This design comes from an exercise in tuning for small area on the open sky130 flow, not from production work.
At most, simulation tests tie the RTL to the original design; equivalence was not proved.
The series may have gaps, and a smaller design here may also do less where the tests do not look.
For runs 3 to 6, only the layout was checked, not whether the RTL still works.
Power is estimated from default activity; no workload was simulated.

==> design.v <==
`timescale 1ns / 1ps
module moving_average_v5 (
    input wire clk,           
    input wire rst_n,         
    input wire enable,        
    input wire data_refresh,  
    input wire output_refresh_mode,  
    input wire signed [15:0] din,    
    input wire [2:0] mode,    
    output reg signed [15:0] dout,   
    output reg output_pulse   
);
reg signed [27:0] sum;     
reg signed [15:0] history [0:3];  
reg [3:0] cnt;            
reg init_flag;            
wire signed [16:0] din_ext = {din[15], din};  
always @(posedge clk or negedge rst_n) begin
    if (!rst_n) begin
        sum <= 28'b0;
        cnt <= 4'b0;
        for (integer i=0; i<4; i=i+1) begin
            history[i] <= 16'b0;
        end
        init_flag <= 1'b0;
        dout <= 16'b0;
        output_pulse <= 1'b0;
    end else if (enable) begin
        if (data_refresh) begin
            for (integer i=3; i>0; i=i-1) begin
                history[i] <= history[i-1];
            end
            history[0] <= din;
            if (!init_flag) begin
                if (cnt == 0) begin
                sum <= $signed(din) << 12;   
                end else if (cnt <= 15) begin
                    sum <= sum + ($signed(din) << 8);   
                end
                if (cnt == 15) init_flag <= 1'b1;   
                cnt <= cnt + 1;
            end else begin
                sum <= sum + ($signed(din) << 4) - ($signed(history[3]) << 4);   
            end
        end
        output_pulse <= 1'b0;
        if (enable && data_refresh) begin
            if (output_refresh_mode) begin
                output_pulse <= 1'b1;
            end else begin
                case (mode)
                    3'b000: output_pulse <= 1'b1;
                    3'b001: output_pulse <= (cnt[0] == 1'b1);
                    3'b010: output_pulse <= (cnt[1:0] == 2'b10);
                    3'b011: output_pulse <= (cnt[1:0] == 2'b11);
                    3'b100: output_pulse <= (cnt == 4'b0111);
                    3'b101: output_pulse <= (cnt == 4'b1111);
                    default: output_pulse <= 1'b1;
                endcase
            end
        end
        case (mode)
            3'b000: dout <= din;
            3'b001: dout <= ($signed(history[0]) + $signed(history[1])) >>> 1;
            3'b010: dout <= (($signed(history[0]) + 
                           ($signed(history[1]) << 1) + 
                           ($signed(history[2]))) >>> 2);
            3'b011: dout <= ($signed(history[0]) + $signed(history[1]) + 
                          $signed(history[2]) + $signed(sum[27:12])) >>> 2;
            3'b100: dout <= sum[27:12];
            3'b101: dout <= sum[27:12];
            default: dout <= din;
        endcase
    end
end
endmodule
==> run.sh <==
#!/bin/bash
# synth_recipe.tcl (not shown) runs the flow's synth.tcl, then flattens the netlist and writes it again
# the make line also repeats each setting of config.mk as NAME=value (left out here)
make -C /OpenROAD-flow-scripts/flow DESIGN_CONFIG=/design/flow/config.mk WORK_HOME=/design/flow/orfs CLKGATE_MAP_FILE= SYNTH_SCRIPT=/design/flow/synth_recipe.tcl finish
==> config.mk <==
export PLATFORM = sky130hd
export DESIGN_NAME = moving_average_v5
export DESIGN_NICKNAME = moving_average_v5
export VERILOG_FILES = /design/flow/design.v
export SDC_FILE = /design/flow/constraint.sdc
export NUM_CORES = 4
export LEC_CHECK = 0
export CAP_MARGIN = 20
export CORE_MARGIN = 2
export CORE_UTILIZATION = 40
export SLEW_MARGIN = 20
==> constraint.sdc <==
create_clock -name core_clock -period 6.0 [get_ports {clk}]
set_input_delay 1.2000 -clock core_clock [delete_from_list [all_inputs] [get_ports {clk}]]
set_output_delay 1.2000 -clock core_clock [all_outputs]
set_load 0.01 [all_outputs]
==> results.ini, run 1 <==
[outcome]
outcome=timing/DRC/antenna clean

[drt]
first_iter_violations=743
wire_per_inst_um=18.9
vias=9002
dr.max_layer_used=met4
viasPerCell=5.67
drc=0
final_antenna_net_count=0
wl_met3_um=1720

[yosys]
synth_top_family_by_area=adder cells
seq_area_frac_synth_pct=27.1
synth_mux_area_share_pct=1.22
synth_compound_area_share_pct=21.5
syn_inst=1233
ys_types=78
syn_avg_cell_area_um2=8.40
yosys_register_bits=112
synthAdderAreaFrac_pct=21.6
synth-edff-count=0
synthFlopType=dfrtp_1
synth-simple-area-share_pct=16.5
yosysWarnings=2
synth_fp_nets=1403

[critical_path]
r2r_slack_ns=1.40
path_buf_inv=0
timing.rr.end=dout[14]
slowest_stage=fa_1
worstSetupEndpoint=dout[14]
cp_num_cells=17
crit_start=history[0][0]
critPathRequiredTime_ns=6.30
startpoint_type=register
regToRegStartpoint=history[0][0]
crit_fanout=5
path_class=register to register
crit_family=compound AO/OA/AOI/OAI gates
rr_worst_depth=17
critPathArrivalTime_ns=4.90
cp_cell_sequence=ha_1, fa_1, a21oi_1, o211ai_1, o21ai_0, o21bai_1, a21oi_1, o21ai_0, xor2_1, fa_1, ha_1, or2_2, o221ai_1, xnor2_1, xnor2_1, nand2_1, a31oi_1
critPathMaxStageDelay_ns=0.49

[floorplan]
initial_utilization_pct=40.9
fp-row-count=58
fp.dieH_um=165
dieArea_um2=27200
die_w_um=165
core-area_um2=25300

[cells_and_area]
final_cell_mix=nand2_1, inv_1, dfrtp_1, a21oi_1, ha_1
reg_top3=history x64, sum x26, dout x16
utilization_pct=45.0
final_net_count=1424
drive_gt1_share_pct=4.61
regMostFlops=history
areaGrowthSynthToFinish_pct=9.96
final_area_um2=11400
antenna_cells=0

[clocking]
cts_setup_buffers=0
cts_tree=done
cts_buffers=9
htreeDepth=3
cts.clk_slew.worst_paths_ns=0.08
clockRootBuffer=clkbuf_16
ctsHoldBuffers=0

[sta]
tns_ns=0
post-route-period-util_pct=76.7
min_period_ns=4.60
holdWs_ns=0.493
hold_viol=0
slew-limit-headroom_pct=39.2

[pwr]
powerDensity_nw_per_um2=568
peakVddDrop_uv=243
p_leak_nw=5.36
totalPowerFinal_mw=6.47

[global_route]
track_usage_pct=23.2
antenna_found_initial=0
grt_max_degree=90
grt_first_pass_wirelength_um=48400

[placement]
dp.cells=1573
place_area_um2=11100
io_buffers=40

[hold_path]
min_delay_worst_endpoint=sum[7]
hold_path.class=register to register
holdPathStages=2
min-delay-start=sum[7]

-- run 1: power breakdown --
group / internal (mW) / switching, mW
Sequential: 0.963 / 0.298
Clock: 0.296 / 0.320
Combinational: 2.03 / 2.57
Total: 3.29 / 3.18
-- run 1: synth_stat cells (all sizes together), types with 11 or more instances --
cell type  instances  share of area, %
nand2            223               8.1
inv              115               4.2
dfrtp            112                27
a21oi             94               4.6
o21ai             94               4.5
ha                91                11
nor2              64               2.3
fa                55                11
xnor2             53               4.5
clkbuf            39               1.4
a21o              24               1.7
nand3             23               1.1
xor2              23               1.9
a211oi            12              0.92
nor2b             11              0.66
nor3              11              0.53
o211ai            11              0.80
o21a              11              0.80
-- run 1: area by class of cell --
cell class / instances / area, um^2 / share of cell area [%]
Clock buffer: 10 / 239 / 2.10
Clock inverter: 6 / 43.8 / 0.384
Inverter: 116 / 435 / 3.82
Multi-Input combinational cell: 965 / 6990 / 61.3
Sequential cell: 112 / 2800 / 24.6
Tap cell: 330 / 413 / 3.62
Timing Repair Buffer: 50 / 473 / 4.15
-- run 1: layer usage --
metal | vias up | track usage (%)
met1 | 4357 | 32.9
li1 | 4319 | -
met5 | - | 0
met2 | 285 | 36.6
met3 | 41 | 2.69
met4 | 0 | 8.26
==> run_1/floorplan.png <==
Pins as bars on the die edge. Tap cells in grey.
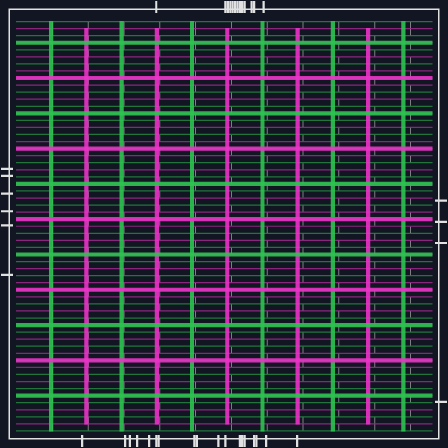
| net | colour |
|---|---|
| VDD | magenta |
| VSS | green |
met5 straps: 11
signal pins: 41

==> run_1/class_map.png <==
Scale bar: 50 um.
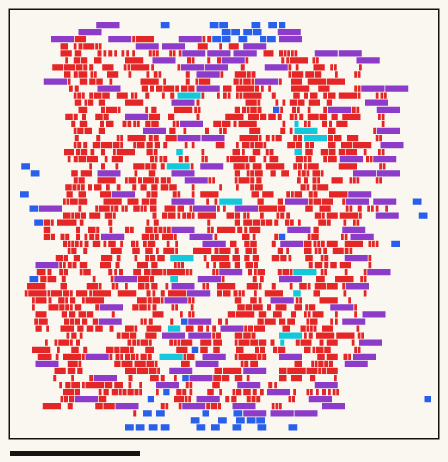
| class | colour | cells | share of their area |
|---|---|---|---|
| clock drivers and dummy loads | cyan | 16 | 2.6% |
| remaining logic cells | red | 1081 | 68% |
| remaining buffers and delay cells | blue | 50 | 4.3% |
| registers | purple | 112 | 26% |

==> run_1/clock_wires.png <==
Scale bar: 50 um.
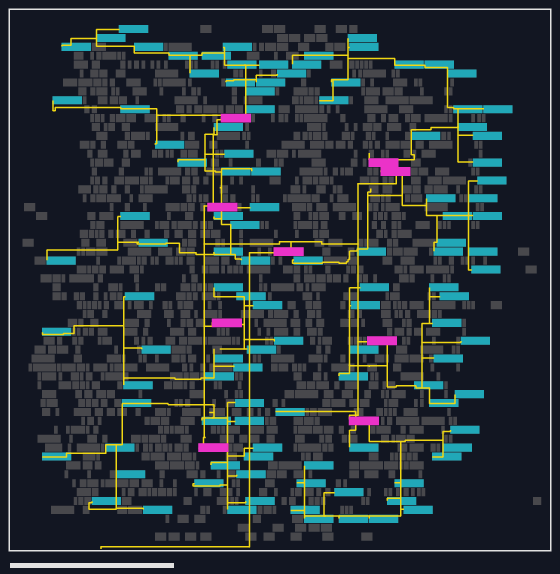
[clock wires] yellow | length: 1770 um
[clock-net drivers] magenta | count: 9
[flip-flops] cyan | count: 112
flops lie: spread over the die
routed clock nets: 10
clock network fraction of total power: 9.5%
Skew-Pair Late Insertion Delay: 0.37 ns
clock group power: 0.616 mW
Clock Skew: 0.00781 ns

==> run_1/layers.png <==
Two of the layers only.
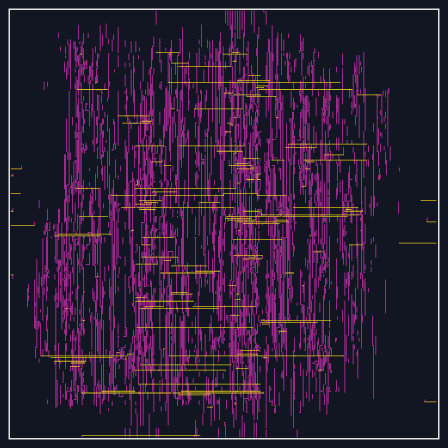
| layer | colour | wire length |
|---|---|---|
| M3 | yellow | 1720 um |
| M2 | magenta | 13600 um |

==> inputs of run 2 (changes only) <==
==> design.v (replaced) <==
`timescale 1ns / 1ps
module moving_average_v5 (
    input wire clk,
    input wire rst_n,
    input wire enable,
    input wire data_refresh,
    input wire output_refresh_mode,
    input wire signed [15:0] din,
    input wire [2:0] mode,
    output reg signed [15:0] dout,
    output reg output_pulse
);
reg [27:4] acc;
reg [15:0] h0, h1, h2, h3;
reg [3:0] cnt;
reg init_flag;
wire upd  = enable & data_refresh;
wire load = ~init_flag & (cnt == 4'd0);
wire [23:0] opa = init_flag ? {{8{din[15]}}, din} : {{4{din[15]}}, din, 4'b0};
wire [23:0] opb = init_flag ? ~{{8{h3[15]}}, h3} : 24'b0;
wire [23:0] acc_sum = acc + opa + opb + {23'b0, init_flag};
wire [15:0] u = h0 + h1;
wire [15:0] z = mode[0] ? acc[27:12] : h1;
wire [15:0] w = u + h2 + z;
reg [15:0] dnext;
always @* begin
    case (mode)
        3'b001:         dnext = {u[15], u[15:1]};
        3'b010, 3'b011: dnext = {{2{w[15]}}, w[15:2]};
        3'b100, 3'b101: dnext = acc[27:12];
        default:        dnext = din;
    endcase
end
reg pnext;
always @* begin
    case (mode)
        3'b001:  pnext = cnt[0];
        3'b010:  pnext = (cnt[1:0] == 2'b10);
        3'b011:  pnext = (cnt[1:0] == 2'b11);
        3'b100:  pnext = (cnt == 4'b0111);
        3'b101:  pnext = (cnt == 4'b1111);
        default: pnext = 1'b1;
    endcase
end
always @(posedge clk or negedge rst_n) begin
    if (!rst_n) begin
        acc <= 24'b0;
        h0 <= 16'b0; h1 <= 16'b0; h2 <= 16'b0; h3 <= 16'b0;
        cnt <= 4'b0;
        init_flag <= 1'b0;
        dout <= 16'b0;
        output_pulse <= 1'b0;
    end else if (enable) begin
        if (data_refresh) begin
            h0 <= din; h1 <= h0; h2 <= h1; h3 <= h2;
            acc <= load ? {din, 8'b0} : acc_sum;
            if (!init_flag) begin
                cnt <= cnt + 4'd1;
                if (cnt == 4'd15) init_flag <= 1'b1;
            end
        end
        output_pulse <= data_refresh & (output_refresh_mode | pnext);
        dout <= dnext;
    end
end
endmodule
==> run_2/clock_wires.png <==
Scale bar: 50 um.
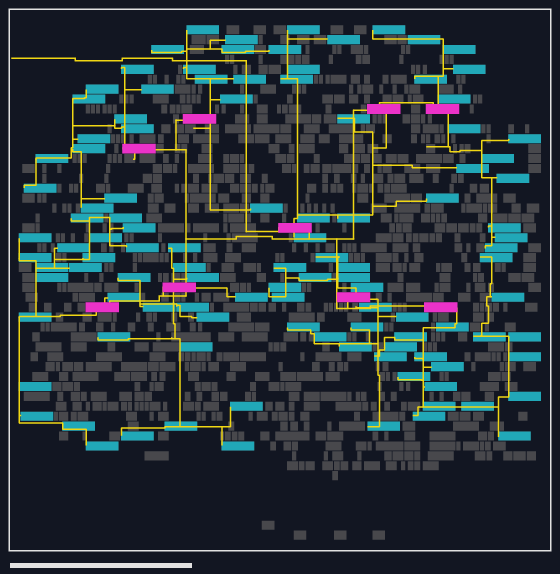
[flip-flops] cyan | count: 110
[clock-net drivers] magenta | count: 9
[clock wires] yellow | length: 1620 um
routed clock nets: 10
clock network fraction of total power: 10.7%
clock group power: 0.629 mW
Clock Skew: 0.0116 ns

==> run_2/placed.png <==
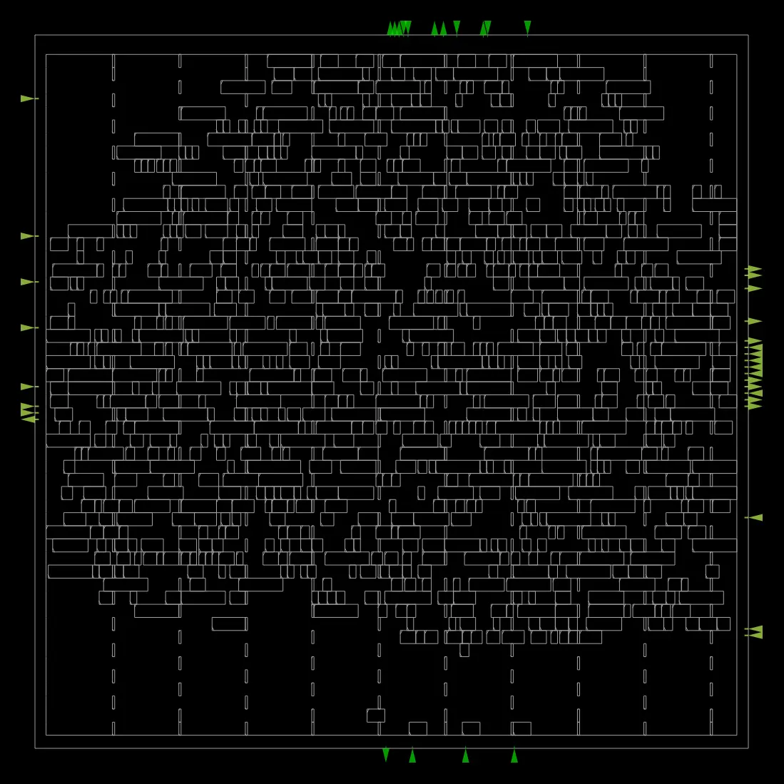
Finished Layout Cells: 1235
Core ar.: 20300 um^2

==> run_2/floorplan.png <==
Pins as bars on the die edge. Tap cells in grey.
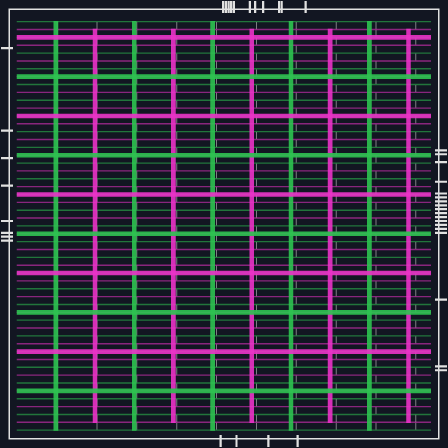
| net | colour |
|---|---|
| VDD | magenta |
| VSS | green |
met1 rails: 53
rows: 52
tap cells: 270
met5 straps: 10

==> run_2/layers.png <==
Two of the layers only.
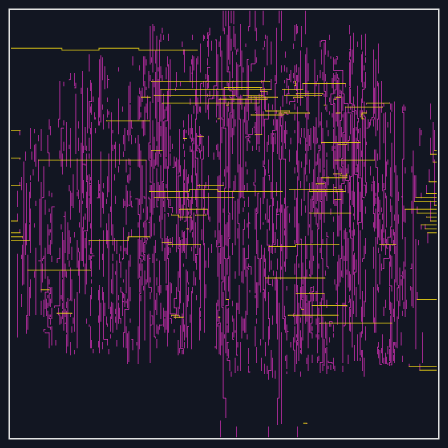
| layer | colour | wire length |
|---|---|---|
| M2 | magenta | 10600 um |
| M3 | yellow | 924 um |
total number of vias: 6743
GRT Util Overall: 21.6%
drt total wl: 23000 um
DR WL/cell: 18.6 um

==> run 2 against run 1 <==
Effect of this change: final cell count shrank 22%; core utilization up 1.0 points; register-to-register slack got worse by 0.40 ns; sequential cell count down 2; fmax down 7.9%; hold slack worse by 0.0071 ns; critical endpoint is now dout[13]; largest cell class unchanged; highest routed layer unchanged.
==> results.ini, run 2 <==
[outcome]
outcome=timing/DRC/antenna clean

[critical_path]
slowest_stage=fa_1
r2r_slack_ns=1.00
crit_fanout=4
path_class=register to register
regToRegStartpoint=h1[0]
crit_start=h1[0]
critPathArrivalTime_ns=5.28
cp_cell_sequence=ha_1, fa_1, a211oi_1, o21ai_0, nand3b_1, o211ai_1, xor2_1, fa_1, ha_1, a21o_1, a2111oi_2, o21ai_1, a31o_2, a21oi_1, xnor2_1, xnor2_1, a221oi_1, nor3_1
critPathMaxStageDelay_ns=0.46
critPathRequiredTime_ns=6.28
startpoint_type=register

[sta]
hold_viol=0
tns_ns=0
holdWs_ns=0.486
slew_violations=0
setup_viol=0
min_period_ns=5.00
max_freq_ghz=0.200
rsz0062_at_grt=no
slew-limit-headroom_pct=38.3
post-route-period-util_pct=83.3

[clocking]
cts_setup_buffers=0
cts.clk_slew.worst_paths_ns=0.08
clockRootBuffer=clkbuf_16
clk_path_buf_depth=2
cts_tree=done
cts_buffers=9
htreeDepth=3
cts_resized=0
insertion_delay_ns=0.37
cts.sinks=110
ctsHoldBuffers=0

[drt]
viasPerCell=5.46
first_iter_violations=436
final_antenna_net_count=0
dr.pass1.iters=5
drc=0

[hold_path]
hold_path.class=register to register
min-delay-start=h3[0]

[pwr]
p_seq_mw=1.22
top_power_group=combinational cells
peakVddDrop_uv=312
swShare_pct=47.0
seqPwrFrac_pct=20.8
comb_power_mw=4.04
power.switching_mw=2.77
comb_power_share_pct=68.6
powerDensity_nw_per_um2=630
internal_power_mw=3.12
p_leak_nw=4.44

[cells_and_area]
drive_gt1_share_pct=8.08
nonClkBufAreaFrac_pct=5.63
regArea_um2=2750
multi_input_area_share_pct=56.9
nMultiInputCombCells=752
multiInputGateArea_um2=5310
largest_reg_flops=24
seqAreaFraction_pct=29.5
n_all_buffers=57
antenna_cells=0
areaGrowthSynthToFinish_pct=12.2
n_fill_cell=1989
clock_area_share_pct=3.15
inv_count=31
regMostFlops=acc
final_cell_mix=nand2_1, dfrtp_1, a21oi_1, ha_1, o21ai_0
nFlopsAndLatches=110
n_clock_buffer=9
final_common_cell=nand2_1
largest_class=multi-input gates
final_net_count=1081

[run]
drv_cap=0

[yosys]
syn_inst=934
syn_avg_cell_area_um2=8.91
synth_mux_area_share_pct=4.27
seq_area_frac_synth_pct=33.1
netlist.area_leader.share_pct=33.1
synth_top_cell_by_area=dfrtp_1
synth_fp_nets=1054
ys_types=58
synthAdderAreaFrac_pct=18.1
synth_top_family_by_area=adder cells
synth-simple-area-share_pct=17.5
synthArstFlopShare_pct=100
yosys_register_bits=110
synth_top_cells_by_area=dfrtp_1, nand2_1, fa_1, ha_1, xnor2_1
synthFlopType=dfrtp_1
synth_most_common_cell=nand2_1
synthTopCellsByCount=nand2_1, dfrtp_1, a21oi_1
yosysWarnings=1
syn_area_um2=8320
synth-edff-count=0
synth_compound_area_share_pct=18.1

[floorplan]
initial_utilization_pct=41.0
dieArea_um2=22000
die_w_um=148
taps=270
fp.dieH_um=148
fp-row-count=52
ios=41

[placement]
dp.cells=1220
io_buffers=40

[global_route]
antenna_found_initial=0
grt_max_degree=69
grt_first_pass_wirelength_um=36900
grt_pass1_vias=6565

==> run 2: final timing paths <==
| check | end | depth (start not counted) |
|---|---|---|
| max | dout[13] | 18 |
| min | h3[0] | 2 |
| max reg2reg | dout[13] | 18 |
| min reg2reg | h3[0] | 2 |
| max in group asynchronous | h0[6] | 2 |
| min in group asynchronous | h1[15] | 1 |
==> run 2: routing by layer <==
metal / global-route usage (%) / wire length, um / up-vias
li1: - / - / 3278
met1: 31.3 / 11000 / 3286
met2: 33.8 / 10600 / 152
met3: 2.94 / 924 / 27
met4: 6.38 / 541 / 0
met5: 0 / 0 / -
==> run 2: worst max-delay path: cells and delay by family, from the launching register on <==
kind,cells,cell delay [ns]
compound gates,9,1.98
fa+ha+maj,4,1.50
xor+xnor,3,0.59
simple gates,2,0.42
flops,1,0.42
==> run 2: metrics by stage <==
step           power [mW]  utilization [%]  instance area, um^2  setup WS [ns]
6_report             5.89             46.0                 9340           1.00
5_1_grt              6.45             46.0                 9340          0.709
4_1_cts              5.90             46.0                 9340           1.06
3_5_place_dp         5.23             44.5                 9040          0.794
3_3_place_gp         5.21             44.5                 9040          0.814
2_1_floorplan        4.32                -                 8320           1.18
==> inputs of run 3 (changes only) <==
--- a/design.v
+++ b/design.v
@@ -18,8 +18,49 @@
 wire load = ~init_flag & (cnt == 4'd0);
-wire [23:0] opa = init_flag ? {{8{din[15]}}, din} : {{4{din[15]}}, din, 4'b0};
-wire [23:0] opb = init_flag ? ~{{8{h3[15]}}, h3} : 24'b0;
-wire [23:0] acc_sum = acc + opa + opb + {23'b0, init_flag};
-wire [15:0] u = h0 + h1;
-wire [15:0] z = mode[0] ? acc[27:12] : h1;
-wire [15:0] w = u + h2 + z;
+reg [23:0] opa, opb;    
+reg        cin;
+reg [23:0] s1, c1, acc_sum;
+reg        cy;
+integer i;
+always @* begin
+    if (init_flag) begin
+        opa = {{8{din[15]}}, din};
+        opb = ~{{8{h3[15]}}, h3};
+        cin = 1'b1;
+    end else begin
+        opa = {{4{din[15]}}, din, 4'b0};
+        opb = 24'b0;
+        cin = 1'b0;
+    end
+    for (i = 0; i < 24; i = i + 1) begin
+        s1[i] = acc[i+4] ^ opa[i] ^ opb[i];
+        c1[i] = (acc[i+4] & opa[i]) | (acc[i+4] & opb[i]) | (opa[i] & opb[i]);
+    end
+    cy = cin;
+    acc_sum[0] = s1[0] ^ cy;
+    cy = s1[0] & cy;
+    for (i = 1; i < 24; i = i + 1) begin
+        acc_sum[i] = s1[i] ^ c1[i-1] ^ cy;
+        cy = (s1[i] & c1[i-1]) | (s1[i] & cy) | (c1[i-1] & cy);
+    end
+end
+reg [15:0] u, z, s2, c2, w;
+reg        cu, cw;
+always @* begin
+    cu = 1'b0;
+    for (i = 0; i < 16; i = i + 1) begin
+        u[i] = h0[i] ^ h1[i] ^ cu;
+        cu = (h0[i] & h1[i]) | (h0[i] & cu) | (h1[i] & cu);
+    end
+    z = (mode[0]) ? acc[27:12] : h1;    
+    for (i = 0; i < 16; i = i + 1) begin
+        s2[i] = u[i] ^ h2[i] ^ z[i];
+        c2[i] = (u[i] & h2[i]) | (u[i] & z[i]) | (h2[i] & z[i]);
+    end
+    cw = 1'b0;
+    w[0] = s2[0];
+    for (i = 1; i < 16; i = i + 1) begin
+        w[i] = s2[i] ^ c2[i-1] ^ cw;
+        cw = (s2[i] & c2[i-1]) | (s2[i] & cw) | (c2[i-1] & cw);
+    end
+end
 reg [15:0] dnext;
==> run_3/clock_wires.png <==
Scale bar: 50 um.
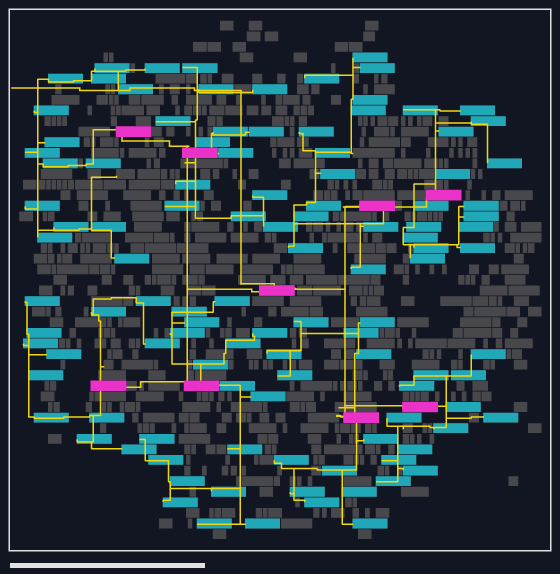
[clock-net drivers] magenta | count: 9
[clock wires] yellow | length: 1510 um
[flip-flops] cyan | count: 110
routed clock nets: 10

==> run_3/floorplan.png <==
Pins as bars on the die edge. Tap cells in grey.
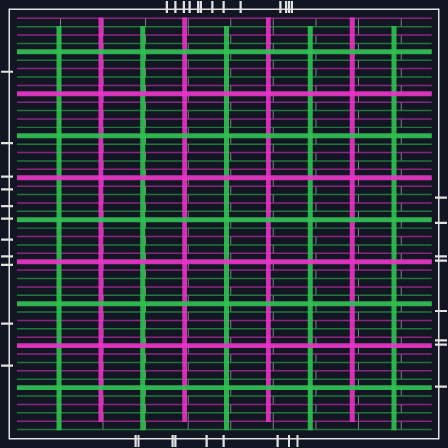
| net | colour |
|---|---|
| VDD | magenta |
| VSS | green |
met4 straps: 9
met5 straps: 9
die width: 139 um
Core ar.: 17900 um^2

==> run_3/cts.png <==
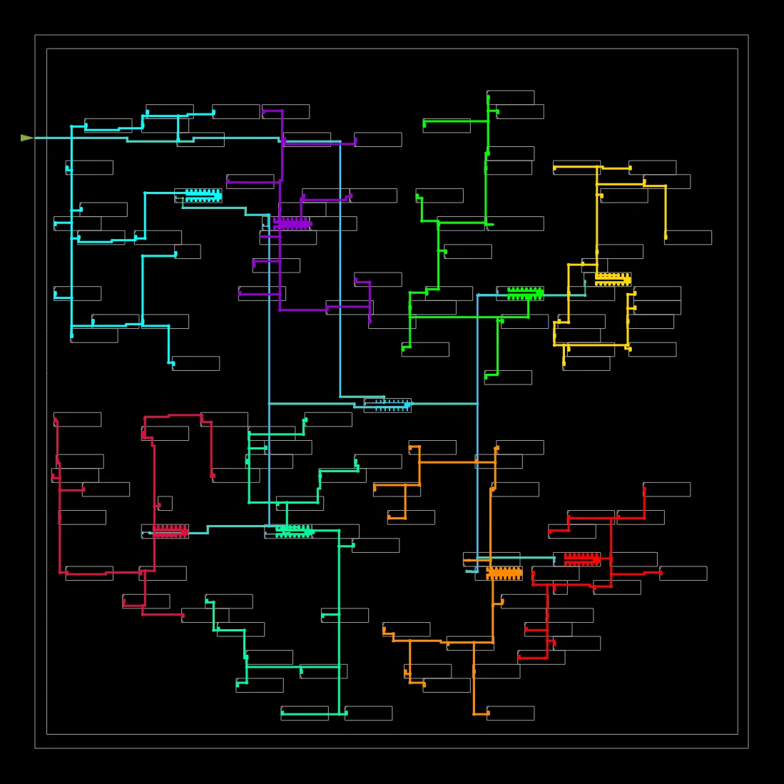
FFs & Latches: 110
clock root buffer: clkbuf_16
sinks on the clock net: 110

==> run_3/placed.png <==
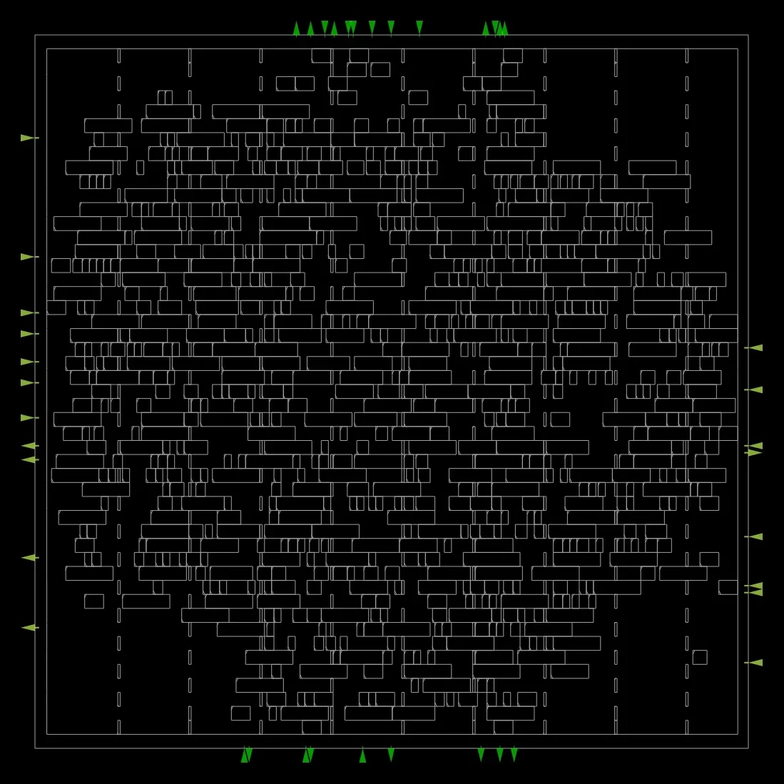
post-layout utilization of the core: 48.5%
fillers: 1653
Seq area share: 31.7%

==> run 3 against run 2 <==
Effect of this change: the layout now fails its checks (negative setup slack); synthesized cell count down 24%; hold slack worse by 0.012 ns; final area is 7.0% lower; core utilization grew 2.5 points; die area fell by 12%; critical path type is now primary input to register; critical endpoint is now acc[27].
==> results.ini, run 3 <==
[outcome]
outcome=finished with violations
violations=negative setup slack

[yosys]
synthArstFlopShare_pct=100
synth_top_cells_by_area=dfrtp_1, fa_1, nand2_1, o21ai_0, inv_1
synthAdderAreaFrac_pct=24.9
yosys_register_bits=110
synth_top_cell_by_area=dfrtp_1
yosysWarnings=1
synth_fp_nets=830
synth_most_common_cell=nand2_1
ys_types=44
synth_compound_area_share_pct=12.2
synth_mux_area_share_pct=5.07
synthFlopType=dfrtp_1
synth-edff-count=0
synth_top_family_by_area=adder cells

[cells_and_area]
final_common_cell=nand2_1
drive_gt1_share_pct=20.0
inv_count=86
areaGrowthSynthToFinish_pct=19.7
regMostFlops=acc
multiInputGateArea_um2=4170
n_clock_buffer=11
largest_reg_flops=24
n_all_buffers=91
final_net_count=891
nMultiInputCombCells=477
largest_class=multi-input gates
antenna_cells=0
nonClkBufAreaFrac_pct=9.16
clock_area_share_pct=4.12

[global_route]
grt_pass1_vias=5700
antenna_found_initial=0
grt_first_pass_wirelength_um=29600
track_usage_pct=19.5

[drt]
wire_per_inst_um=17.3
wl_um=17500
first_iter_violations=373
vias=5178
drc=0

[sta]
tns_ns=-33.35
setup_viol=19
fin_ws_ns=-4.22
hold_viol=0
min_period_ns=10.22
max_freq_ghz=0.0978
fin_skew_ns=0.0122
holdWs_ns=0.474
rsz0062_at_grt=yes
post-route-period-util_pct=170

[clocking]
insertion_delay_ns=0.36
cts_tree=done
cts.clk_slew.worst_paths_ns=0.07
cts_setup_buffers=1
cts_buffers=9

[critical_path]
r2r_slack_ns=-3.95
critPathRequiredTime_ns=6.27
rr_worst_depth=34
crit_fanout=2
worstSetupEndpoint=acc[27]
slowest_stage=fa_1
startpoint_type=primary input

[floorplan]
fp-row-count=49
taps=229

[placement]
place_area_um2=8250
place_ws_ns=-5.12

[pwr]
p_leak_nw=3.84

run 3: how the worst min path moves through the flow:
stage           start  endpoint  cells after the start
4_1_cts         h3[0]     h3[0]                      2
6_report        h3[4]     h3[4]                      2
3_5_place_dp    h3[4]     h3[4]                      2
2_1_floorplan   h3[0]     h3[0]                      2
5_1_grt         h3[4]     h3[4]                      2
3_3_place_gp   h0[14]    h1[14]                      2
run 3: worst max-delay path: cells and delay by family:
kind                       cells  cell delay (ns)
adders and majority gates     24             8.10
and+or+nand+nor                2             0.24
buffers and inverters          5             0.38
xor gates and xnor gates       2             0.32
AOI/OAI and AO/OA              2             0.25
run 3: power by group:
| group | internal, mW | switching (mW) | total, mW |
|---|---|---|---|
| Combinational | 1.40 | 1.39 | 2.79 |
| Clock | 0.431 | 0.283 | 0.714 |
| Sequential | 0.949 | 0.200 | 1.15 |
| Total | 2.78 | 1.87 | 4.65 |
run 3: per-layer routing:
metal,share of wire (%),vias up,track usage (%),wire [um]
met5,0,-,0,0
met4,1.6,0,5.85,279
met3,3.0,17,2.97,524
met2,52,80,34.2,9020
met1,44,2673,25.1,7630
li1,-,2408,-,-
==> inputs of run 4 (changes only) <==
==> design.v (replaced) <==
`timescale 1ns / 1ps
module ma5_add #(parameter W = 16, parameter B = 8) (
    input  wire [W-1:0] a,
    input  wire [W-1:0] b,
    input  wire         cin,
    output wire [W-1:0] s
);
    wire [W:0] c0;       
    wire [W-1:0] s0;     
    wire [W:0] pa;       
    wire [W/B:0] bc;     
    assign bc[0] = cin;
    genvar i;
    generate
        for (i = 0; i < W; i = i + 1) begin : g_bit
            wire ci = (i % B == 0) ? ((i == 0) ? cin : 1'b0) : c0[i];
            assign s0[i]   = a[i] ^ b[i] ^ ci;
            assign c0[i+1] = (a[i] & b[i]) | (a[i] & ci) | (b[i] & ci);
            if (i < B) begin : g_first
                assign s[i] = s0[i];
                assign pa[i+1] = 1'b0;
            end else begin : g_upper
                wire p_in = (i % B == 0) ? 1'b1 : pa[i];
                assign pa[i+1] = p_in & s0[i];
                assign s[i] = s0[i] ^ (bc[i/B] & p_in);
            end
            if (i % B == B - 1) begin : g_bc
                if (i < B) begin : g_bc0
                    assign bc[i/B+1] = c0[i+1];
                end else begin : g_bcn
                    assign bc[i/B+1] = c0[i+1] | (bc[i/B] & pa[i+1]);
                end
            end
        end
    endgenerate
endmodule
module moving_average_v5 (
    input wire clk,
    input wire rst_n,
    input wire enable,
    input wire data_refresh,
    input wire output_refresh_mode,
    input wire signed [15:0] din,
    input wire [2:0] mode,
    output reg signed [15:0] dout,
    output reg output_pulse
);
reg [27:4] acc;
reg [15:0] h0, h1, h2, h3;
reg [3:0] cnt;
reg init_flag;
wire upd  = enable & data_refresh;
wire load = ~init_flag & (cnt == 4'd0);
reg [23:0] x, y;
always @* begin
    if (!upd)
        x = 24'b0;
    else if (init_flag)
        x = {{8{din[15]}}, din};
    else if (load)
        x = {din, 8'b0};
    else
        x = {{4{din[15]}}, din, 4'b0};
    y = (upd & init_flag) ? ~{{8{h3[15]}}, h3} : 24'b0;
end
wire cin_a = upd & init_flag;
wire [23:0] xs = acc ^ x ^ y;
wire [23:0] xc = (acc & x) | (acc & y) | (x & y);
wire [23:0] acc_next;
ma5_add #(.W(24), .B(8)) u_acc_add (
    .a(xs), .b({xc[22:0], cin_a}), .cin(1'b0), .s(acc_next)
);
wire m2 = (mode[1:0] == 2'b10) & ~mode[2];
wire m3 = (mode[1:0] == 2'b11) & ~mode[2];
wire [15:0] p = ({16{m2}} & h1) | ({16{m3}} & h2);
wire [15:0] q = ({16{m2}} & h2) | ({16{m3}} & acc[27:12]);
wire [15:0] t1s = h0 ^ h1 ^ p;
wire [15:0] t1c = (h0 & h1) | (h0 & p) | (h1 & p);
wire [15:0] t2s = t1s ^ {t1c[14:0], 1'b0} ^ q;
wire [15:0] t2c = (t1s & {t1c[14:0], 1'b0}) | (t1s & q) | ({t1c[14:0], 1'b0} & q);
wire [15:0] w;
ma5_add #(.W(16), .B(8)) u_out_add (
    .a(t2s), .b({t2c[14:0], 1'b0}), .cin(1'b0), .s(w)
);
reg [15:0] dnext;
always @* begin
    case (mode)
        3'b001:         dnext = {w[15], w[15:1]};
        3'b010, 3'b011: dnext = {{2{w[15]}}, w[15:2]};
        3'b100, 3'b101: dnext = acc[27:12];
        default:        dnext = din;
    endcase
end
reg pnext;
always @* begin
    case (mode)
        3'b001:  pnext = cnt[0];
        3'b010:  pnext = (cnt[1:0] == 2'b10);
        3'b011:  pnext = (cnt[1:0] == 2'b11);
        3'b100:  pnext = (cnt == 4'b0111);
        3'b101:  pnext = (cnt == 4'b1111);
        default: pnext = 1'b1;
    endcase
end
always @(posedge clk or negedge rst_n) begin
    if (!rst_n) begin
        acc <= 24'b0;
    end else begin
        acc <= acc_next;
    end
end
always @(posedge clk or negedge rst_n) begin
    if (!rst_n) begin
        h0 <= 16'b0; h1 <= 16'b0; h2 <= 16'b0;
        cnt <= 4'b0;
        init_flag <= 1'b0;
        dout <= 16'b0;
        output_pulse <= 1'b0;
    end else if (enable) begin
        if (data_refresh) begin
            h0 <= din; h1 <= h0; h2 <= h1;
            if (!init_flag) begin
                cnt <= cnt + 4'd1;
                if (cnt == 4'd15) init_flag <= 1'b1;
            end
        end
        output_pulse <= data_refresh & (output_refresh_mode | pnext);
        dout <= dnext;
    end
end
always @(posedge clk) begin
    if (enable & data_refresh) h3 <= h2;
end
endmodule
==> run_4/class_map.png <==
Scale bar: 50 um.
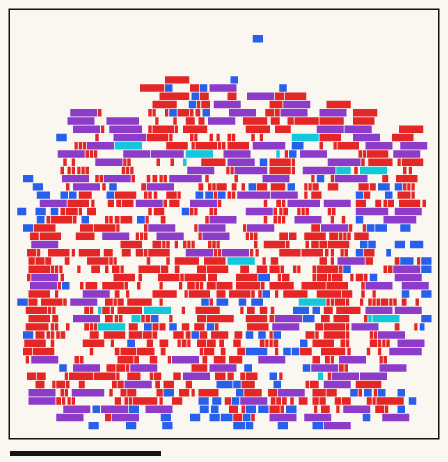
| class | colour | cells | share of their area |
|---|---|---|---|
| remaining buffers and delay cells | blue | 120 | 12% |
| registers | purple | 110 | 32% |
| clock drivers and dummy loads | cyan | 16 | 3.0% |
| remaining logic cells | red | 601 | 54% |
Seq area share: 30.7%
# rows: 50
Core ar.: 18600 um^2
post-layout utilization of the core: 49.4%

==> run_4/cts.png <==
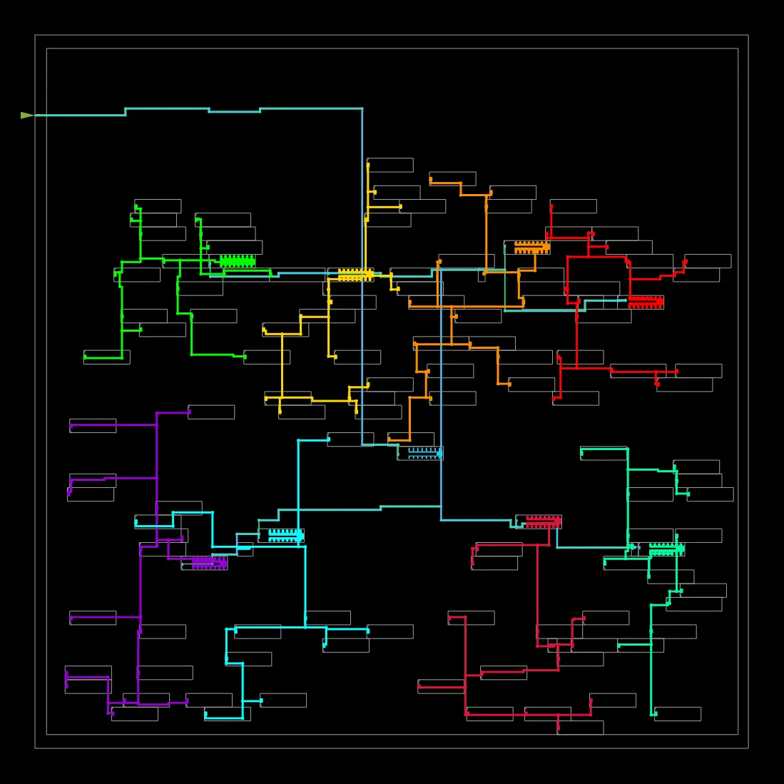
CTS H-tree lvls: 3
TritonCTS Buffers: 9

==> run_4/clock_wires.png <==
Scale bar: 50 um.
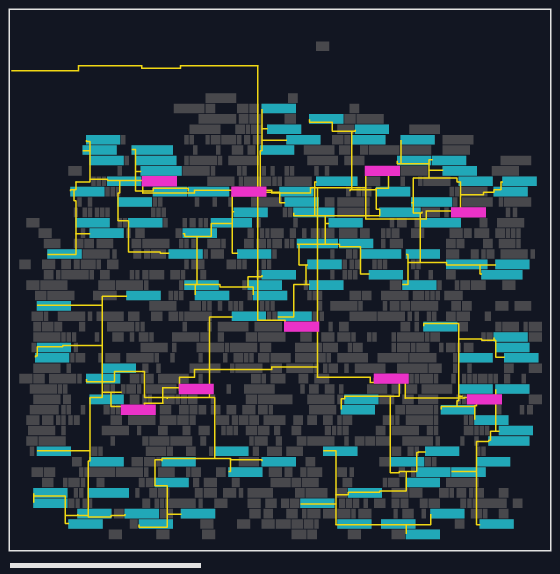
[clock wires] yellow | length: 1530 um
[clock-net drivers] magenta | count: 9
[flip-flops] cyan | count: 110
flops lie: spread over the die

==> run_4/layers.png <==
Two of the layers only.
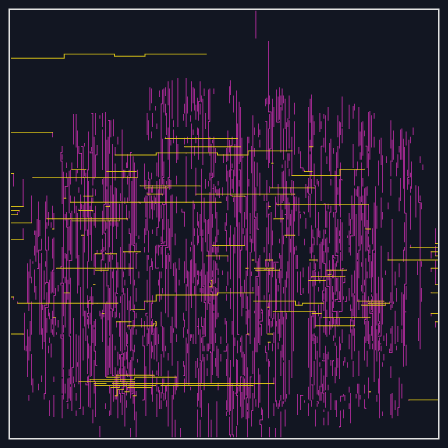
| layer | colour | wire length |
|---|---|---|
| M3 | yellow | 1040 um |
| M2 | magenta | 9830 um |

==> run 4 against run 3 <==
Effect of this change: now clean on timing, DRC and antenna; critical endpoint is now dout[12]; clock power shrank about 20%; via count grew 9.8%; non-clock buffer count grew 29; critical path type unchanged; die area grew 4.0%; clock skew shrank 0.0036 ns; largest cell class unchanged.
==> results.ini, run 4 <==
[global_route]
grt_pass1_vias=5976
track_usage_pct=20.9
use_met3_pct=3.88
busiest_layer=met2
grt.met1_usage_pct=26.8
gr-total-overflow=0
grt_util_met2_pct=36.0
grt_first_pass_wirelength_um=31800
antenna_found_initial=0
grt_max_degree=53

[yosys]
synthTopCellsByCount=nand2_1, inv_1, dfrtp_1
synthFlopType=dfrtp_1
netlist.area_leader.share_pct=31.2
synth_fp_nets=867
synth-edff-count=16
yosys_register_bits=110
syn_inst=747
synth_top_family_by_area=adder cells
synth_top_cell_by_area=dfrtp_1
synth_xor_area_share_pct=3.84
synthAdderAreaFrac_pct=24.3
seq_area_frac_synth_pct=37.5
ys_types=55
synth_mux_area_share_pct=2.75
synth_most_common_cell=nand2_1
synthArstFlopShare_pct=85.5
syn_avg_cell_area_um2=10.1
synth-simple-area-share_pct=13.9
synth_top_cells_by_area=dfrtp_1, fa_1, nand2_1, edfxtp_1, inv_1
syn_area_um2=7550
yosysWarnings=1
synth_compound_area_share_pct=10.7

[sta]
setup_viol=0
hold_viol=0
min_period_ns=5.87
holdWs_ns=0.500
fin_skew_ns=0.00856
fin_ws_ns=0.129
tns_ns=0
max_freq_ghz=0.170
slew-limit-headroom_pct=49.2
post-route-period-util_pct=97.9
worstMarginPinSlew_ns=0.761
slew_violations=0
rsz0062_at_grt=yes

[pwr]
comb_power_mw=1.87
top_power_group=combinational cells
comb_power_share_pct=51.7
p_clk_share_pct=15.7
peakVddDrop_uv=234
p_leak_nw=4.22
totalPowerFinal_mw=3.62
powerDensity_nw_per_um2=393
swShare_pct=40.3
internal_power_mw=2.16
power.switching_mw=1.46
p_seq_mw=1.18
seqPwrFrac_pct=32.6
clk-power_mw=0.569

[floorplan]
fp.dieH_um=141
initial_utilization_pct=40.5
die_w_um=141
dieArea_um2=20000
ios=41

[cells_and_area]
final_common_cell=nand2_1
final_net_count=962
regMostFlops=acc
final_cell_mix=nand2_1, dfrtp_1, inv_1, buf_4, fa_1
antenna_cells=0
final_area_um2=9210
largest_reg_flops=24
stdcell_count=1081
areaGrowthSynthToFinish_pct=22.0
drive_gt1_share_pct=20.2

[placement]
io_buffers=40
place_area_um2=8660
dp.cells=1048
place_congestion=0.912
hpwl_um=15000
place_ws_ns=-0.852

[drt]
drt-met1-wl_um=8040
dr.pass1.iters=5
dr.max_layer_used=met4
drc=0
vias=5688
wl_met3_um=1040
final_antenna_net_count=0
wl_um=19500
viasPerCell=5.26
wire_per_inst_um=18.0
first_iter_violations=359
met2_wirelength_um=9830

[outcome]
outcome=timing/DRC/antenna clean

[clocking]
ctsHoldBuffers=0
cts_tree=done
cts.clk_slew.worst_paths_ns=0.07
cts_resized=33
cts_setup_buffers=9
cts.sinks=110
clk_path_buf_depth=2
insertion_delay_ns=0.36
clockRootBuffer=clkbuf_16

[critical_path]
critPathArrivalTime_ns=6.10
crit_start=mode[1]
startpoint_type=primary input
rr_worst_depth=22
crit_fanout=4
regToRegStartpoint=cnt[1]
path_buf_inv=8
critPathMaxStageDelay_ns=0.56
crit_top_cell=fa_2
r2r_slack_ns=0.28
timing.rr.end=acc[26]
crit_family=adder cells
critPathRequiredTime_ns=6.23
slowest_stage=fa_1
path_class=primary input to register
cp-end-kind=register
cp_cell_sequence=buf_8, inv_6, nor3_4, buf_6, buf_8, a22o_1, fa_1, inv_2, fa_1, inv_2, fa_2, fa_2, fa_2, fa_2, fa_2, inv_2, fa_2, buf_4, and4b_1, nand4_1, xor2_2, a221oi_2, o22ai_1

[hold_path]
min-delay-start=h0[14]
min_delay_worst_endpoint=h1[14]
hold_path.class=register to register
holdPathStages=2

[run]
drv_cap=0

[run 4: cell types whose count changed after synthesis, moves of 11 or more]
cell      change
dfrtp_1      -16
xnor2_1      +11
inv_1        +17
nor2_1       +35
nor2b_1      -15
edfxtp_1     +16
o211ai_1     -17
o21ai_0      -62
a22o_1       +16
nand2_1      +11
[run 4: layout make-up]
class,count,area [um^2]
flip-flops and latches,110,2830
clock buffers,12,246
well taps,234,293
fillers,1713,9430
inverters,103,394
repair buffers,120,1050
multi-input cells,498,4380
clock inverters,4,21.3
[run 4: worst max path at each step]
| stage | to | slack [ns] | cells after the start |
|---|---|---|---|
| 5_1_grt | dout[7] | -0.09 | 22 |
| 3_5_place_dp | dout[14] | -0.85 | 18 |
| 4_1_cts | dout[7] | 0.009 | 22 |
| 3_3_place_gp | dout[12] | -0.65 | 20 |
| 6_report | dout[12] | 0.13 | 23 |
| 2_1_floorplan | dout[13] | -0.09 | 18 |
[run 4: kinds of logic after synthesis]
family | after synthesis
AO/OA/AOI/OAI | 113
flip-flops | 110
AND/OR/NAND/NOR | 239
adder cells (fa/ha/maj) | 96
buffers and inverters | 139
XOR/XNOR | 30
multiplexers | 20
==> inputs of run 5 (changes only) <==
--- a/config.mk
+++ b/config.mk
@@ -10,2 +10,3 @@
 export CORE_UTILIZATION = 40
+export GPL_TIMING_DRIVEN = 0
 export SLEW_MARGIN = 20
==> run_5/cts.png <==
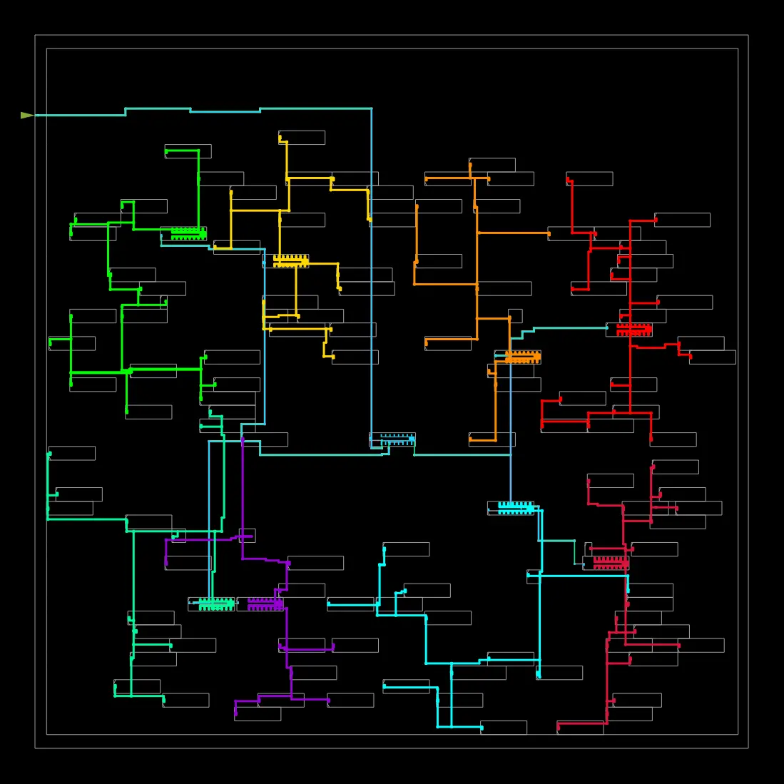

==> run_5/class_map.png <==
Scale bar: 50 um.
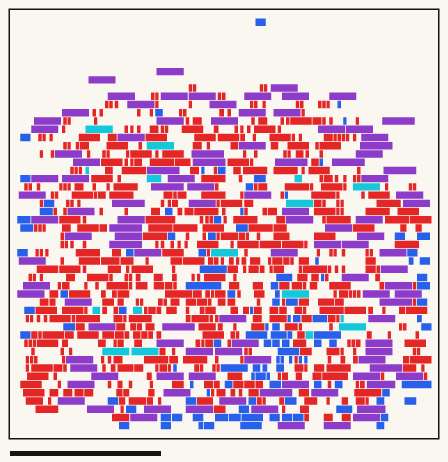
| class | colour | cells | share of their area |
|---|---|---|---|
| clock drivers and dummy loads | cyan | 16 | 3.1% |
| remaining buffers and delay cells | blue | 113 | 12% |
| registers | purple | 110 | 31% |
| remaining logic cells | red | 601 | 54% |

==> run_5/layers.png <==
Two of the layers only.
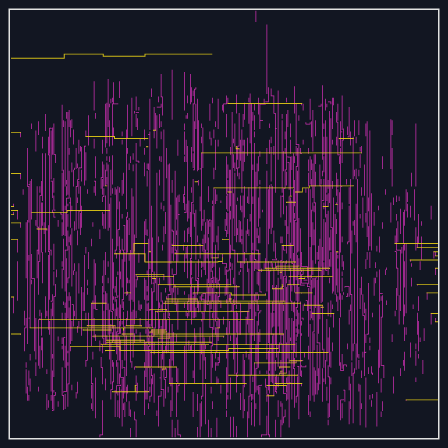
| layer | colour | wire length |
|---|---|---|
| M3 | yellow | 1370 um |
| M2 | magenta | 10100 um |

==> run_5/clock_wires.png <==
Scale bar: 50 um.
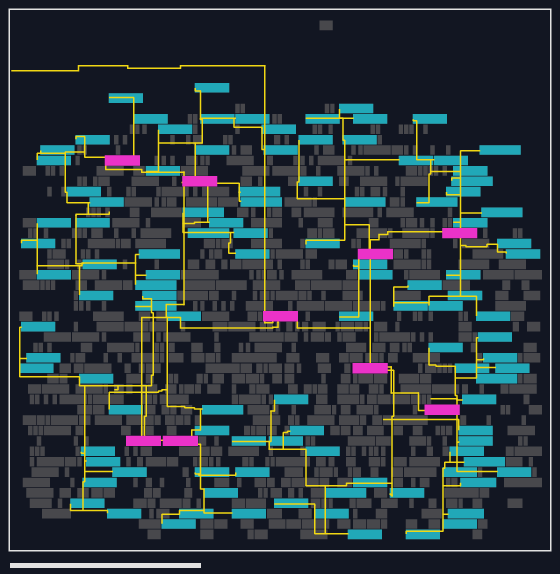
[clock-net drivers] magenta | count: 9
[clock wires] yellow | length: 1590 um
[flip-flops] cyan | count: 110
flops lie: spread over the die
clock network fraction of total power: 16.0%
Clock Skew: 0.00917 ns
clock group power: 0.589 mW

==> run 5 against run 4 <==
Effect of this change: now fails the layout checks on negative setup slack; combinational power up 3%; fmax down 2.8%; synthesized area unchanged; register-to-register slack worse by 0.09 ns; sequential power about the same; first-iteration DRC count up 33%; non-clock buffer count down 7; largest cell class unchanged; largest power group unchanged.
==> results.ini, run 5 <==
[sta]
setup_viol=2
holdWs_ns=0.492
hold_viol=0
fin_ws_ns=-0.0421
slew_violations=0
post-route-period-util_pct=101
max_freq_ghz=0.166
rsz0062_at_grt=yes
min_period_ns=6.04
worstMarginPinSlew_ns=0.675

[pwr]
powerDensity_nw_per_um2=396
internal_power_mw=2.16
peakVddDrop_uv=212
power.switching_mw=1.52
comb_power_share_pct=52.2
totalPowerFinal_mw=3.68
p_leak_nw=4.17
p_seq_mw=1.17
seqPwrFrac_pct=31.8
top_power_group=combinational cells
comb_power_mw=1.92

[drt]
drt-met1-wl_um=9210
met2_wirelength_um=10100
wl_met3_um=1370
final_antenna_net_count=0
vias=5692
dr.max_layer_used=met4
wl_um=21200
drc=0
dr.pass1.iters=5
viasPerCell=5.30
first_iter_violations=477

[cells_and_area]
final_cell_mix=nand2_1, inv_1, dfrtp_1, fa_1, nor2_1
largest_reg_flops=24
regMostFlops=acc

[floorplan]
initial_utilization_pct=40.5
core-area_um2=18600
fp.dieH_um=141
die_w_um=141
dieArea_um2=20000
fp-row-count=50

[yosys]
seq_area_frac_synth_pct=37.5
syn_area_um2=7550
synthAdderAreaFrac_pct=24.3
synth_most_common_cell=nand2_1
synth_compound_area_share_pct=10.7
synthTopCellsByCount=nand2_1, inv_1, dfrtp_1
netlist.area_leader.share_pct=31.2
yosysWarnings=1
syn_avg_cell_area_um2=10.1
syn_inst=747
synth_fp_nets=867
synth_top_cell_by_area=dfrtp_1
synth-edff-count=16
synth_top_cells_by_area=dfrtp_1, fa_1, nand2_1, edfxtp_1, inv_1
synth_top_family_by_area=adder cells
ys_types=55
yosys_register_bits=110
synth_mux_area_share_pct=2.75
synth-simple-area-share_pct=13.9

[critical_path]
crit_fanout=6
cp-end-kind=register
critPathMaxStageDelay_ns=0.47
slowest_stage=fa_1
cp_cell_sequence=buf_12, inv_6, nor3_4, buf_4, buf_8, buf_4, a22o_1, fa_1, inv_1, fa_1, inv_1, fa_2, fa_2, fa_2, fa_2, fa_2, inv_2, fa_2, nor4_4, xnor3_1, a221oi_2, a211oi_1
critPathArrivalTime_ns=6.26
startpoint_type=primary input
critPathRequiredTime_ns=6.22
path_buf_inv=8

[global_route]
grt_max_degree=63
track_usage_pct=22.7
use_met3_pct=4.56
gr-total-overflow=0
grt_util_met2_pct=35.9
grt_first_pass_wirelength_um=33900
antenna_found_initial=0

[outcome]
outcome=finished with violations
violations=negative setup slack

[clocking]
insertion_delay_ns=0.37
clockRootBuffer=clkbuf_16
clk_path_buf_depth=2
cts.clk_slew.worst_paths_ns=0.08
ctsHoldBuffers=0
htreeDepth=3
cts_setup_buffers=20
cts_tree=done
cts_buffers=9

[placement]
dp.cells=1021
place_area_um2=8400
hpwl_um=15500

## run 5: cell counts after synthesis
Identical to the previous run, type by type.
## run 5: layout make-up
class / instances / area, um^2
Fill cell: 1752 / 9350
Multi-Input combinational cell: 498 / 4420
Sequential cell: 110 / 2840
Timing Repair Buffer: 78 / 774
Inverter: 103 / 409
Tap cell: 234 / 293
Buffer: 35 / 284
Clock buffer: 12 / 246
Clock inverter: 4 / 31.3
## run 5: path summary, 6_finish.rpt
| kind | depth (start not counted) | start | slack, ns | end |
|---|---|---|---|---|
| max in group asynchronous | 2 | rst_n | 4.64 | acc[20] |
| hold / removal | 2 | h0[14] | 0.49 | h1[14] |
| setup reg to reg | 22 | cnt[1] | 0.19 | acc[27] |
| min in group asynchronous | 1 | rst_n | 0.72 | dout[4] |
| setup / recovery | 22 | mode[1] | -0.04 | dout[13] |
| hold reg to reg | 2 | h0[14] | 0.49 | h1[14] |
## run 5: through the flow
stage               setup slack (ns)  utilization [%]
global placement               -1.15             44.9
detailed placement             -1.21             45.0
global route                  -0.190             49.9
floorplan                    -0.0915                -
finish                       -0.0421             49.9
CTS                           -0.137             48.3
==> inputs of run 6 (changes only) <==
==> flow/run.sh (new file) <==
#!/bin/bash
export BUFFER_PORTS_ARGS="-buffer_cell sky130_fd_sc_hd__buf_1"
bash standard.sh > standard.log 2>&1
==> standard.sh (new file) <==
#!/bin/bash
# synth_recipe.tcl (not shown) runs the flow's synth.tcl, then flattens the netlist and writes it again
# the make line also repeats each setting of config.mk as NAME=value (left out here)
make -C /OpenROAD-flow-scripts/flow DESIGN_CONFIG=/design/flow/config.mk WORK_HOME=/design/flow/orfs CLKGATE_MAP_FILE= SYNTH_SCRIPT=/design/flow/synth_recipe.tcl "${@:-finish}"
removed: run.sh
==> run_6/layers.png <==
Two of the layers only.
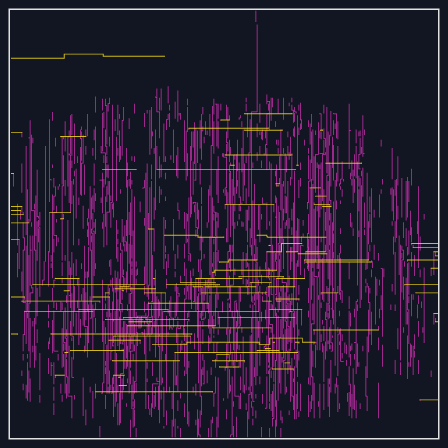
| layer | colour | wire length |
|---|---|---|
| M3 | yellow | 1300 um |
| M2 | magenta | 9860 um |

==> run_6/class_map.png <==
Scale bar: 50 um.
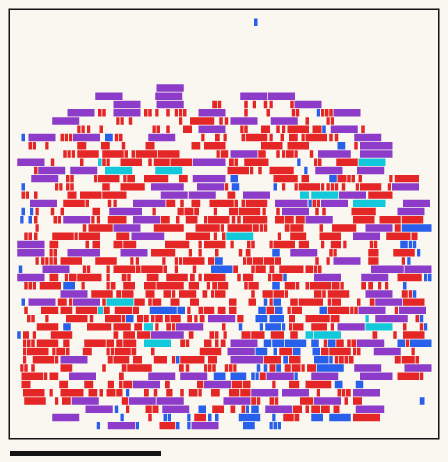
| class | colour | cells | share of their area |
|---|---|---|---|
| remaining logic cells | red | 601 | 56% |
| remaining buffers and delay cells | blue | 104 | 8.5% |
| registers | purple | 110 | 33% |
| clock drivers and dummy loads | cyan | 16 | 3.4% |
Seq area share: 31.6%
post-route cell area: 8980 um^2

==> run_6/cts.png <==
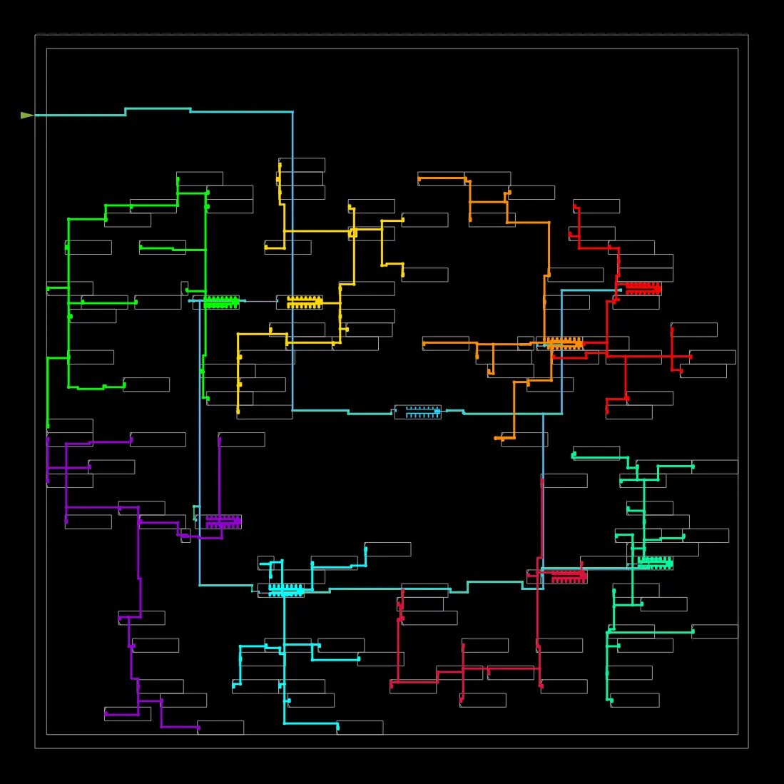

==> run_6/floorplan.png <==
Pins as bars on the die edge. Tap cells in grey.
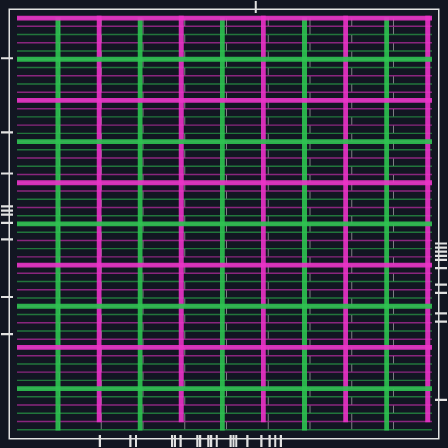
| net | colour |
|---|---|
| VDD | magenta |
| VSS | green |
met5 straps: 10
signal pins: 41

==> run 6 against run 5 <==
Effect of this change: the layout still fails its checks (negative setup slack); sequential share of layout area up 1.1 points; core utilization down 1.7 points; setup slack better by 0.017 ns; final area down 3.4%; hold slack better by 0.0023 ns; non-clock buffer count down 9; sequential power about the same; clock power up 3.7%; critical path depth down 3; global-route usage down 1.0 points; critical path type unchanged; largest cell class unchanged.
==> results.ini, run 6 <==
[clocking]
clockRootBuffer=clkbuf_16
cts_setup_buffers=15
clk_path_buf_depth=2
cts.clk_slew.worst_paths_ns=0.07
cts_buffers=9
insertion_delay_ns=0.37
cts_tree=done
cts.sinks=110
cts_resized=30

[floorplan]
ios=41
dieArea_um2=20000
die_w_um=141
fp.dieH_um=141
initial_utilization_pct=40.5
taps=234
core-area_um2=18600

[cells_and_area]
n_fill_cell=1747
n_all_buffers=104
areaGrowthSynthToFinish_pct=18.9
multi_input_area_share_pct=49.3
nMultiInputCombCells=498
final_net_count=946
stdcell_count=1065
nFlopsAndLatches=110
final_common_cell=nand2_1
antenna_cells=0
regMostFlops=acc
largest_reg_flops=24
n_clock_buffer=11
regArea_um2=2830
final_cell_mix=nand2_1, dfrtp_1, inv_1, fa_1, nor2_1
inv_count=103
drive_gt1_share_pct=17.0
multiInputGateArea_um2=4420
nonClkBufAreaFrac_pct=8.18

[pwr]
powerDensity_nw_per_um2=403
p_leak_nw=3.98
peakVddDrop_uv=266

[sta]
fin_skew_ns=0.0121
rsz0062_at_grt=yes
slew-limit-headroom_pct=53.6
worstMarginPinSlew_ns=0.696
slew_violations=0
hold_viol=0
tns_ns=-0.0247
setup_viol=1
max_freq_ghz=0.166
fin_ws_ns=-0.0247

[placement]
dp.cells=1023
place_ws_ns=-0.777
io_buffers=39
place_congestion=0.879
place_area_um2=8190

[yosys]
synth_top_family_by_area=adder cells
seq_area_frac_synth_pct=37.5
synth_mux_area_share_pct=2.75
synth_fp_nets=867
syn_area_um2=7550
synthAdderAreaFrac_pct=24.3
synth_compound_area_share_pct=10.7
synth_top_cell_by_area=dfrtp_1
synth-simple-area-share_pct=13.9
synth_top_cells_by_area=dfrtp_1, fa_1, nand2_1, edfxtp_1, inv_1
synthTopCellsByCount=nand2_1, inv_1, dfrtp_1
yosysWarnings=1
syn_inst=747
synth-edff-count=16
synthFlopType=dfrtp_1
synth_most_common_cell=nand2_1
syn_avg_cell_area_um2=10.1

[outcome]
outcome=finished with violations
violations=negative setup slack

[critical_path]
crit_fanout=10
crit_start=mode[2]
rr_worst_depth=22
timing.rr.end=acc[27]
cp-end-kind=register
worstSetupEndpoint=dout[8]
startpoint_type=primary input
critPathArrivalTime_ns=6.28
critPathRequiredTime_ns=6.25
r2r_slack_ns=0.15
regToRegStartpoint=cnt[0]

[drt]
dr.max_layer_used=met4
dr.pass1.iters=6
wl_um=20900
first_iter_violations=514
vias=5663
final_antenna_net_count=0
met2_wirelength_um=9860
wl_met3_um=1300
viasPerCell=5.32
drt-met1-wl_um=9110
drc=0
wire_per_inst_um=19.6

[global_route]
gr-total-overflow=0
track_usage_pct=21.7
grt_first_pass_wirelength_um=32500
grt_pass1_vias=5754
antenna_found_initial=0

[hold_path]
min-delay-start=h0[0]
holdPathStages=2
hold_path.class=register to register
min_delay_worst_endpoint=h1[0]

[run]
drv_cap=0

## run 6: worst max-delay path, cell delays in order
cell      delay, ns
buf_12         0.11
nor3_4         0.25
clkbuf_1       0.53
a22oi_1        0.24
fa_1           0.58
inv_2          0.05
fa_2           0.38
fa_2           0.39
fa_2           0.38
fa_2           0.37
fa_2           0.37
inv_2          0.06
fa_2           0.22
inv_2          0.05
ha_4           0.15
xor2_2         0.14
a222oi_1       0.35
a21oi_1        0.16
mux2_4         0.28
## run 6: metrics by stage
step | hold slack, ns | total power [mW]
2_1_floorplan | 0.450 | 2.36
3_3_place_gp | 0.465 | 2.78
3_5_place_dp | 0.484 | 2.82
4_1_cts | 0.491 | 3.50
5_1_grt | 0.515 | 3.88
6_report | 0.494 | 3.61
## run 6: power breakdown
| group | leakage [nW] | internal [mW] | switching [mW] |
|---|---|---|---|
| Clock | 0.140 | 0.325 | 0.286 |
| Sequential | 1.31 | 0.964 | 0.206 |
| Combinational | 2.53 | 0.824 | 1.01 |
## run 6: layer usage
layer	vias up	GRT usage, %
met4	0	7.37
met5	-	0
li1	2574	-
met1	2859	30.3
met2	191	34.7
met3	39	3.64
==> inputs of run 7 (changes only) <==
--- a/design.v
+++ b/design.v
@@ -1,3 +1,3 @@
 `timescale 1ns / 1ps
-module ma5_add #(parameter W = 16, parameter B = 8) (
+module ma5_add #(parameter W = 16, parameter F = 6, parameter B = 5) (
     input  wire [W-1:0] a,
@@ -5,32 +5,26 @@
     input  wire         cin,
-    output wire [W-1:0] s
+    output reg  [W-1:0] s
 );
-    wire [W:0] c0;       
-    wire [W-1:0] s0;     
-    wire [W:0] pa;       
-    wire [W/B:0] bc;     
-    assign bc[0] = cin;
-    genvar i;
-    generate
-        for (i = 0; i < W; i = i + 1) begin : g_bit
-            wire ci = (i % B == 0) ? ((i == 0) ? cin : 1'b0) : c0[i];
-            assign s0[i]   = a[i] ^ b[i] ^ ci;
-            assign c0[i+1] = (a[i] & b[i]) | (a[i] & ci) | (b[i] & ci);
-            if (i < B) begin : g_first
-                assign s[i] = s0[i];
-                assign pa[i+1] = 1'b0;
-            end else begin : g_upper
-                wire p_in = (i % B == 0) ? 1'b1 : pa[i];
-                assign pa[i+1] = p_in & s0[i];
-                assign s[i] = s0[i] ^ (bc[i/B] & p_in);
+    reg [W-1:0] s0;
+    reg c, bc, pa;
+    integer i, k;
+    always @* begin
+        c = cin;
+        for (i = 0; i < F; i = i + 1) begin
+            s[i] = a[i] ^ b[i] ^ c;
+            c = (a[i] & b[i]) | (a[i] & c) | (b[i] & c);
+        end
+        bc = c;
+        for (k = F; k < W; k = k + B) begin
+            c = 1'b0;
+            pa = 1'b1;
+            for (i = k; i < k + B && i < W; i = i + 1) begin
+                s0[i] = a[i] ^ b[i] ^ c;
+                c = (a[i] & b[i]) | (a[i] & c) | (b[i] & c);
+                s[i] = s0[i] ^ (bc & pa);
+                pa = pa & s0[i];
             end
-            if (i % B == B - 1) begin : g_bc
-                if (i < B) begin : g_bc0
-                    assign bc[i/B+1] = c0[i+1];
-                end else begin : g_bcn
-                    assign bc[i/B+1] = c0[i+1] | (bc[i/B] & pa[i+1]);
-                end
-            end
+            bc = c | (bc & pa);
         end
-    endgenerate
+    end
 endmodule
@@ -69,16 +63,17 @@
 wire [23:0] acc_next;
-ma5_add #(.W(24), .B(8)) u_acc_add (
+ma5_add #(.W(24), .F(6), .B(6)) u_acc_add (
     .a(xs), .b({xc[22:0], cin_a}), .cin(1'b0), .s(acc_next)
 );
-wire m2 = (mode[1:0] == 2'b10) & ~mode[2];
-wire m3 = (mode[1:0] == 2'b11) & ~mode[2];
-wire [15:0] p = ({16{m2}} & h1) | ({16{m3}} & h2);
-wire [15:0] q = ({16{m2}} & h2) | ({16{m3}} & acc[27:12]);
-wire [15:0] t1s = h0 ^ h1 ^ p;
-wire [15:0] t1c = (h0 & h1) | (h0 & p) | (h1 & p);
-wire [15:0] t2s = t1s ^ {t1c[14:0], 1'b0} ^ q;
-wire [15:0] t2c = (t1s & {t1c[14:0], 1'b0}) | (t1s & q) | ({t1c[14:0], 1'b0} & q);
+wire m1 = (mode == 3'b001);
+wire m2 = (mode == 3'b010);
+wire m3 = (mode == 3'b011);
+wire [15:0] q = ({16{m1}} & ~h2) | ({16{m2}} & h1) | ({16{m3}} & acc[27:12]);
+wire [15:0] t1s = h0 ^ h1 ^ h2;
+wire [15:0] t1c = (h0 & h1) | (h0 & h2) | (h1 & h2);
+wire [15:0] t1cs = {t1c[14:0], 1'b0};
+wire [15:0] t2s = t1s ^ t1cs ^ q;
+wire [15:0] t2c = (t1s & t1cs) | (t1s & q) | (t1cs & q);
 wire [15:0] w;
-ma5_add #(.W(16), .B(8)) u_out_add (
-    .a(t2s), .b({t2c[14:0], 1'b0}), .cin(1'b0), .s(w)
+ma5_add #(.W(16), .F(6), .B(5)) u_out_add (
+    .a(t2s), .b({t2c[14:0], m1}), .cin(1'b0), .s(w)
 );
--- a/config.mk
+++ b/config.mk
@@ -10,3 +10,3 @@
 export CORE_UTILIZATION = 40
-export GPL_TIMING_DRIVEN = 0
+export CTS_BUF_LIST = sky130_fd_sc_hd__clkbuf_8
 export SLEW_MARGIN = 20
==> run_7/clock_wires.png <==
Scale bar: 50 um.
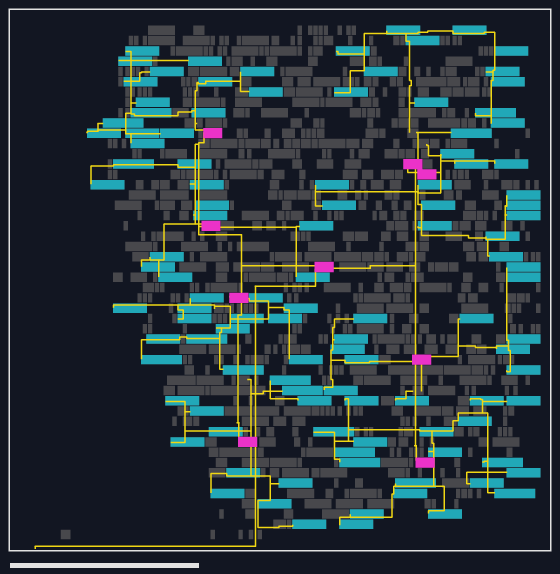
[clock wires] yellow | length: 1520 um
[flip-flops] cyan | count: 110
[clock-net drivers] magenta | count: 9
routed clock nets: 10
flops lie: spread over the die

==> run_7/placed.png <==
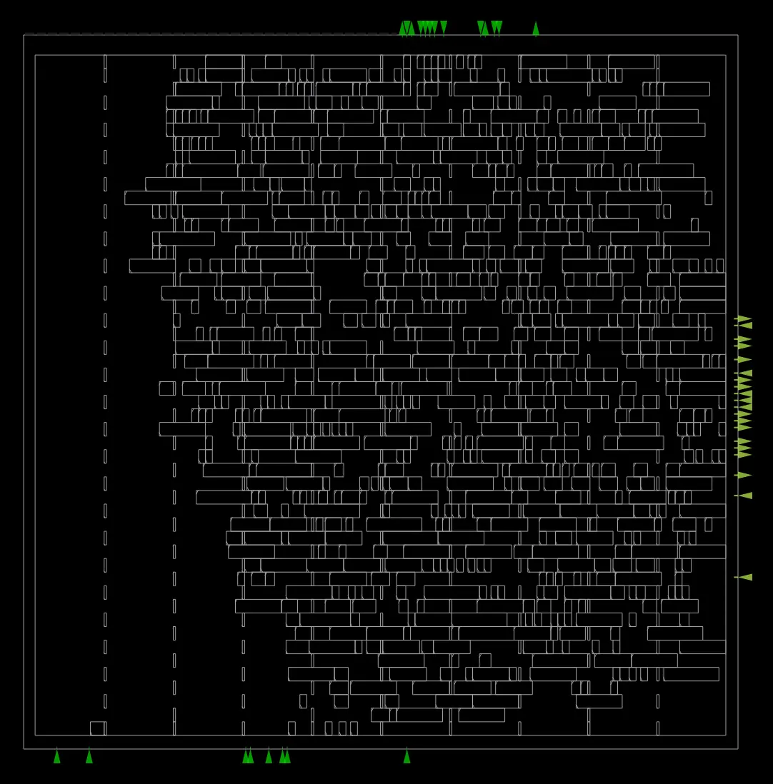
Core ar.: 18800 um^2
fillers: 1763

==> run_7/layers.png <==
Two of the layers only.
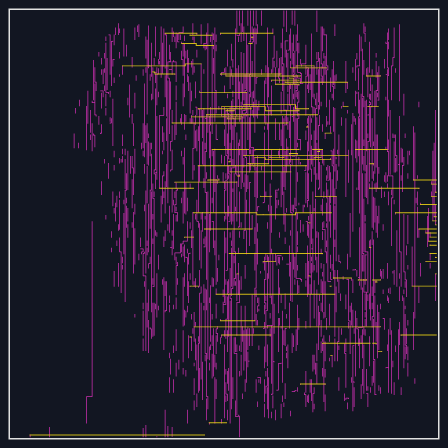
| layer | colour | wire length |
|---|---|---|
| M3 | yellow | 1030 um |
| M2 | magenta | 9130 um |

==> run_7/floorplan.png <==
Pins as bars on the die edge. Tap cells in grey.
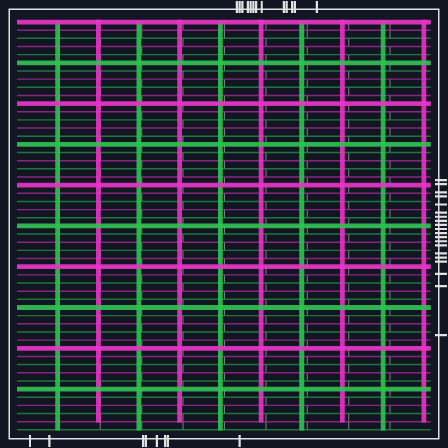
| net | colour |
|---|---|
| VDD | magenta |
| VSS | green |
rows: 50
met5 straps: 10
met4 straps: 10
signal pins: 41
tap cells: 234

==> run 7 against run 6 <==
Effect of this change: now clean on timing, DRC and antenna; critical endpoint is now acc[24]; clock skew rose by 0.0031 ns; sequential share of layout area rose by 1.6 points; hold slack got worse by 0.0022 ns; die area rose by 1.9%; global-route usage shrank 0.49 points; sequential power about the same; setup slack better by 0.28 ns; largest power group unchanged; final cell count shrank 0.75%; final area decreased by 5.0%; routed wire length shrank 2.9%; register-to-register slack better by 0.11 ns.
==> results.ini, run 7 <==
[outcome]
outcome=timing/DRC/antenna clean

[critical_path]
crit_family=adder cells
worstSetupEndpoint=acc[24]
timing.rr.end=acc[24]
path_buf_inv=3
rr_worst_depth=20
critPathArrivalTime_ns=6.02
slowest_stage=fa_1
critPathMaxStageDelay_ns=0.56
startpoint_type=register
path_class=register to register
crit_fanout=4
cp-end-kind=register
regToRegStartpoint=cnt[0]
cp_num_cells=20
critPathRequiredTime_ns=6.28
r2r_slack_ns=0.26
crit_start=cnt[0]
cp_cell_sequence=inv_1, ha_1, nor4b_4, mux2i_1, nor2_1, a21oi_1, nor2_1, fa_1, ha_1, fa_1, inv_1, fa_1, fa_1, fa_1, fa_1, or4_1, o31ai_4, buf_4, nand3_1, xor2_1
crit_top_cell=fa_1

[sta]
hold_viol=0
min_period_ns=5.74
fin_skew_ns=0.0153
rsz0062_at_grt=no
post-route-period-util_pct=95.7
fin_ws_ns=0.260
max_freq_ghz=0.174
tns_ns=0
setup_viol=0
holdWs_ns=0.492
slew_violations=0
worstMarginPinSlew_ns=0.741
slew-limit-headroom_pct=50.6

[clocking]
clk_path_buf_depth=2
insertion_delay_ns=0.40
cts_tree=done
ctsHoldBuffers=0
cts_resized=0
cts_setup_buffers=0
clockRootBuffer=clkbuf_8
cts.sinks=110
cts.clk_slew.worst_paths_ns=0.11
htreeDepth=3
cts_buffers=9

[pwr]
peakVddDrop_uv=162
swShare_pct=42.6
p_clk_share_pct=13.3
totalPowerFinal_mw=3.32
clk-power_mw=0.443
p_seq_mw=1.16
seqPwrFrac_pct=34.8
p_leak_nw=3.92
top_power_group=combinational cells
power.switching_mw=1.41
comb_power_mw=1.72
powerDensity_nw_per_um2=389
comb_power_share_pct=51.8
internal_power_mw=1.90

[drt]
vias=5589
final_antenna_net_count=0
first_iter_violations=593
wire_per_inst_um=19.2
drc=0
wl_um=20300
viasPerCell=5.29
dr.pass1.iters=5

[yosys]
syn_inst=764
synth_top_cells_by_area=dfrtp_1, fa_1, nand2_1, edfxtp_1, inv_1
syn_avg_cell_area_um2=10.1
netlist.area_leader.share_pct=30.6
synthFlopType=dfrtp_1
syn_area_um2=7700
synth_most_common_cell=nand2_1
synthArstFlopShare_pct=85.5
ys_types=60
synthTopCellsByCount=nand2_1, dfrtp_1, inv_1
synth_fp_nets=887
yosysWarnings=3
synth_top_cell_by_area=dfrtp_1
seq_area_frac_synth_pct=36.8
yosys_register_bits=110
synth-edff-count=16

[cells_and_area]
antenna_cells=0
final_common_cell=nand2_1
largest_reg_flops=24
areaGrowthSynthToFinish_pct=10.8
regMostFlops=acc
stdcell_count=1057
utilization_pct=45.4
drive_gt1_share_pct=8.51
final_net_count=941
final_area_um2=8530
final_cell_mix=nand2_1, dfrtp_1, inv_1, fa_1, nor2_1

[floorplan]
fp.dieH_um=143
die_w_um=143
initial_utilization_pct=41.0
ios=41
dieArea_um2=20400
fp-row-count=50

[global_route]
track_usage_pct=21.2
antenna_found_initial=0
grt_max_degree=56
grt_first_pass_wirelength_um=32300
grt_pass1_vias=5650
gr-total-overflow=0

[hold_path]
holdPathStages=1
min-delay-start=dout[6]
hold_path.class=register to register
min_delay_worst_endpoint=dout[6]

[placement]
place_area_um2=8340
dp.cells=1041
io_buffers=40
place_congestion=0.852
place_ws_ns=-0.104
hpwl_um=15500

[run]
drv_cap=0

## run 7: changes by cell type after synthesis, moves of 4 or more
| cell | before | now |
|---|---|---|
| inv_1 | 103 | 84 |
| buf_1 | 5 | 0 |
| nor3_1 | 3 | 8 |
| or3_1 | 2 | 9 |
| mux2i_1 | 14 | 30 |
| o22a_1 | 0 | 12 |
| a211oi_1 | 2 | 7 |
| a22o_1 | 16 | 2 |
| a22oi_1 | 16 | 2 |
| a21o_1 | 0 | 5 |
| nor2_1 | 41 | 46 |
| ha_1 | 12 | 16 |
| nand3_1 | 3 | 7 |
## run 7: cell families after synthesis
family	count (synthesis)	synth area share, %
flops	110	36.8
xor+xnor	31	3.71
mux	33	4.34
fa+ha+maj	99	24.2
buf+inv	122	6.14
compound gates	107	9.83
simple gates	262	15.0
## run 7: cell type report
type	instances	area (um^2)
tap	234	293
sequential	110	2830
fill	1763	10200
timing repair buffer	80	492
clock inverter	7	56.3
inverter	85	319
clock buffer	9	124
multi-input combinational	532	4410
## run 7: per-layer routing
metal  vias up  GRT usage [%]  share of wire, %
met5         -              0                 0
met2       153           31.4                45
li1       2603              -                 -
met3        42           3.45               5.1
met1      2791           30.7                47
met4         0           9.48               3.2
==> inputs of run 8 (changes only) <==
==> flow/run.sh (replaced) <==
#!/bin/bash
# The standard layout, with two changes:
#  * each port gets the smallest buffer (buf_1) instead of the default choice;
#  * after the standard synthesis, fa_polarity.py picks each full adder's
#    polarity (a full adder is self-dual) to drop the inverters synthesis
#    left around them. Registers and logic function are unchanged.
set -euo pipefail
export BUFFER_PORTS_ARGS="-buffer_cell sky130_fd_sc_hd__buf_1"
R=orfs/results/sky130hd/moving_average_v5/base
bash standard.sh synth > synth.log 2>&1
cp $R/1_2_yosys.v yosys_standard.v
python3 flow/fa_polarity.py yosys_standard.v yosys_fapol.v > fa_polarity.log 2>&1
cp yosys_fapol.v $R/1_2_yosys.v
rm -f $R/1_synth.odb
bash standard.sh > standard.log 2>&1
==> flow/fa_polarity.py (new file) <==
#!/usr/bin/env python3
"""Remove inverters around full adders by choosing each full adder's polarity.

A full adder is self-dual: FA(~a, ~b, ~c) gives ~SUM and ~COUT. Synthesis
often maps adder chains with every input inverted; this picks, for each
sky130 fa cell, whether to use it as is or with all pins complemented, so
that the fewest inverters are needed, and rewrites the netlist. Buffers and
inverters are dissolved and one inverter is put back per net that needs its
complement. The logic function and every register are unchanged.

usage: fa_polarity.py in.v out.v
"""
import math
import random
import re
import sys

OUT_PINS = {'X', 'Y', 'Q', 'Q_N', 'SUM', 'COUT', 'HI', 'LO', 'GCLK'}
INV_RE = re.compile(r'^sky130_fd_sc_hd__(inv|clkinv)_\d+$')
BUF_RE = re.compile(r'^sky130_fd_sc_hd__(buf|clkbuf)_\d+$')
FA_RE = re.compile(r'^sky130_fd_sc_hd__fa_\d+$')
CONST = {"1'h0": "1'h1", "1'h1": "1'h0", "1'b0": "1'b1", "1'b1": "1'b0"}

src = open(sys.argv[1]).read()
cell_re = re.compile(r'^(\s*)(sky130_fd_sc_hd__\w+)\s+(\S+)\s*\((.*?)\);\n', re.S | re.M)
pin_re = re.compile(r'\.(\w+)\(([^()]*)\)')

cells = []
for m in cell_re.finditer(src):
    pins = [(p, n.strip()) for p, n in pin_re.findall(m.group(4))]
    cells.append({'type': m.group(2), 'name': m.group(3), 'pins': pins,
                  'span': m.span()})

# output ports (their nets keep their drivers)
hdr = src[:src.index(');')]
out_ports = set()
for m in re.finditer(r'^\s*output\s+(\[(\d+):(\d+)\]\s+)?(\S+?)\s*;', src, re.M):
    if m.group(1):
        hi, lo = int(m.group(2)), int(m.group(3))
        for i in range(min(hi, lo), max(hi, lo) + 1):
            out_ports.add('%s[%d]' % (m.group(4), i))
    else:
        out_ports.add(m.group(4))

driver = {}
for idx, c in enumerate(cells):
    for p, n in c['pins']:
        if p in OUT_PINS:
            driver[n] = (idx, p)

def transparent(c):
    if INV_RE.match(c['type']) or BUF_RE.match(c['type']):
        outn = [n for p, n in c['pins'] if p in OUT_PINS][0]
        return outn not in out_ports
    return False

trans = [transparent(c) for c in cells]
inv_par = [1 if INV_RE.match(c['type']) else 0 for c in cells]

root_cache = {}
def root(n):
    if n in root_cache:
        return root_cache[n]
    par = 0
    cur = n
    seen = 0
    while cur in driver and trans[driver[cur][0]] and seen < 1000:
        idx = driver[cur][0]
        par ^= inv_par[idx]
        cur = [x for p, x in cells[idx]['pins'] if p == 'A'][0]
        seen += 1
    root_cache[n] = (cur, par)
    return root_cache[n]

fa_idx = [i for i, c in enumerate(cells) if FA_RE.match(c['type'])]
fa_var = {i: k for k, i in enumerate(fa_idx)}

# consumers: (cell idx, pin, root, parity)
consumers = []
for idx, c in enumerate(cells):
    if trans[idx]:
        continue
    for p, n in c['pins']:
        if p in OUT_PINS:
            continue
        r, par = root(n)
        consumers.append((idx, p, r, par))
for n in sorted(out_ports):
    if n in driver and trans[driver[n][0]]:
        pass  # cannot happen: such drivers are kept
    r, par = root(n)
    if r != n:
        consumers.append((-1, n, r, par))

roots = sorted(set(x[2] for x in consumers))
root_id = {r: i for i, r in enumerate(roots)}
root_cons = [[] for _ in roots]
for k, (idx, p, r, par) in enumerate(consumers):
    root_cons[root_id[r]].append(k)
root_drv_fa = []
for r in roots:
    d = driver.get(r)
    root_drv_fa.append(fa_var.get(d[0]) if d else None)

fa_roots = [set() for _ in fa_idx]
for k, (idx, p, r, par) in enumerate(consumers):
    if idx in fa_var:
        fa_roots[fa_var[idx]].add(root_id[r])
for ri, v in enumerate(root_drv_fa):
    if v is not None:
        fa_roots[v].add(ri)

flip = [0] * len(fa_idx)

def need(k):
    idx, p, r, par = consumers[k]
    v = fa_var.get(idx)
    return par ^ (flip[v] if v is not None else 0)

def root_cost(ri):
    r = roots[ri]
    if r in CONST:
        return 0
    v = root_drv_fa[ri]
    prov = flip[v] if v is not None else 0
    for k in root_cons[ri]:
        if need(k) != prov:
            return 1
    return 0

def total():
    return sum(root_cost(i) for i in range(len(roots)))

def delta(v):
    rs = fa_roots[v]
    before = sum(root_cost(i) for i in rs)
    flip[v] ^= 1
    after = sum(root_cost(i) for i in rs)
    flip[v] ^= 1
    return after - before

orig_inv = sum(1 for i, c in enumerate(cells) if trans[i] and inv_par[i])
orig_buf = sum(1 for i, c in enumerate(cells) if trans[i] and not inv_par[i])
cost = total()
start = cost
best = cost
best_flip = flip[:]
random.seed(1)
n = len(fa_idx)
if n:
    T = 2.0
    steps = 40000
    for s in range(steps):
        T = 2.0 * (1 - s / steps) + 0.01
        v = random.randrange(n)
        d = delta(v)
        if d <= 0 or random.random() < math.exp(-d / T):
            flip[v] ^= 1
            cost += d
            if cost < best:
                best = cost
                best_flip = flip[:]
    flip = best_flip[:]
    # final greedy descent
    improved = True
    while improved:
        improved = False
        for v in range(n):
            if delta(v) < 0:
                flip[v] ^= 1
                improved = True
    best = total()

sys.stderr.write('fa_polarity: %d full adders, %d flipped; inverters %d -> %d '
                 '(buffers dissolved: %d)\n' % (n, sum(flip), orig_inv, best, orig_buf))

# ---- rewrite ----
inv_net = {}
new_cells = []
ninv = 0
def inv_of(r):
    global ninv
    if r in CONST:
        return CONST[r]
    if r not in inv_net:
        name = '_fapol_n%d_' % ninv
        inv_net[r] = name
        new_cells.append('  sky130_fd_sc_hd__inv_1 _fapol_i%d_ (\n    .A(%s),\n    .Y(%s)\n  );\n'
                         % (ninv, r if r.startswith('\\') is False else r + ' ', name))
        ninv += 1
    return inv_net[r]

def ref(r):
    return r + ' ' if r.startswith('\\') else r

new_pins = {}
for k, (idx, p, r, par) in enumerate(consumers):
    ri = root_id[r]
    v = root_drv_fa[ri]
    prov = flip[v] if v is not None else 0
    net = ref(r) if need(k) == prov else inv_of(r)
    new_pins[(idx, p)] = net

out = []
pos = 0
extra_assign = []
for idx, c in enumerate(cells):
    a, b = c['span']
    out.append(src[pos:a])
    pos = b
    if trans[idx]:
        continue
    lines = []
    for p, nn in c['pins']:
        if p in OUT_PINS:
            lines.append('    .%s(%s)' % (p, ref(nn) if not nn.startswith('\\') else nn + ' '))
        else:
            lines.append('    .%s(%s)' % (p, new_pins[(idx, p)]))
    out.append('  %s %s (\n%s\n  );\n' % (c['type'], c['name'], ',\n'.join(lines)))
out.append(src[pos:])
text = ''.join(out)
# output ports fed through a dissolved buffer/inverter chain
for k, (idx, p, r, par) in enumerate(consumers):
    if idx == -1:
        extra_assign.append('  assign %s = %s;\n' % (p, new_pins[(idx, p)]))
decl = ''.join('  wire %s;\n' % n for n in inv_net.values())
ins = text.index('  sky130_fd_sc_hd__')
text = text[:ins] + decl + ''.join(new_cells) + ''.join(extra_assign) + text[ins:]
open(sys.argv[2], 'w').write(text)
--- a/config.mk
+++ b/config.mk
@@ -7,2 +7,3 @@
 export LEC_CHECK = 0
+export ABC_AREA = 1
 export CAP_MARGIN = 20
==> run_8/class_map.png <==
Scale bar: 50 um.
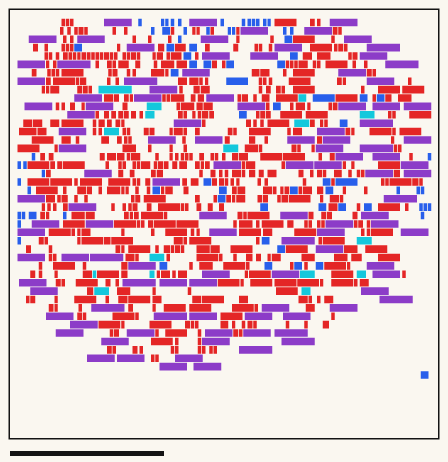
| class | colour | cells | share of their area |
|---|---|---|---|
| remaining buffers and delay cells | blue | 78 | 6.0% |
| clock drivers and dummy loads | cyan | 16 | 2.5% |
| remaining logic cells | red | 630 | 56% |
| registers | purple | 110 | 36% |
# rows: 49
Seq area share: 34.4%
post-layout utilization of the core: 46.0%
post-route cell area: 8230 um^2

==> run_8/floorplan.png <==
Pins as bars on the die edge. Tap cells in grey.
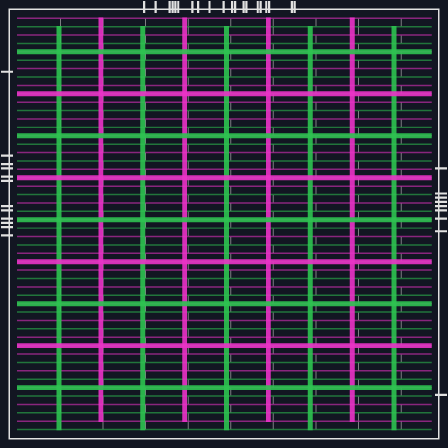
| net | colour |
|---|---|
| VSS | green |
| VDD | magenta |
met1 rails: 50
met5 straps: 9
met4 straps: 9
tap cells: 229
rows: 49
Die Y-Extent: 139 um
IR drop worst, VDD: 180 uV
Core ar.: 17900 um^2

==> run_8/layers.png <==
Two of the layers only.
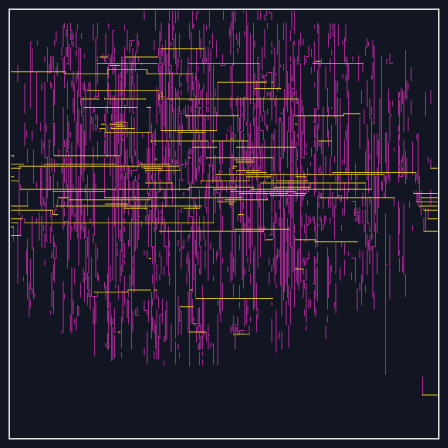
| layer | colour | wire length |
|---|---|---|
| M3 | yellow | 1450 um |
| M2 | magenta | 9100 um |
total number of vias: 5503
DR WL/cell: 18.4 um
GRT Util Overall: 21.6%

==> run_8/clock_wires.png <==
Scale bar: 50 um.
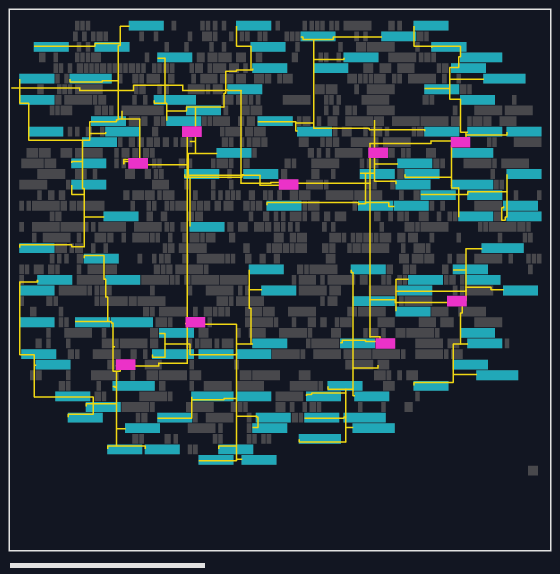
[clock wires] yellow | length: 1520 um
[clock-net drivers] magenta | count: 9
[flip-flops] cyan | count: 110
routed clock nets: 10
flops lie: spread over the die
Skew-Pair Late Insertion Delay: 0.40 ns
clock network fraction of total power: 14.7%

==> run 8 against run 7 <==
Effect of this change: critical path type is now primary input to register; still clean; final area down 3.5%; largest power group unchanged; first-iteration DRC count down 20%; critical endpoint is now dout[11]; non-clock buffer count down 2; fmax up 2.0%.
==> results.ini, run 8 <==
[cells_and_area]
nFlopsAndLatches=110
nMultiInputCombCells=518
areaGrowthSynthToFinish_pct=13.5
final_common_cell=nand2_1
drive_gt1_share_pct=8.87
regMostFlops=acc
n_clock_buffer=9
multiInputGateArea_um2=4020
clock_area_share_pct=2.39
inv_count=112
antenna_cells=0
multi_input_area_share_pct=48.8
largest_class=multi-input gates
nonClkBufAreaFrac_pct=5.79
largest_reg_flops=24
regArea_um2=2830
n_fill_cell=1722
final_cell_mix=nand2_1, inv_1, dfrtp_1, fa_1, o21ai_0
stdcell_count=1063
n_all_buffers=78
final_net_count=952

[placement]
io_buffers=40
place_ws_ns=-0.0899
hpwl_um=15000
place_area_um2=8040
dp.cells=1047
place_congestion=0.914

[yosys]
syn_inst=740
yosysWarnings=3
syn_avg_cell_area_um2=9.80
synth_fp_nets=863
syn_area_um2=7250

[sta]
holdWs_ns=0.488
post-route-period-util_pct=93.8
fin_skew_ns=0.0190
rsz0062_at_grt=no
slew-limit-headroom_pct=41.5
slew_violations=0
fin_ws_ns=0.373
hold_viol=0
worstMarginPinSlew_ns=0.877
max_freq_ghz=0.178
tns_ns=0
min_period_ns=5.63
setup_viol=0

[global_route]
use_met3_pct=4.25
busiest_layer=met2
grt.met1_usage_pct=31.0
grt_first_pass_wirelength_um=31800
grt_max_degree=61
gr-total-overflow=0
grt_pass1_vias=5678
antenna_found_initial=0
grt_util_met2_pct=33.9

[critical_path]
rr_worst_depth=19
path_class=primary input to register
startpoint_type=primary input
crit_fanout=5
crit_top_cell=fa_1
cp-end-kind=register
cp_cell_sequence=buf_1, inv_1, nor3_2, nand2_1, o221ai_1, fa_1, fa_1, fa_1, fa_1, fa_1, fa_1, nand4_1, nor2_1, nand2_1, nand2_1, ha_1, xnor2_1, a221oi_1, a21o_1, nand2_1
slowest_stage=fa_1
critPathArrivalTime_ns=5.93
critPathMaxStageDelay_ns=0.48
critPathRequiredTime_ns=6.31

[drt]
dr.max_layer_used=met4
drt-met1-wl_um=8620
met2_wirelength_um=9100
wl_um=19600
drc=0
dr.pass1.iters=5
first_iter_violations=475
viasPerCell=5.18
wl_met3_um=1450
final_antenna_net_count=0

[clocking]
cts_resized=0
clk_path_buf_depth=2
clockRootBuffer=clkbuf_8
cts.sinks=110
cts.clk_slew.worst_paths_ns=0.12
cts_setup_buffers=0
htreeDepth=3
ctsHoldBuffers=0
cts_buffers=9
cts_tree=done

[pwr]
p_leak_nw=3.89
totalPowerFinal_mw=3.24
comb_power_share_pct=50.8
internal_power_mw=1.84
swShare_pct=43.1
seqPwrFrac_pct=34.6
power.switching_mw=1.40
powerDensity_nw_per_um2=394

[run]
drv_cap=0

[floorplan]
dieArea_um2=19200
taps=229
initial_utilization_pct=40.5
die_w_um=139
ios=41

[hold_path]
hold_path.class=register to register
holdPathStages=2

[outcome]
outcome=timing/DRC/antenna clean

run 8: changes by cell type in the layout (fill, tap and decap cells not counted), moves of 12 or more:
cell / change
nand3_1: +12
xnor2_1: -14
o21ai_0: +45
o22a_1: -12
o221ai_1: +14
inv_1: +27
mux2i_1: -30
run 8: path summary, 6_finish.rpt:
kind	end	slack (ns)	start
worst min-delay path	dout[8]	0.49	dout[8]
min in group asynchronous	h1[4]	0.94	rst_n
worst min register to register	dout[8]	0.49	dout[8]
worst max register to register	acc[27]	0.81	init_flag
worst max-delay path	dout[11]	0.37	mode[0]
max in group asynchronous	acc[23]	4.00	rst_n
run 8: power by group through the flow:
stage	Clock (mW)	Combinational [mW]	Sequential [mW]
after floorplan	0	1.18	1.09
after global placement	0	1.60	1.14
final	0.475	1.65	1.12
after detailed placement	0	1.65	1.14
after CTS	0.485	1.66	1.12
after global routing	0.511	1.89	1.15
run 8: critical path: cells and delay by family:
family / cells / cell delay (ns)
compound gates: 3 / 0.55
simple gates: 7 / 0.80
fa+ha+maj: 7 / 2.93
xor+xnor: 1 / 0.14
buf+inv: 2 / 0.31
==> inputs of run 9 (changes only) <==
--- a/config.mk
+++ b/config.mk
@@ -12,2 +12,3 @@
 export CTS_BUF_LIST = sky130_fd_sc_hd__clkbuf_8
+export GPL_TIMING_DRIVEN = 0
 export SLEW_MARGIN = 20
==> run_9/cts.png <==
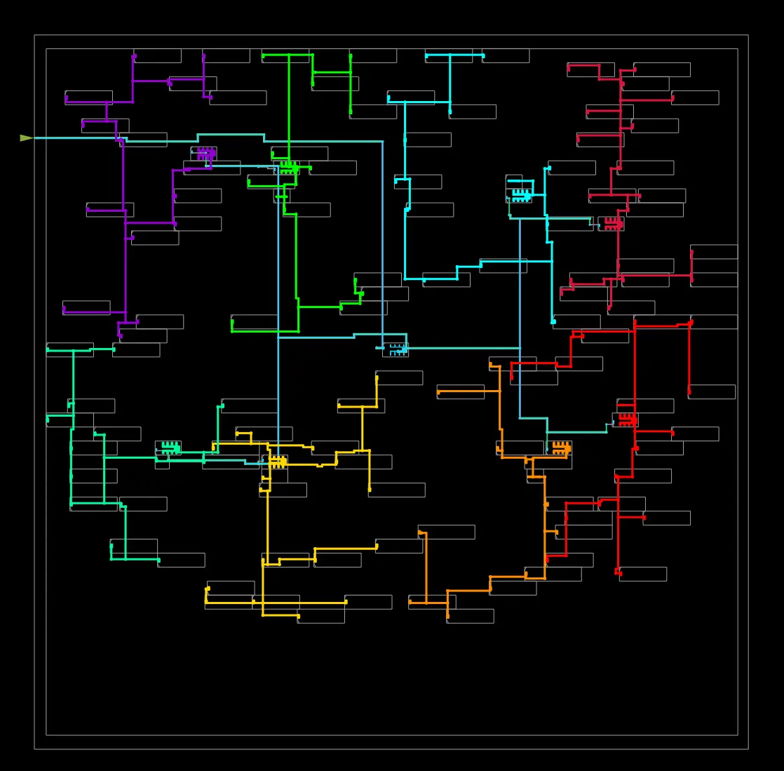
clock root buffer: clkbuf_8

==> run_9/placed.png <==
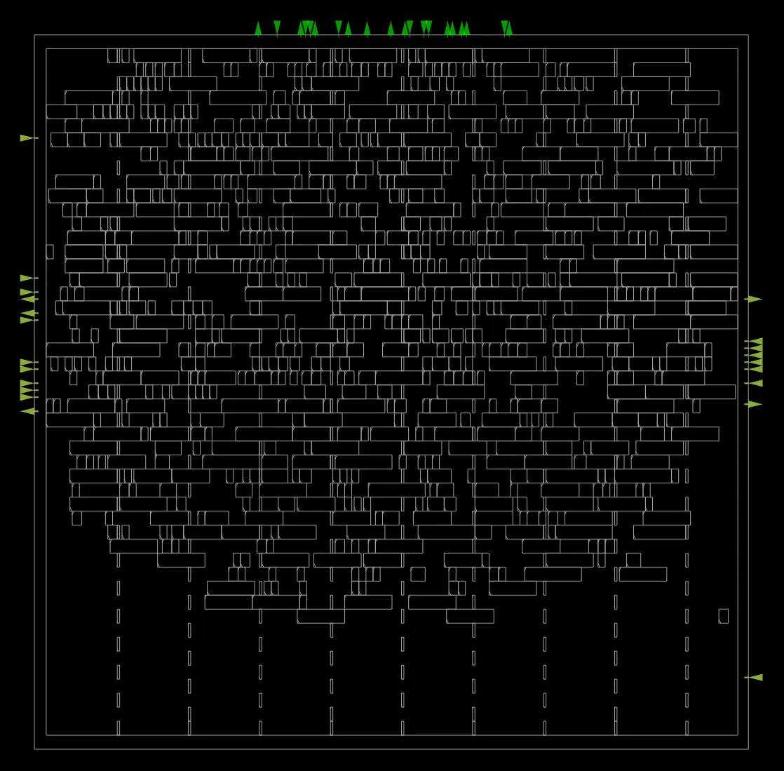
Tap Count: 229
post-layout utilization of the core: 46.3%

==> run_9/layers.png <==
Two of the layers only.
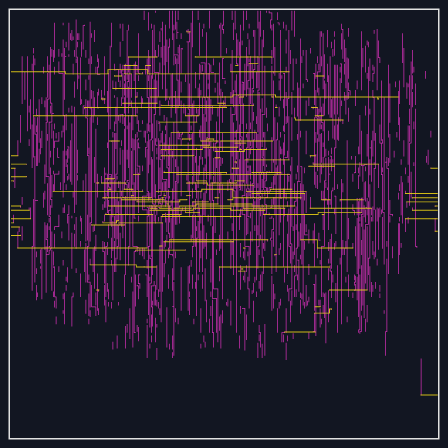
| layer | colour | wire length |
|---|---|---|
| M3 | yellow | 1470 um |
| M2 | magenta | 9640 um |

==> run_9/clock_wires.png <==
Scale bar: 50 um.
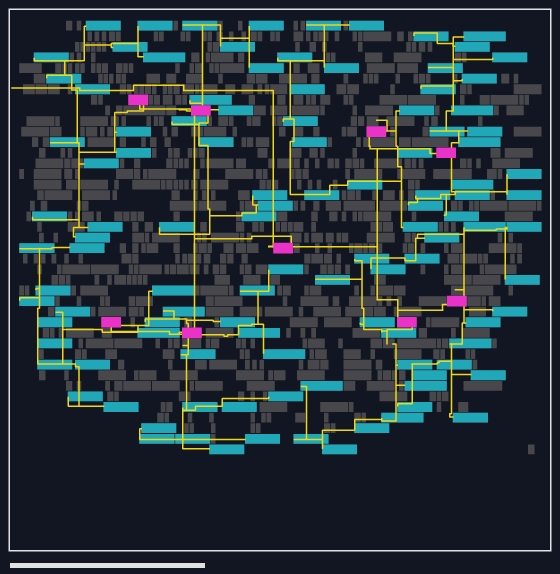
[flip-flops] cyan | count: 110
[clock-net drivers] magenta | count: 9
[clock wires] yellow | length: 1550 um
routed clock nets: 10

==> run 9 against run 8 <==
Effect of this change: clock power rose by 12%; critical path depth rose by 1; critical endpoint unchanged; sequential share of layout area down 0.22 points; sequential cell count unchanged; clock skew is 0.0086 ns lower; final cell count fell by 1.5%; largest power group unchanged; first-iteration DRC count is 3.8% lower.
==> results.ini, run 9 <==
[pwr]
swShare_pct=42.8
comb_power_share_pct=49.6
clk-power_mw=0.532
powerDensity_nw_per_um2=396
comb_power_mw=1.63
p_seq_mw=1.12
power.switching_mw=1.40
p_leak_nw=3.84
peakVddDrop_uv=228
top_power_group=combinational cells

[cells_and_area]
areaGrowthSynthToFinish_pct=14.2
regMostFlops=acc
regArea_um2=2830
largest_reg_flops=24
multiInputGateArea_um2=4120
n_fill_cell=1709
final_common_cell=nand2_1
final_area_um2=8280
antenna_cells=0

[sta]
tns_ns=0
slew-limit-headroom_pct=43.5
setup_viol=0
holdWs_ns=0.487
worstMarginPinSlew_ns=0.842
post-route-period-util_pct=96.3
slew_violations=0
min_period_ns=5.78
fin_skew_ns=0.0103

[critical_path]
worstSetupEndpoint=dout[11]
slowest_stage=fa_1
cp-end-kind=register
regToRegStartpoint=init_flag
cp_cell_sequence=clkbuf_2, inv_2, nor3_4, clkinvlp_4, buf_4, o22ai_1, a21oi_1, inv_1, fa_1, ha_1, fa_1, fa_1, fa_1, fa_1, nand2_1, nand2_2, ha_1, xnor2_2, a221oi_1, a21o_1, nand2_1
critPathRequiredTime_ns=6.29
crit_top_cell=fa_1
startpoint_type=primary input
crit_fanout=8
crit_start=mode[1]

[global_route]
track_usage_pct=22.8
grt.met1_usage_pct=32.0
antenna_found_initial=0
gr-total-overflow=0
use_met3_pct=4.04
grt_first_pass_wirelength_um=33300
grt_pass1_vias=5804

[placement]
io_buffers=40
dp.cells=1013

[drt]
wl_met3_um=1470
vias=5630
wl_um=20700

[outcome]
outcome=timing/DRC/antenna clean

[yosys]
syn_area_um2=7250
syn_avg_cell_area_um2=9.80
synth_fp_nets=863

[floorplan]
initial_utilization_pct=40.5
fp.dieH_um=139
dieArea_um2=19200
ios=41
die_w_um=139

[hold_path]
hold_path.class=register to register
holdPathStages=2

[clocking]
insertion_delay_ns=0.40
clk_path_buf_depth=2
cts_tree=done
ctsHoldBuffers=0
cts_buffers=9
cts.clk_slew.worst_paths_ns=0.11
cts.sinks=110

run 9: worst max-delay path: cells and delay by family:
| kind | cells | cell delay, ns |
|---|---|---|
| fa+ha+maj | 7 | 2.75 |
| buf+inv | 5 | 0.84 |
| compound gates | 4 | 0.60 |
| simple gates | 4 | 0.55 |
| xor+xnor | 1 | 0.14 |
run 9: what timing repair did:
action	in CTS	in global routing
cloned	7	0
endpoints found under the hold margin	0	0
gates resized for setup	13	14
endpoints found under the setup margin	31	13
pin swaps	5	4
buffers inserted	5	6
run 9: layout make-up:
cell class / instances / area share (%)
Multi-Input combinational cell: 522 / 49.7
Sequential cell: 110 / 34.2
Inverter: 112 / 5.26
Timing Repair Buffer: 55 / 4.35
Tap cell: 229 / 3.46
Clock buffer: 10 / 1.66
Clock inverter: 6 / 1.13
Timing Repair inverter: 3 / 0.211
run 9: how the worst min path moves through the flow:
stage,to,start
4_1_cts,output_pulse,output_pulse
3_3_place_gp,dout[14],dout[14]
3_5_place_dp,output_pulse,output_pulse
5_1_grt,dout[11],dout[11]
2_1_floorplan,h1[14],h1[14]
6_report,output_pulse,output_pulse
==> inputs of run 10 (changes only) <==
--- a/config.mk
+++ b/config.mk
@@ -7,3 +7,2 @@
 export LEC_CHECK = 0
-export ABC_AREA = 1
 export CAP_MARGIN = 20
@@ -12,3 +11,2 @@
 export CTS_BUF_LIST = sky130_fd_sc_hd__clkbuf_8
-export GPL_TIMING_DRIVEN = 0
 export SLEW_MARGIN = 20
==> run_10/class_map.png <==
Scale bar: 50 um.
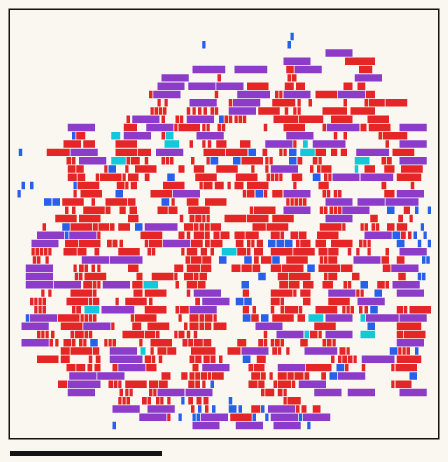
| class | colour | cells | share of their area |
|---|---|---|---|
| remaining logic cells | red | 596 | 58% |
| clock drivers and dummy loads | cyan | 16 | 2.0% |
| registers | purple | 110 | 35% |
| remaining buffers and delay cells | blue | 81 | 5.7% |

==> run_10/clock_wires.png <==
Scale bar: 50 um.
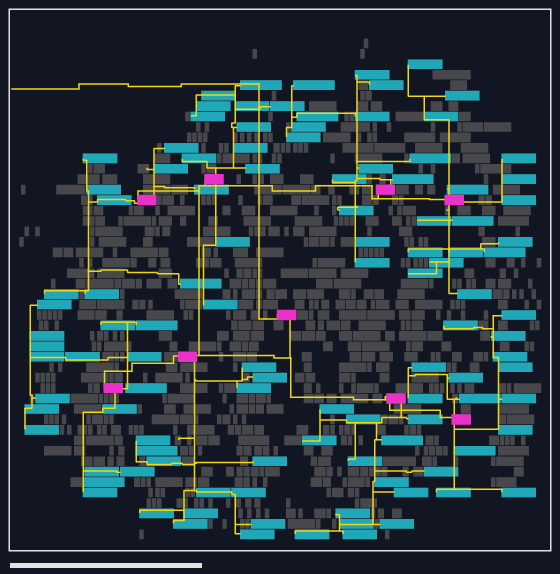
[clock-net drivers] magenta | count: 9
[flip-flops] cyan | count: 110
[clock wires] yellow | length: 1480 um
routed clock nets: 10

==> run_10/placed.png <==
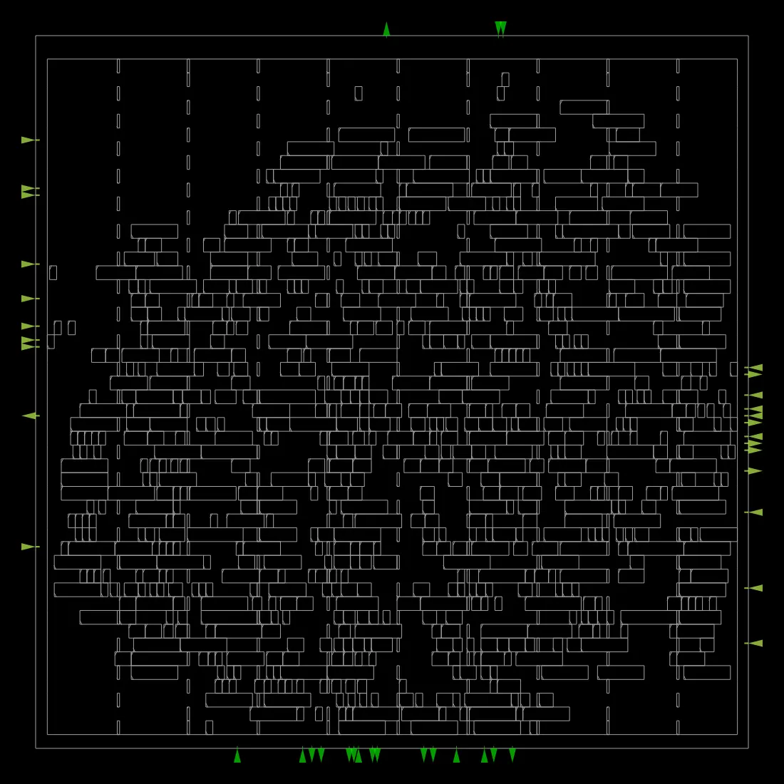
post-layout utilization of the core: 46.6%
Seq area share: 33.5%
fillers: 1713

==> run_10/cts.png <==
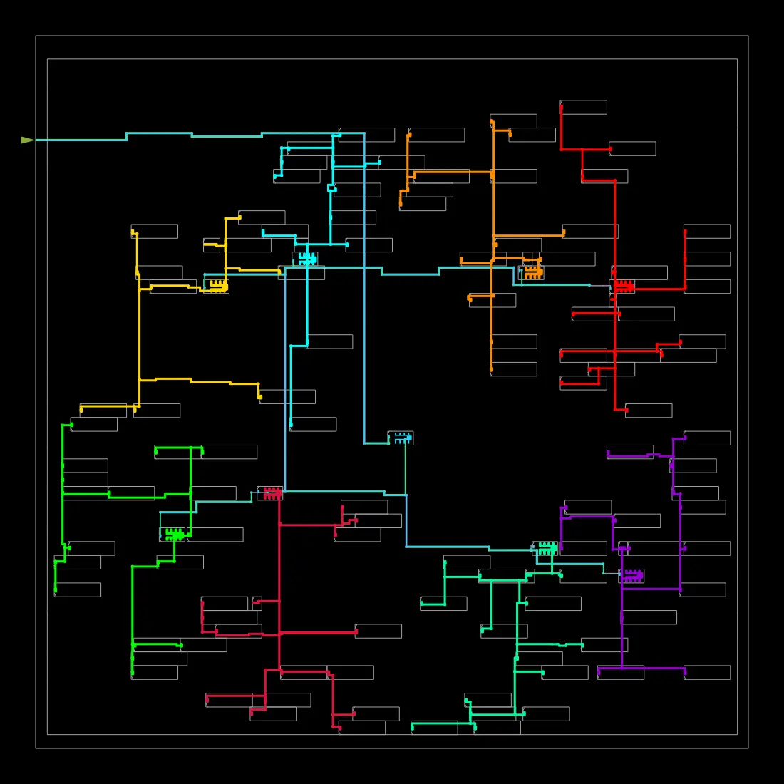

==> run 10 against run 9 <==
Effect of this change: combinational power increased by 4%; critical endpoint is now dout[10]; setup slack improved by 0.046 ns; fmax increased by 0.80%; largest cell class unchanged; critical path depth unchanged; final area increased by 2.1%; die area increased by 2.8%; largest power group unchanged; highest routed layer unchanged; still clean on timing, DRC and antenna.
==> results.ini, run 10 <==
[global_route]
grt.met1_usage_pct=29.2
antenna_found_initial=0
track_usage_pct=21.9
use_met3_pct=5.26
gr-total-overflow=0
grt_util_met2_pct=35.8
grt_first_pass_wirelength_um=33000
busiest_layer=met2
grt_pass1_vias=5953
grt_max_degree=50

[clocking]
htreeDepth=3
cts_tree=done
cts_buffers=9
clockRootBuffer=clkbuf_8
insertion_delay_ns=0.40
cts.clk_slew.worst_paths_ns=0.11
clk_path_buf_depth=2
cts.sinks=110

[pwr]
p_seq_mw=1.17
internal_power_mw=1.88
comb_power_mw=1.70
p_clk_share_pct=12.6
clk-power_mw=0.414
p_leak_nw=3.93
top_power_group=combinational cells
swShare_pct=42.6
peakVddDrop_uv=163
power.switching_mw=1.40
comb_power_share_pct=51.8
seqPwrFrac_pct=35.6
powerDensity_nw_per_um2=388

[sta]
max_freq_ghz=0.174
tns_ns=0
worstMarginPinSlew_ns=0.731
fin_skew_ns=0.0102
post-route-period-util_pct=95.5
slew-limit-headroom_pct=51.3
rsz0062_at_grt=no
hold_viol=0
min_period_ns=5.73
fin_ws_ns=0.268
slew_violations=0
setup_viol=0
holdWs_ns=0.494

[yosys]
syn_inst=706
syn_area_um2=7470
syn_avg_cell_area_um2=10.6
synth_fp_nets=829
yosysWarnings=3

[floorplan]
initial_utilization_pct=41.1
fp-row-count=49
dieArea_um2=19800
fp.dieH_um=141
ios=41
core-area_um2=18100
die_w_um=141

[critical_path]
path_class=primary input to register
rr_worst_depth=19
startpoint_type=primary input
cp_cell_sequence=clkbuf_2, buf_4, mux2i_1, o22a_1, nor2_1, fa_1, fa_1, fa_1, fa_1, fa_1, fa_1, inv_1, nand3b_1, or3_4, nand2_1, ha_1, xnor2_1, a22o_1, mux2i_1, a211oi_1, a21o_1
path_buf_inv=3
critPathArrivalTime_ns=6.08
crit_family=adder cells
crit_top_cell=fa_1
cp_num_cells=21
cp-end-kind=register
slowest_stage=fa_1
crit_fanout=5
critPathRequiredTime_ns=6.34
critPathMaxStageDelay_ns=0.52

[drt]
wl_met3_um=1200
dr.pass1.iters=5
first_iter_violations=498
met2_wirelength_um=9830
final_antenna_net_count=0
wire_per_inst_um=19.7
dr.max_layer_used=met4
drc=0
wl_um=20300
viasPerCell=5.39
vias=5559
drt-met1-wl_um=8720

[hold_path]
hold_path.class=register to register
holdPathStages=1

[cells_and_area]
largest_reg_flops=24
regArea_um2=2830
drive_gt1_share_pct=10.5
final_net_count=921
final_common_cell=nand2_1
final_area_um2=8450
multiInputGateArea_um2=4460
regMostFlops=acc
antenna_cells=0
areaGrowthSynthToFinish_pct=13.2
final_cell_mix=nand2_1, dfrtp_1, fa_1, inv_1, nor2_1

[placement]
io_buffers=40
place_ws_ns=-0.254
hpwl_um=15600
place_congestion=0.887
place_area_um2=8280

[run]
drv_cap=0

[outcome]
outcome=timing/DRC/antenna clean

==> run 10: worst paths after layout <==
path / from / to / slack, ns
max: mode[0] / dout[10] / 0.27
min: dout[2] / dout[2] / 0.49
max reg2reg: cnt[0] / acc[23] / 0.36
min reg2reg: dout[2] / dout[2] / 0.49
max in group asynchronous: rst_n / dout[7] / 4.03
min in group asynchronous: rst_n / acc[5] / 0.84
==> run 10: cell type report <==
| type | instances | area share, % |
|---|---|---|
| clock buffer | 9 | 1.47 |
| timing repair buffer | 81 | 5.48 |
| inverter | 64 | 2.89 |
| tap | 229 | 3.39 |
| clock inverter | 7 | 0.474 |
| sequential | 110 | 33.5 |
| multi-input combinational | 532 | 52.8 |
==> run 10: timing repair <==
action | 4_1_cts | 5_1_grt
buffers inserted | 0 | 0
hold endpoints to repair | 0 | 0
gates resized for setup | 0 | 2
hold buffers | 0 | 0
setup endpoints to repair | 0 | 3
==> run 10: per-stage QoR <==
stage | cells | power, mW
floorplan | 706 | 2.38
global placement | 1016 | 2.80
detailed placement | 1016 | 2.88
CTS | 1032 | 3.31
global route | 1032 | 3.58
finish | 1032 | 3.28
==> inputs of run 11 (changes only) <==
==> flow/run.sh (replaced) <==
#!/bin/bash
# The standard layout with an area pass after its standard synthesis:
#  * each port gets the smallest buffer (buf_1);
#  * the synthesized netlist is improved without touching its registers:
#    fa_polarity.py picks each full adder's polarity (a full adder is
#    self-dual) to drop inverters, and abc re-maps the remaining logic for
#    area (reabc.ys), twice over; the result replaces 1_2_yosys.v and the
#    standard flow continues from there. Timing is then repaired by the flow.
set -euo pipefail
export BUFFER_PORTS_ARGS="-buffer_cell sky130_fd_sc_hd__buf_1"
R=orfs/results/sky130hd/moving_average_v5/base
L=orfs/logs/sky130hd/moving_average_v5/base
LIB=$FLOW_HOME/platforms/sky130hd/lib/sky130_fd_sc_hd__tt_025C_1v80.lib
bash standard.sh synth > synth.log 2>&1
cp $R/1_2_yosys.v yosys_standard.v
DONTUSE=$(grep -o -- "-dont_use [^ ]*" $L/1_2_yosys.log | sort -u | tr '\n' ' ')
cur=yosys_standard.v
for i in 1 2 3; do
  python3 flow/fa_polarity.py $cur pol$i.v >> fa_polarity.log 2>&1
  sed -e "s#@LIB@#$LIB#g" -e "s#@IN@#pol$i.v#" -e "s#@OUT@#abc$i.v#" \
      -e "s#@SCRIPT@#flow/amap.script#" -e "s#@TOP@#$FLOW_TOP#" \
      -e "s#@DONTUSE@#$DONTUSE#" flow/reabc.ys > reabc$i.ys
  yosys -l reabc$i.log reabc$i.ys > /dev/null
  cur=abc$i.v
done
python3 flow/fa_polarity.py $cur yosys_final.v >> fa_polarity.log 2>&1
cp yosys_final.v $R/1_2_yosys.v
rm -f $R/1_synth.odb
bash standard.sh > standard.log 2>&1
==> flow/amap.script (new file) <==
strash
dch -f
amap
==> flow/reabc.ys (new file) <==
# Re-map the logic between registers and adder cells for area.
# Registers, full and half adders and tie cells stay as they are (black boxes);
# every other cell is read as its liberty function and mapped again by abc.
read_liberty -overwrite -ignore_miss_func @LIB@
blackbox sky130_fd_sc_hd__fa_* sky130_fd_sc_hd__ha_* sky130_fd_sc_hd__df* sky130_fd_sc_hd__edf* sky130_fd_sc_hd__sdf* sky130_fd_sc_hd__dl* sky130_fd_sc_hd__conb_*
read_verilog @IN@
hierarchy -check -top @TOP@
flatten
rename -hide w:*.*
opt_clean -purge
abc -script @SCRIPT@ -liberty @LIB@ @DONTUSE@
splitnets
opt_clean -purge
write_verilog -noattr -nohex -nodec -selected @OUT@.tmp.v
design -reset
read_liberty -lib @LIB@
read_verilog @OUT@.tmp.v
hierarchy -check -top @TOP@
hilomap -singleton -hicell sky130_fd_sc_hd__conb_1 HI -locell sky130_fd_sc_hd__conb_1 LO
opt_clean -purge
check -assert -mapped
stat -liberty @LIB@
write_verilog -noattr -nohex -nodec @OUT@
--- a/config.mk
+++ b/config.mk
@@ -7,2 +7,3 @@
 export LEC_CHECK = 0
+export ABC_AREA = 1
 export CAP_MARGIN = 20
==> run_11/clock_wires.png <==
Scale bar: 50 um.
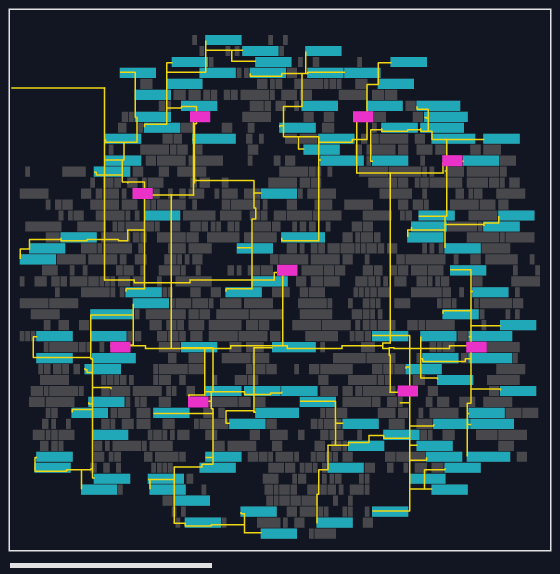
[clock-net drivers] magenta | count: 9
[clock wires] yellow | length: 1510 um
[flip-flops] cyan | count: 109
routed clock nets: 10
Skew-Pair Late Insertion Delay: 0.41 ns
clock network fraction of total power: 9.8%
Clock Skew: 0.0129 ns
clock group power: 0.431 mW

==> run_11/floorplan.png <==
Pins as bars on the die edge. Tap cells in grey.
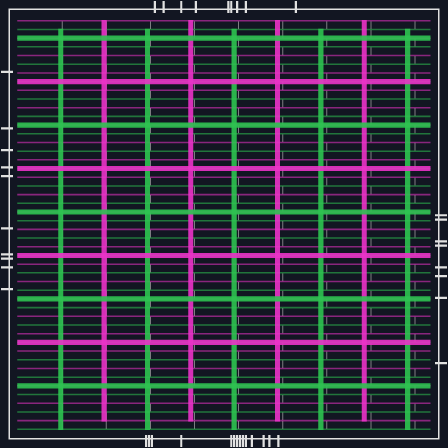
| net | colour |
|---|---|
| VDD | magenta |
| VSS | green |
met4 straps: 9
tap cells: 220
met1 rails: 48
rows: 47
Die Y-Extent: 134 um
die width: 134 um

==> run_11/class_map.png <==
Scale bar: 50 um.
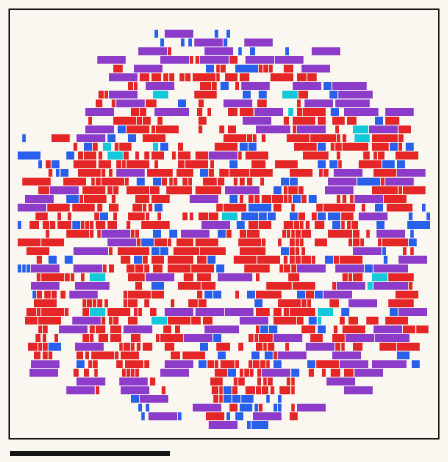
| class | colour | cells | share of their area |
|---|---|---|---|
| clock drivers and dummy loads | cyan | 16 | 2.1% |
| remaining logic cells | red | 506 | 52% |
| registers | purple | 109 | 33% |
| remaining buffers and delay cells | blue | 140 | 12% |
# rows: 47
Core ar.: 16500 um^2

==> run_11/cts.png <==
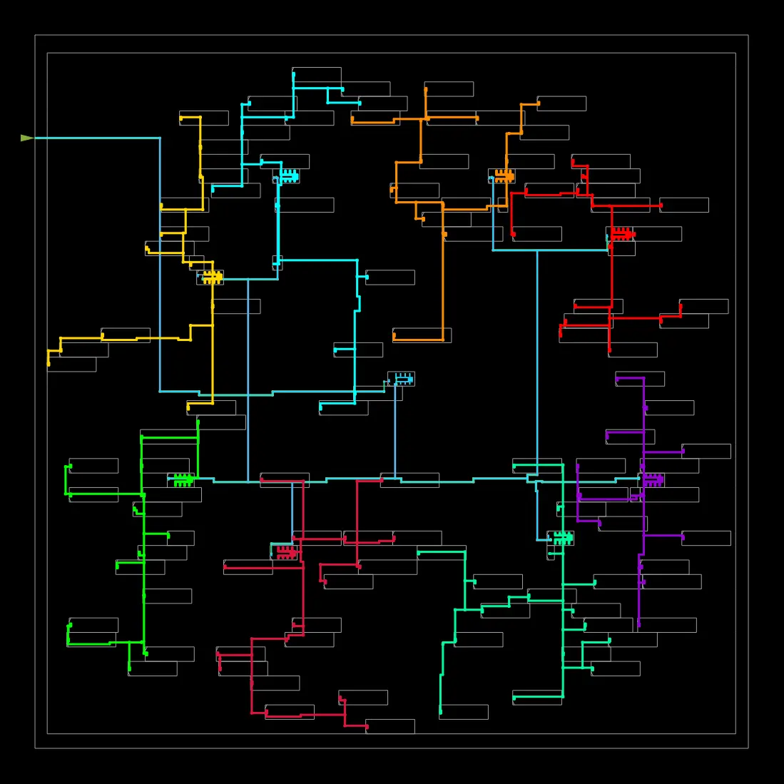
sinks on the clock net: 109
FFs & Latches: 109

==> run 11 against run 10 <==
Effect of this change: the layout now fails its checks (negative setup slack); combinational power rose by 67%; clock power rose by 4%; final area increased by 3.1%; synthesized cell count shrank 13%; sequential share of layout area is 1.3 points lower; non-clock buffer count rose by 59; via count decreased by 1.0%; hold slack got worse by 0.026 ns; total power rose by 34%; fmax down 8.5%; routed wire length is 0.23% higher; first-iteration DRC count decreased by 5.8%; critical path type unchanged; critical endpoint is now dout[12]; largest cell class unchanged; highest routed layer unchanged.
==> results.ini, run 11 <==
[placement]
place_area_um2=7950
io_buffers=40
dp.cells=949
hpwl_um=15300
place_ws_ns=-1.04
place_congestion=0.970

[cells_and_area]
stdcell_count=991
utilization_pct=52.7
final_common_cell=dfrtp_1
drive_gt1_share_pct=28.0
areaGrowthSynthToFinish_pct=29.0
regMostFlops=acc
final_net_count=889
antenna_cells=0
final_cell_mix=dfrtp_1, buf_4, nor2_1, fa_1, inv_1
largest_reg_flops=24
final_area_um2=8710

[global_route]
grt.met1_usage_pct=31.3
grt_first_pass_wirelength_um=32300
busiest_layer=met2
antenna_found_initial=0
grt_pass1_vias=5866
track_usage_pct=23.9
grt_util_met2_pct=40.7
gr-total-overflow=0
grt_max_degree=61
use_met3_pct=4.12

[clocking]
htreeDepth=3
cts_setup_buffers=14
cts.clk_slew.worst_paths_ns=0.09
clockRootBuffer=clkbuf_8
ctsHoldBuffers=0
cts_tree=done
cts_resized=46
clk_path_buf_depth=2
cts_buffers=9

[sta]
slew_violations=0
hold_viol=0
rsz0062_at_grt=yes
post-route-period-util_pct=104
slew-limit-headroom_pct=47.0
setup_viol=8
worstMarginPinSlew_ns=0.795
min_period_ns=6.26
max_freq_ghz=0.160
fin_ws_ns=-0.264
holdWs_ns=0.468
tns_ns=-1.57

[critical_path]
slowest_stage=fa_1
crit_family=adder cells
startpoint_type=primary input
critPathArrivalTime_ns=6.59
path_buf_inv=5
cp-end-kind=register
path_class=primary input to register
crit_fanout=5
critPathRequiredTime_ns=6.33
critPathMaxStageDelay_ns=0.45
crit_top_cell=fa_2

[pwr]
p_leak_nw=3.60
powerDensity_nw_per_um2=507
totalPowerFinal_mw=4.42
peakVddDrop_uv=275

[floorplan]
dieArea_um2=17900
initial_utilization_pct=40.9
ios=41

[drt]
dr.max_layer_used=met4
wl_um=20400
drt-met1-wl_um=8350
final_antenna_net_count=0
first_iter_violations=469
wire_per_inst_um=20.6
viasPerCell=5.55
drc=0
vias=5502
met2_wirelength_um=10300
wl_met3_um=1150
dr.pass1.iters=5

[yosys]
syn_avg_cell_area_um2=11.0
yosysWarnings=3
syn_inst=615
synth_fp_nets=738
syn_area_um2=6750

[outcome]
violations=negative setup slack
outcome=finished with violations

[hold_path]
hold_path.class=register to register

[run]
drv_cap=0

-- run 11: worst register-to-register path: cells and delay by family, from the launching register on --
kind | cells | cell delay, ns
simple gates | 11 | 1.24
flops | 1 | 0.40
buf+inv | 9 | 0.91
compound gates | 4 | 0.56
fa+ha+maj | 7 | 2.77
-- run 11: power breakdown --
| part | internal [mW] | switching, mW |
|---|---|---|
| Combinational | 1.38 | 1.46 |
| Sequential | 0.957 | 0.186 |
| Clock | 0.170 | 0.261 |
| Total | 2.51 | 1.91 |
-- run 11: final timing paths --
kind | start | to | slack (ns) | cells after the start
min in group asynchronous | rst_n | h2[0] | 0.78 | 1
max in group asynchronous | rst_n | acc[18] | 4.02 | 2
hold reg to reg | h2[15] | h3[15] | 0.47 | 0
setup reg to reg | cnt[0] | acc[27] | 0.08 | 31
setup / recovery | mode[1] | dout[12] | -0.26 | 26
hold / removal | h2[15] | h3[15] | 0.47 | 0
-- run 11: final cells by class --
cell class                 instances  area [um^2]
fill                            1481         7810
multi-input combinational        440         4170
sequential                       109         2800
timing repair buffer             140         1030
tap                              220          275
inverter                          66          258
clock buffer                      11          151
clock inverter                     5         26.3

==> layout pictures side by side <==
Metal layers overlaid.
Two of the layers only.
picture 1
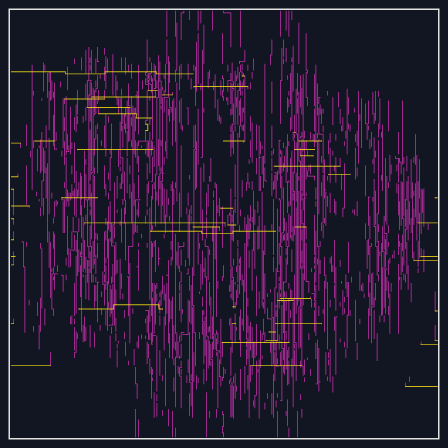
picture 2
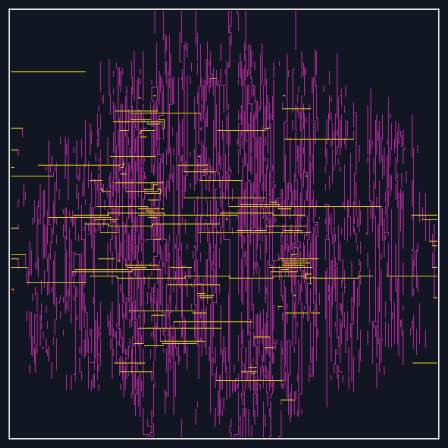
picture 3
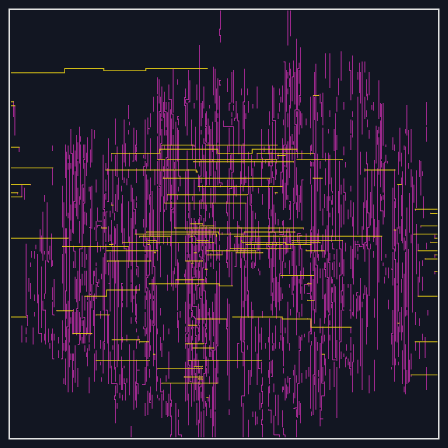
- least wire: picture 1
run 10 -> picture 3
run 3 -> picture 1
run 11 -> picture 2

Key to picture 1:
| layer | colour | wire length |
|---|---|---|
| M3 | yellow | 525 um |
| M2 | magenta | 9020 um |


==> screenshots <==
Placement view.
image #1
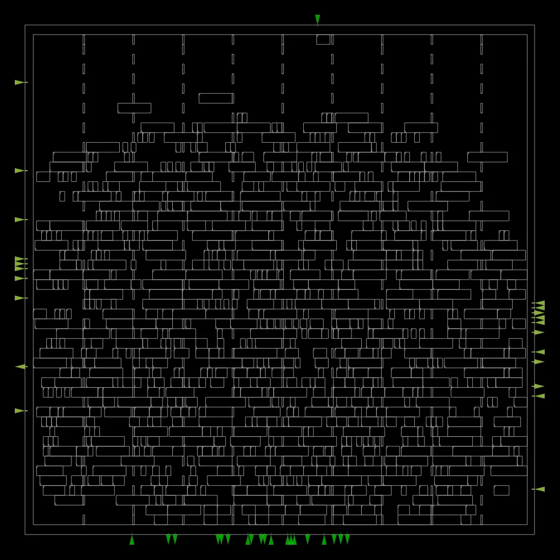
image #2
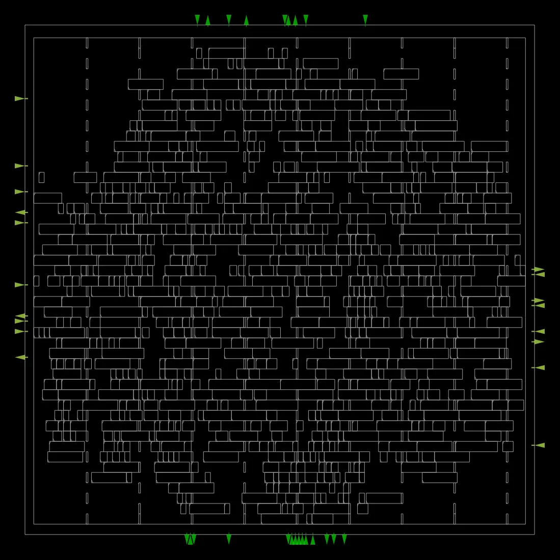
image #3
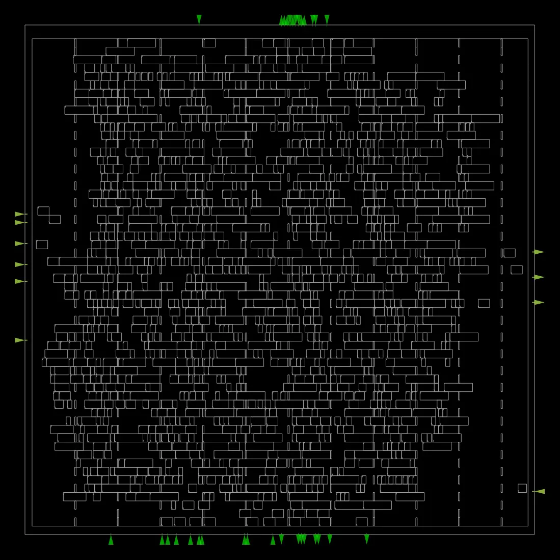
image #4
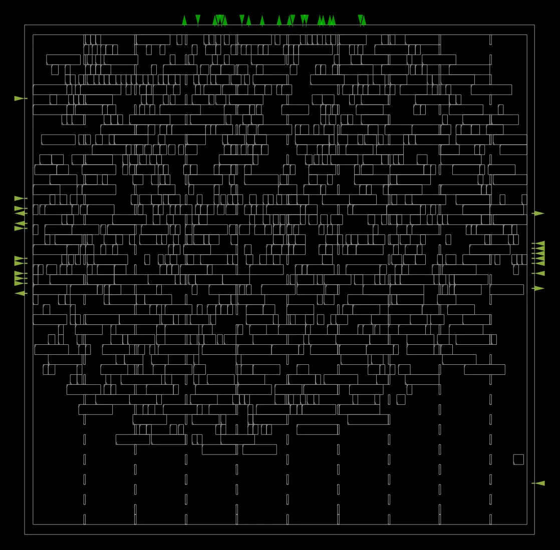
Run 1 is image #3.
Run 5 is image #1.
Run 8 is image #4.
Run 11 is image #2.
The one with the most cells is image #3.

==> re-timing with driven ports <==
How much do the figures lean on ideal ports? The routed layouts below were timed once more, with nothing changed but the port constraints.
Step 1: set_driving_cell puts a clkbuf_16 on clk and a buf_2 on each other input, an assumption about the parent block.
Step 2 adds t to the input delays and takes it off the output delays; t is the mean of the earliest and latest rising clock arrival at the registers after step 1. Input paths then give back, and output paths get back, about the clock's delay inside the block.
Slacks: ideal / step 1 / step 2; pairs: ideal / step 1.
run | t, ns | slack for setup (ns) | worst setup path after step 2 | worst data-port slew with drivers (ns) | pins driven straight from the clock port
run 1 | 0.411 | 1.398 / 1.398 / 1.127 | input to register | 0.04 | 1
run 2 | 0.405 | 1.001 / 1.001 / 0.764 | input to register | 0.04 | 1
run 3 | 0.402 | -4.223 / -4.241 / -4.643 | input to register | 0.06 | 1
run 4 | 0.400 | 0.129 / 0.126 / -0.274 | input to register | 0.06 | 1
run 5 | 0.405 | -0.042 / -0.046 / -0.451 | input to register | 0.06 | 1
run 6 | 0.405 | -0.025 / -0.041 / -0.446 | input to register | 0.06 | 1
run 7 | 0.432 | 0.260 / 0.260 / -0.084 | input to register | 0.04 | 1
run 8 | 0.429 | 0.373 / 0.382 / -0.047 | input to register | 0.04 | 1
run 9 | 0.434 | 0.222 / 0.237 / -0.197 | input to register | 0.06 | 1
run 10 | 0.430 | 0.268 / 0.220 / -0.210 | input to register | 0.08 | 1
run 11 | 0.440 | -0.264 / -0.275 / -0.714 | input to register | 0.07 | 1
With both steps, setup timing fails in 5 of these runs, where it was met with ideal ports. The setup slack of run 10, which loses most, moves by -0.048 ns with the drivers and by -0.478 ns with both steps.
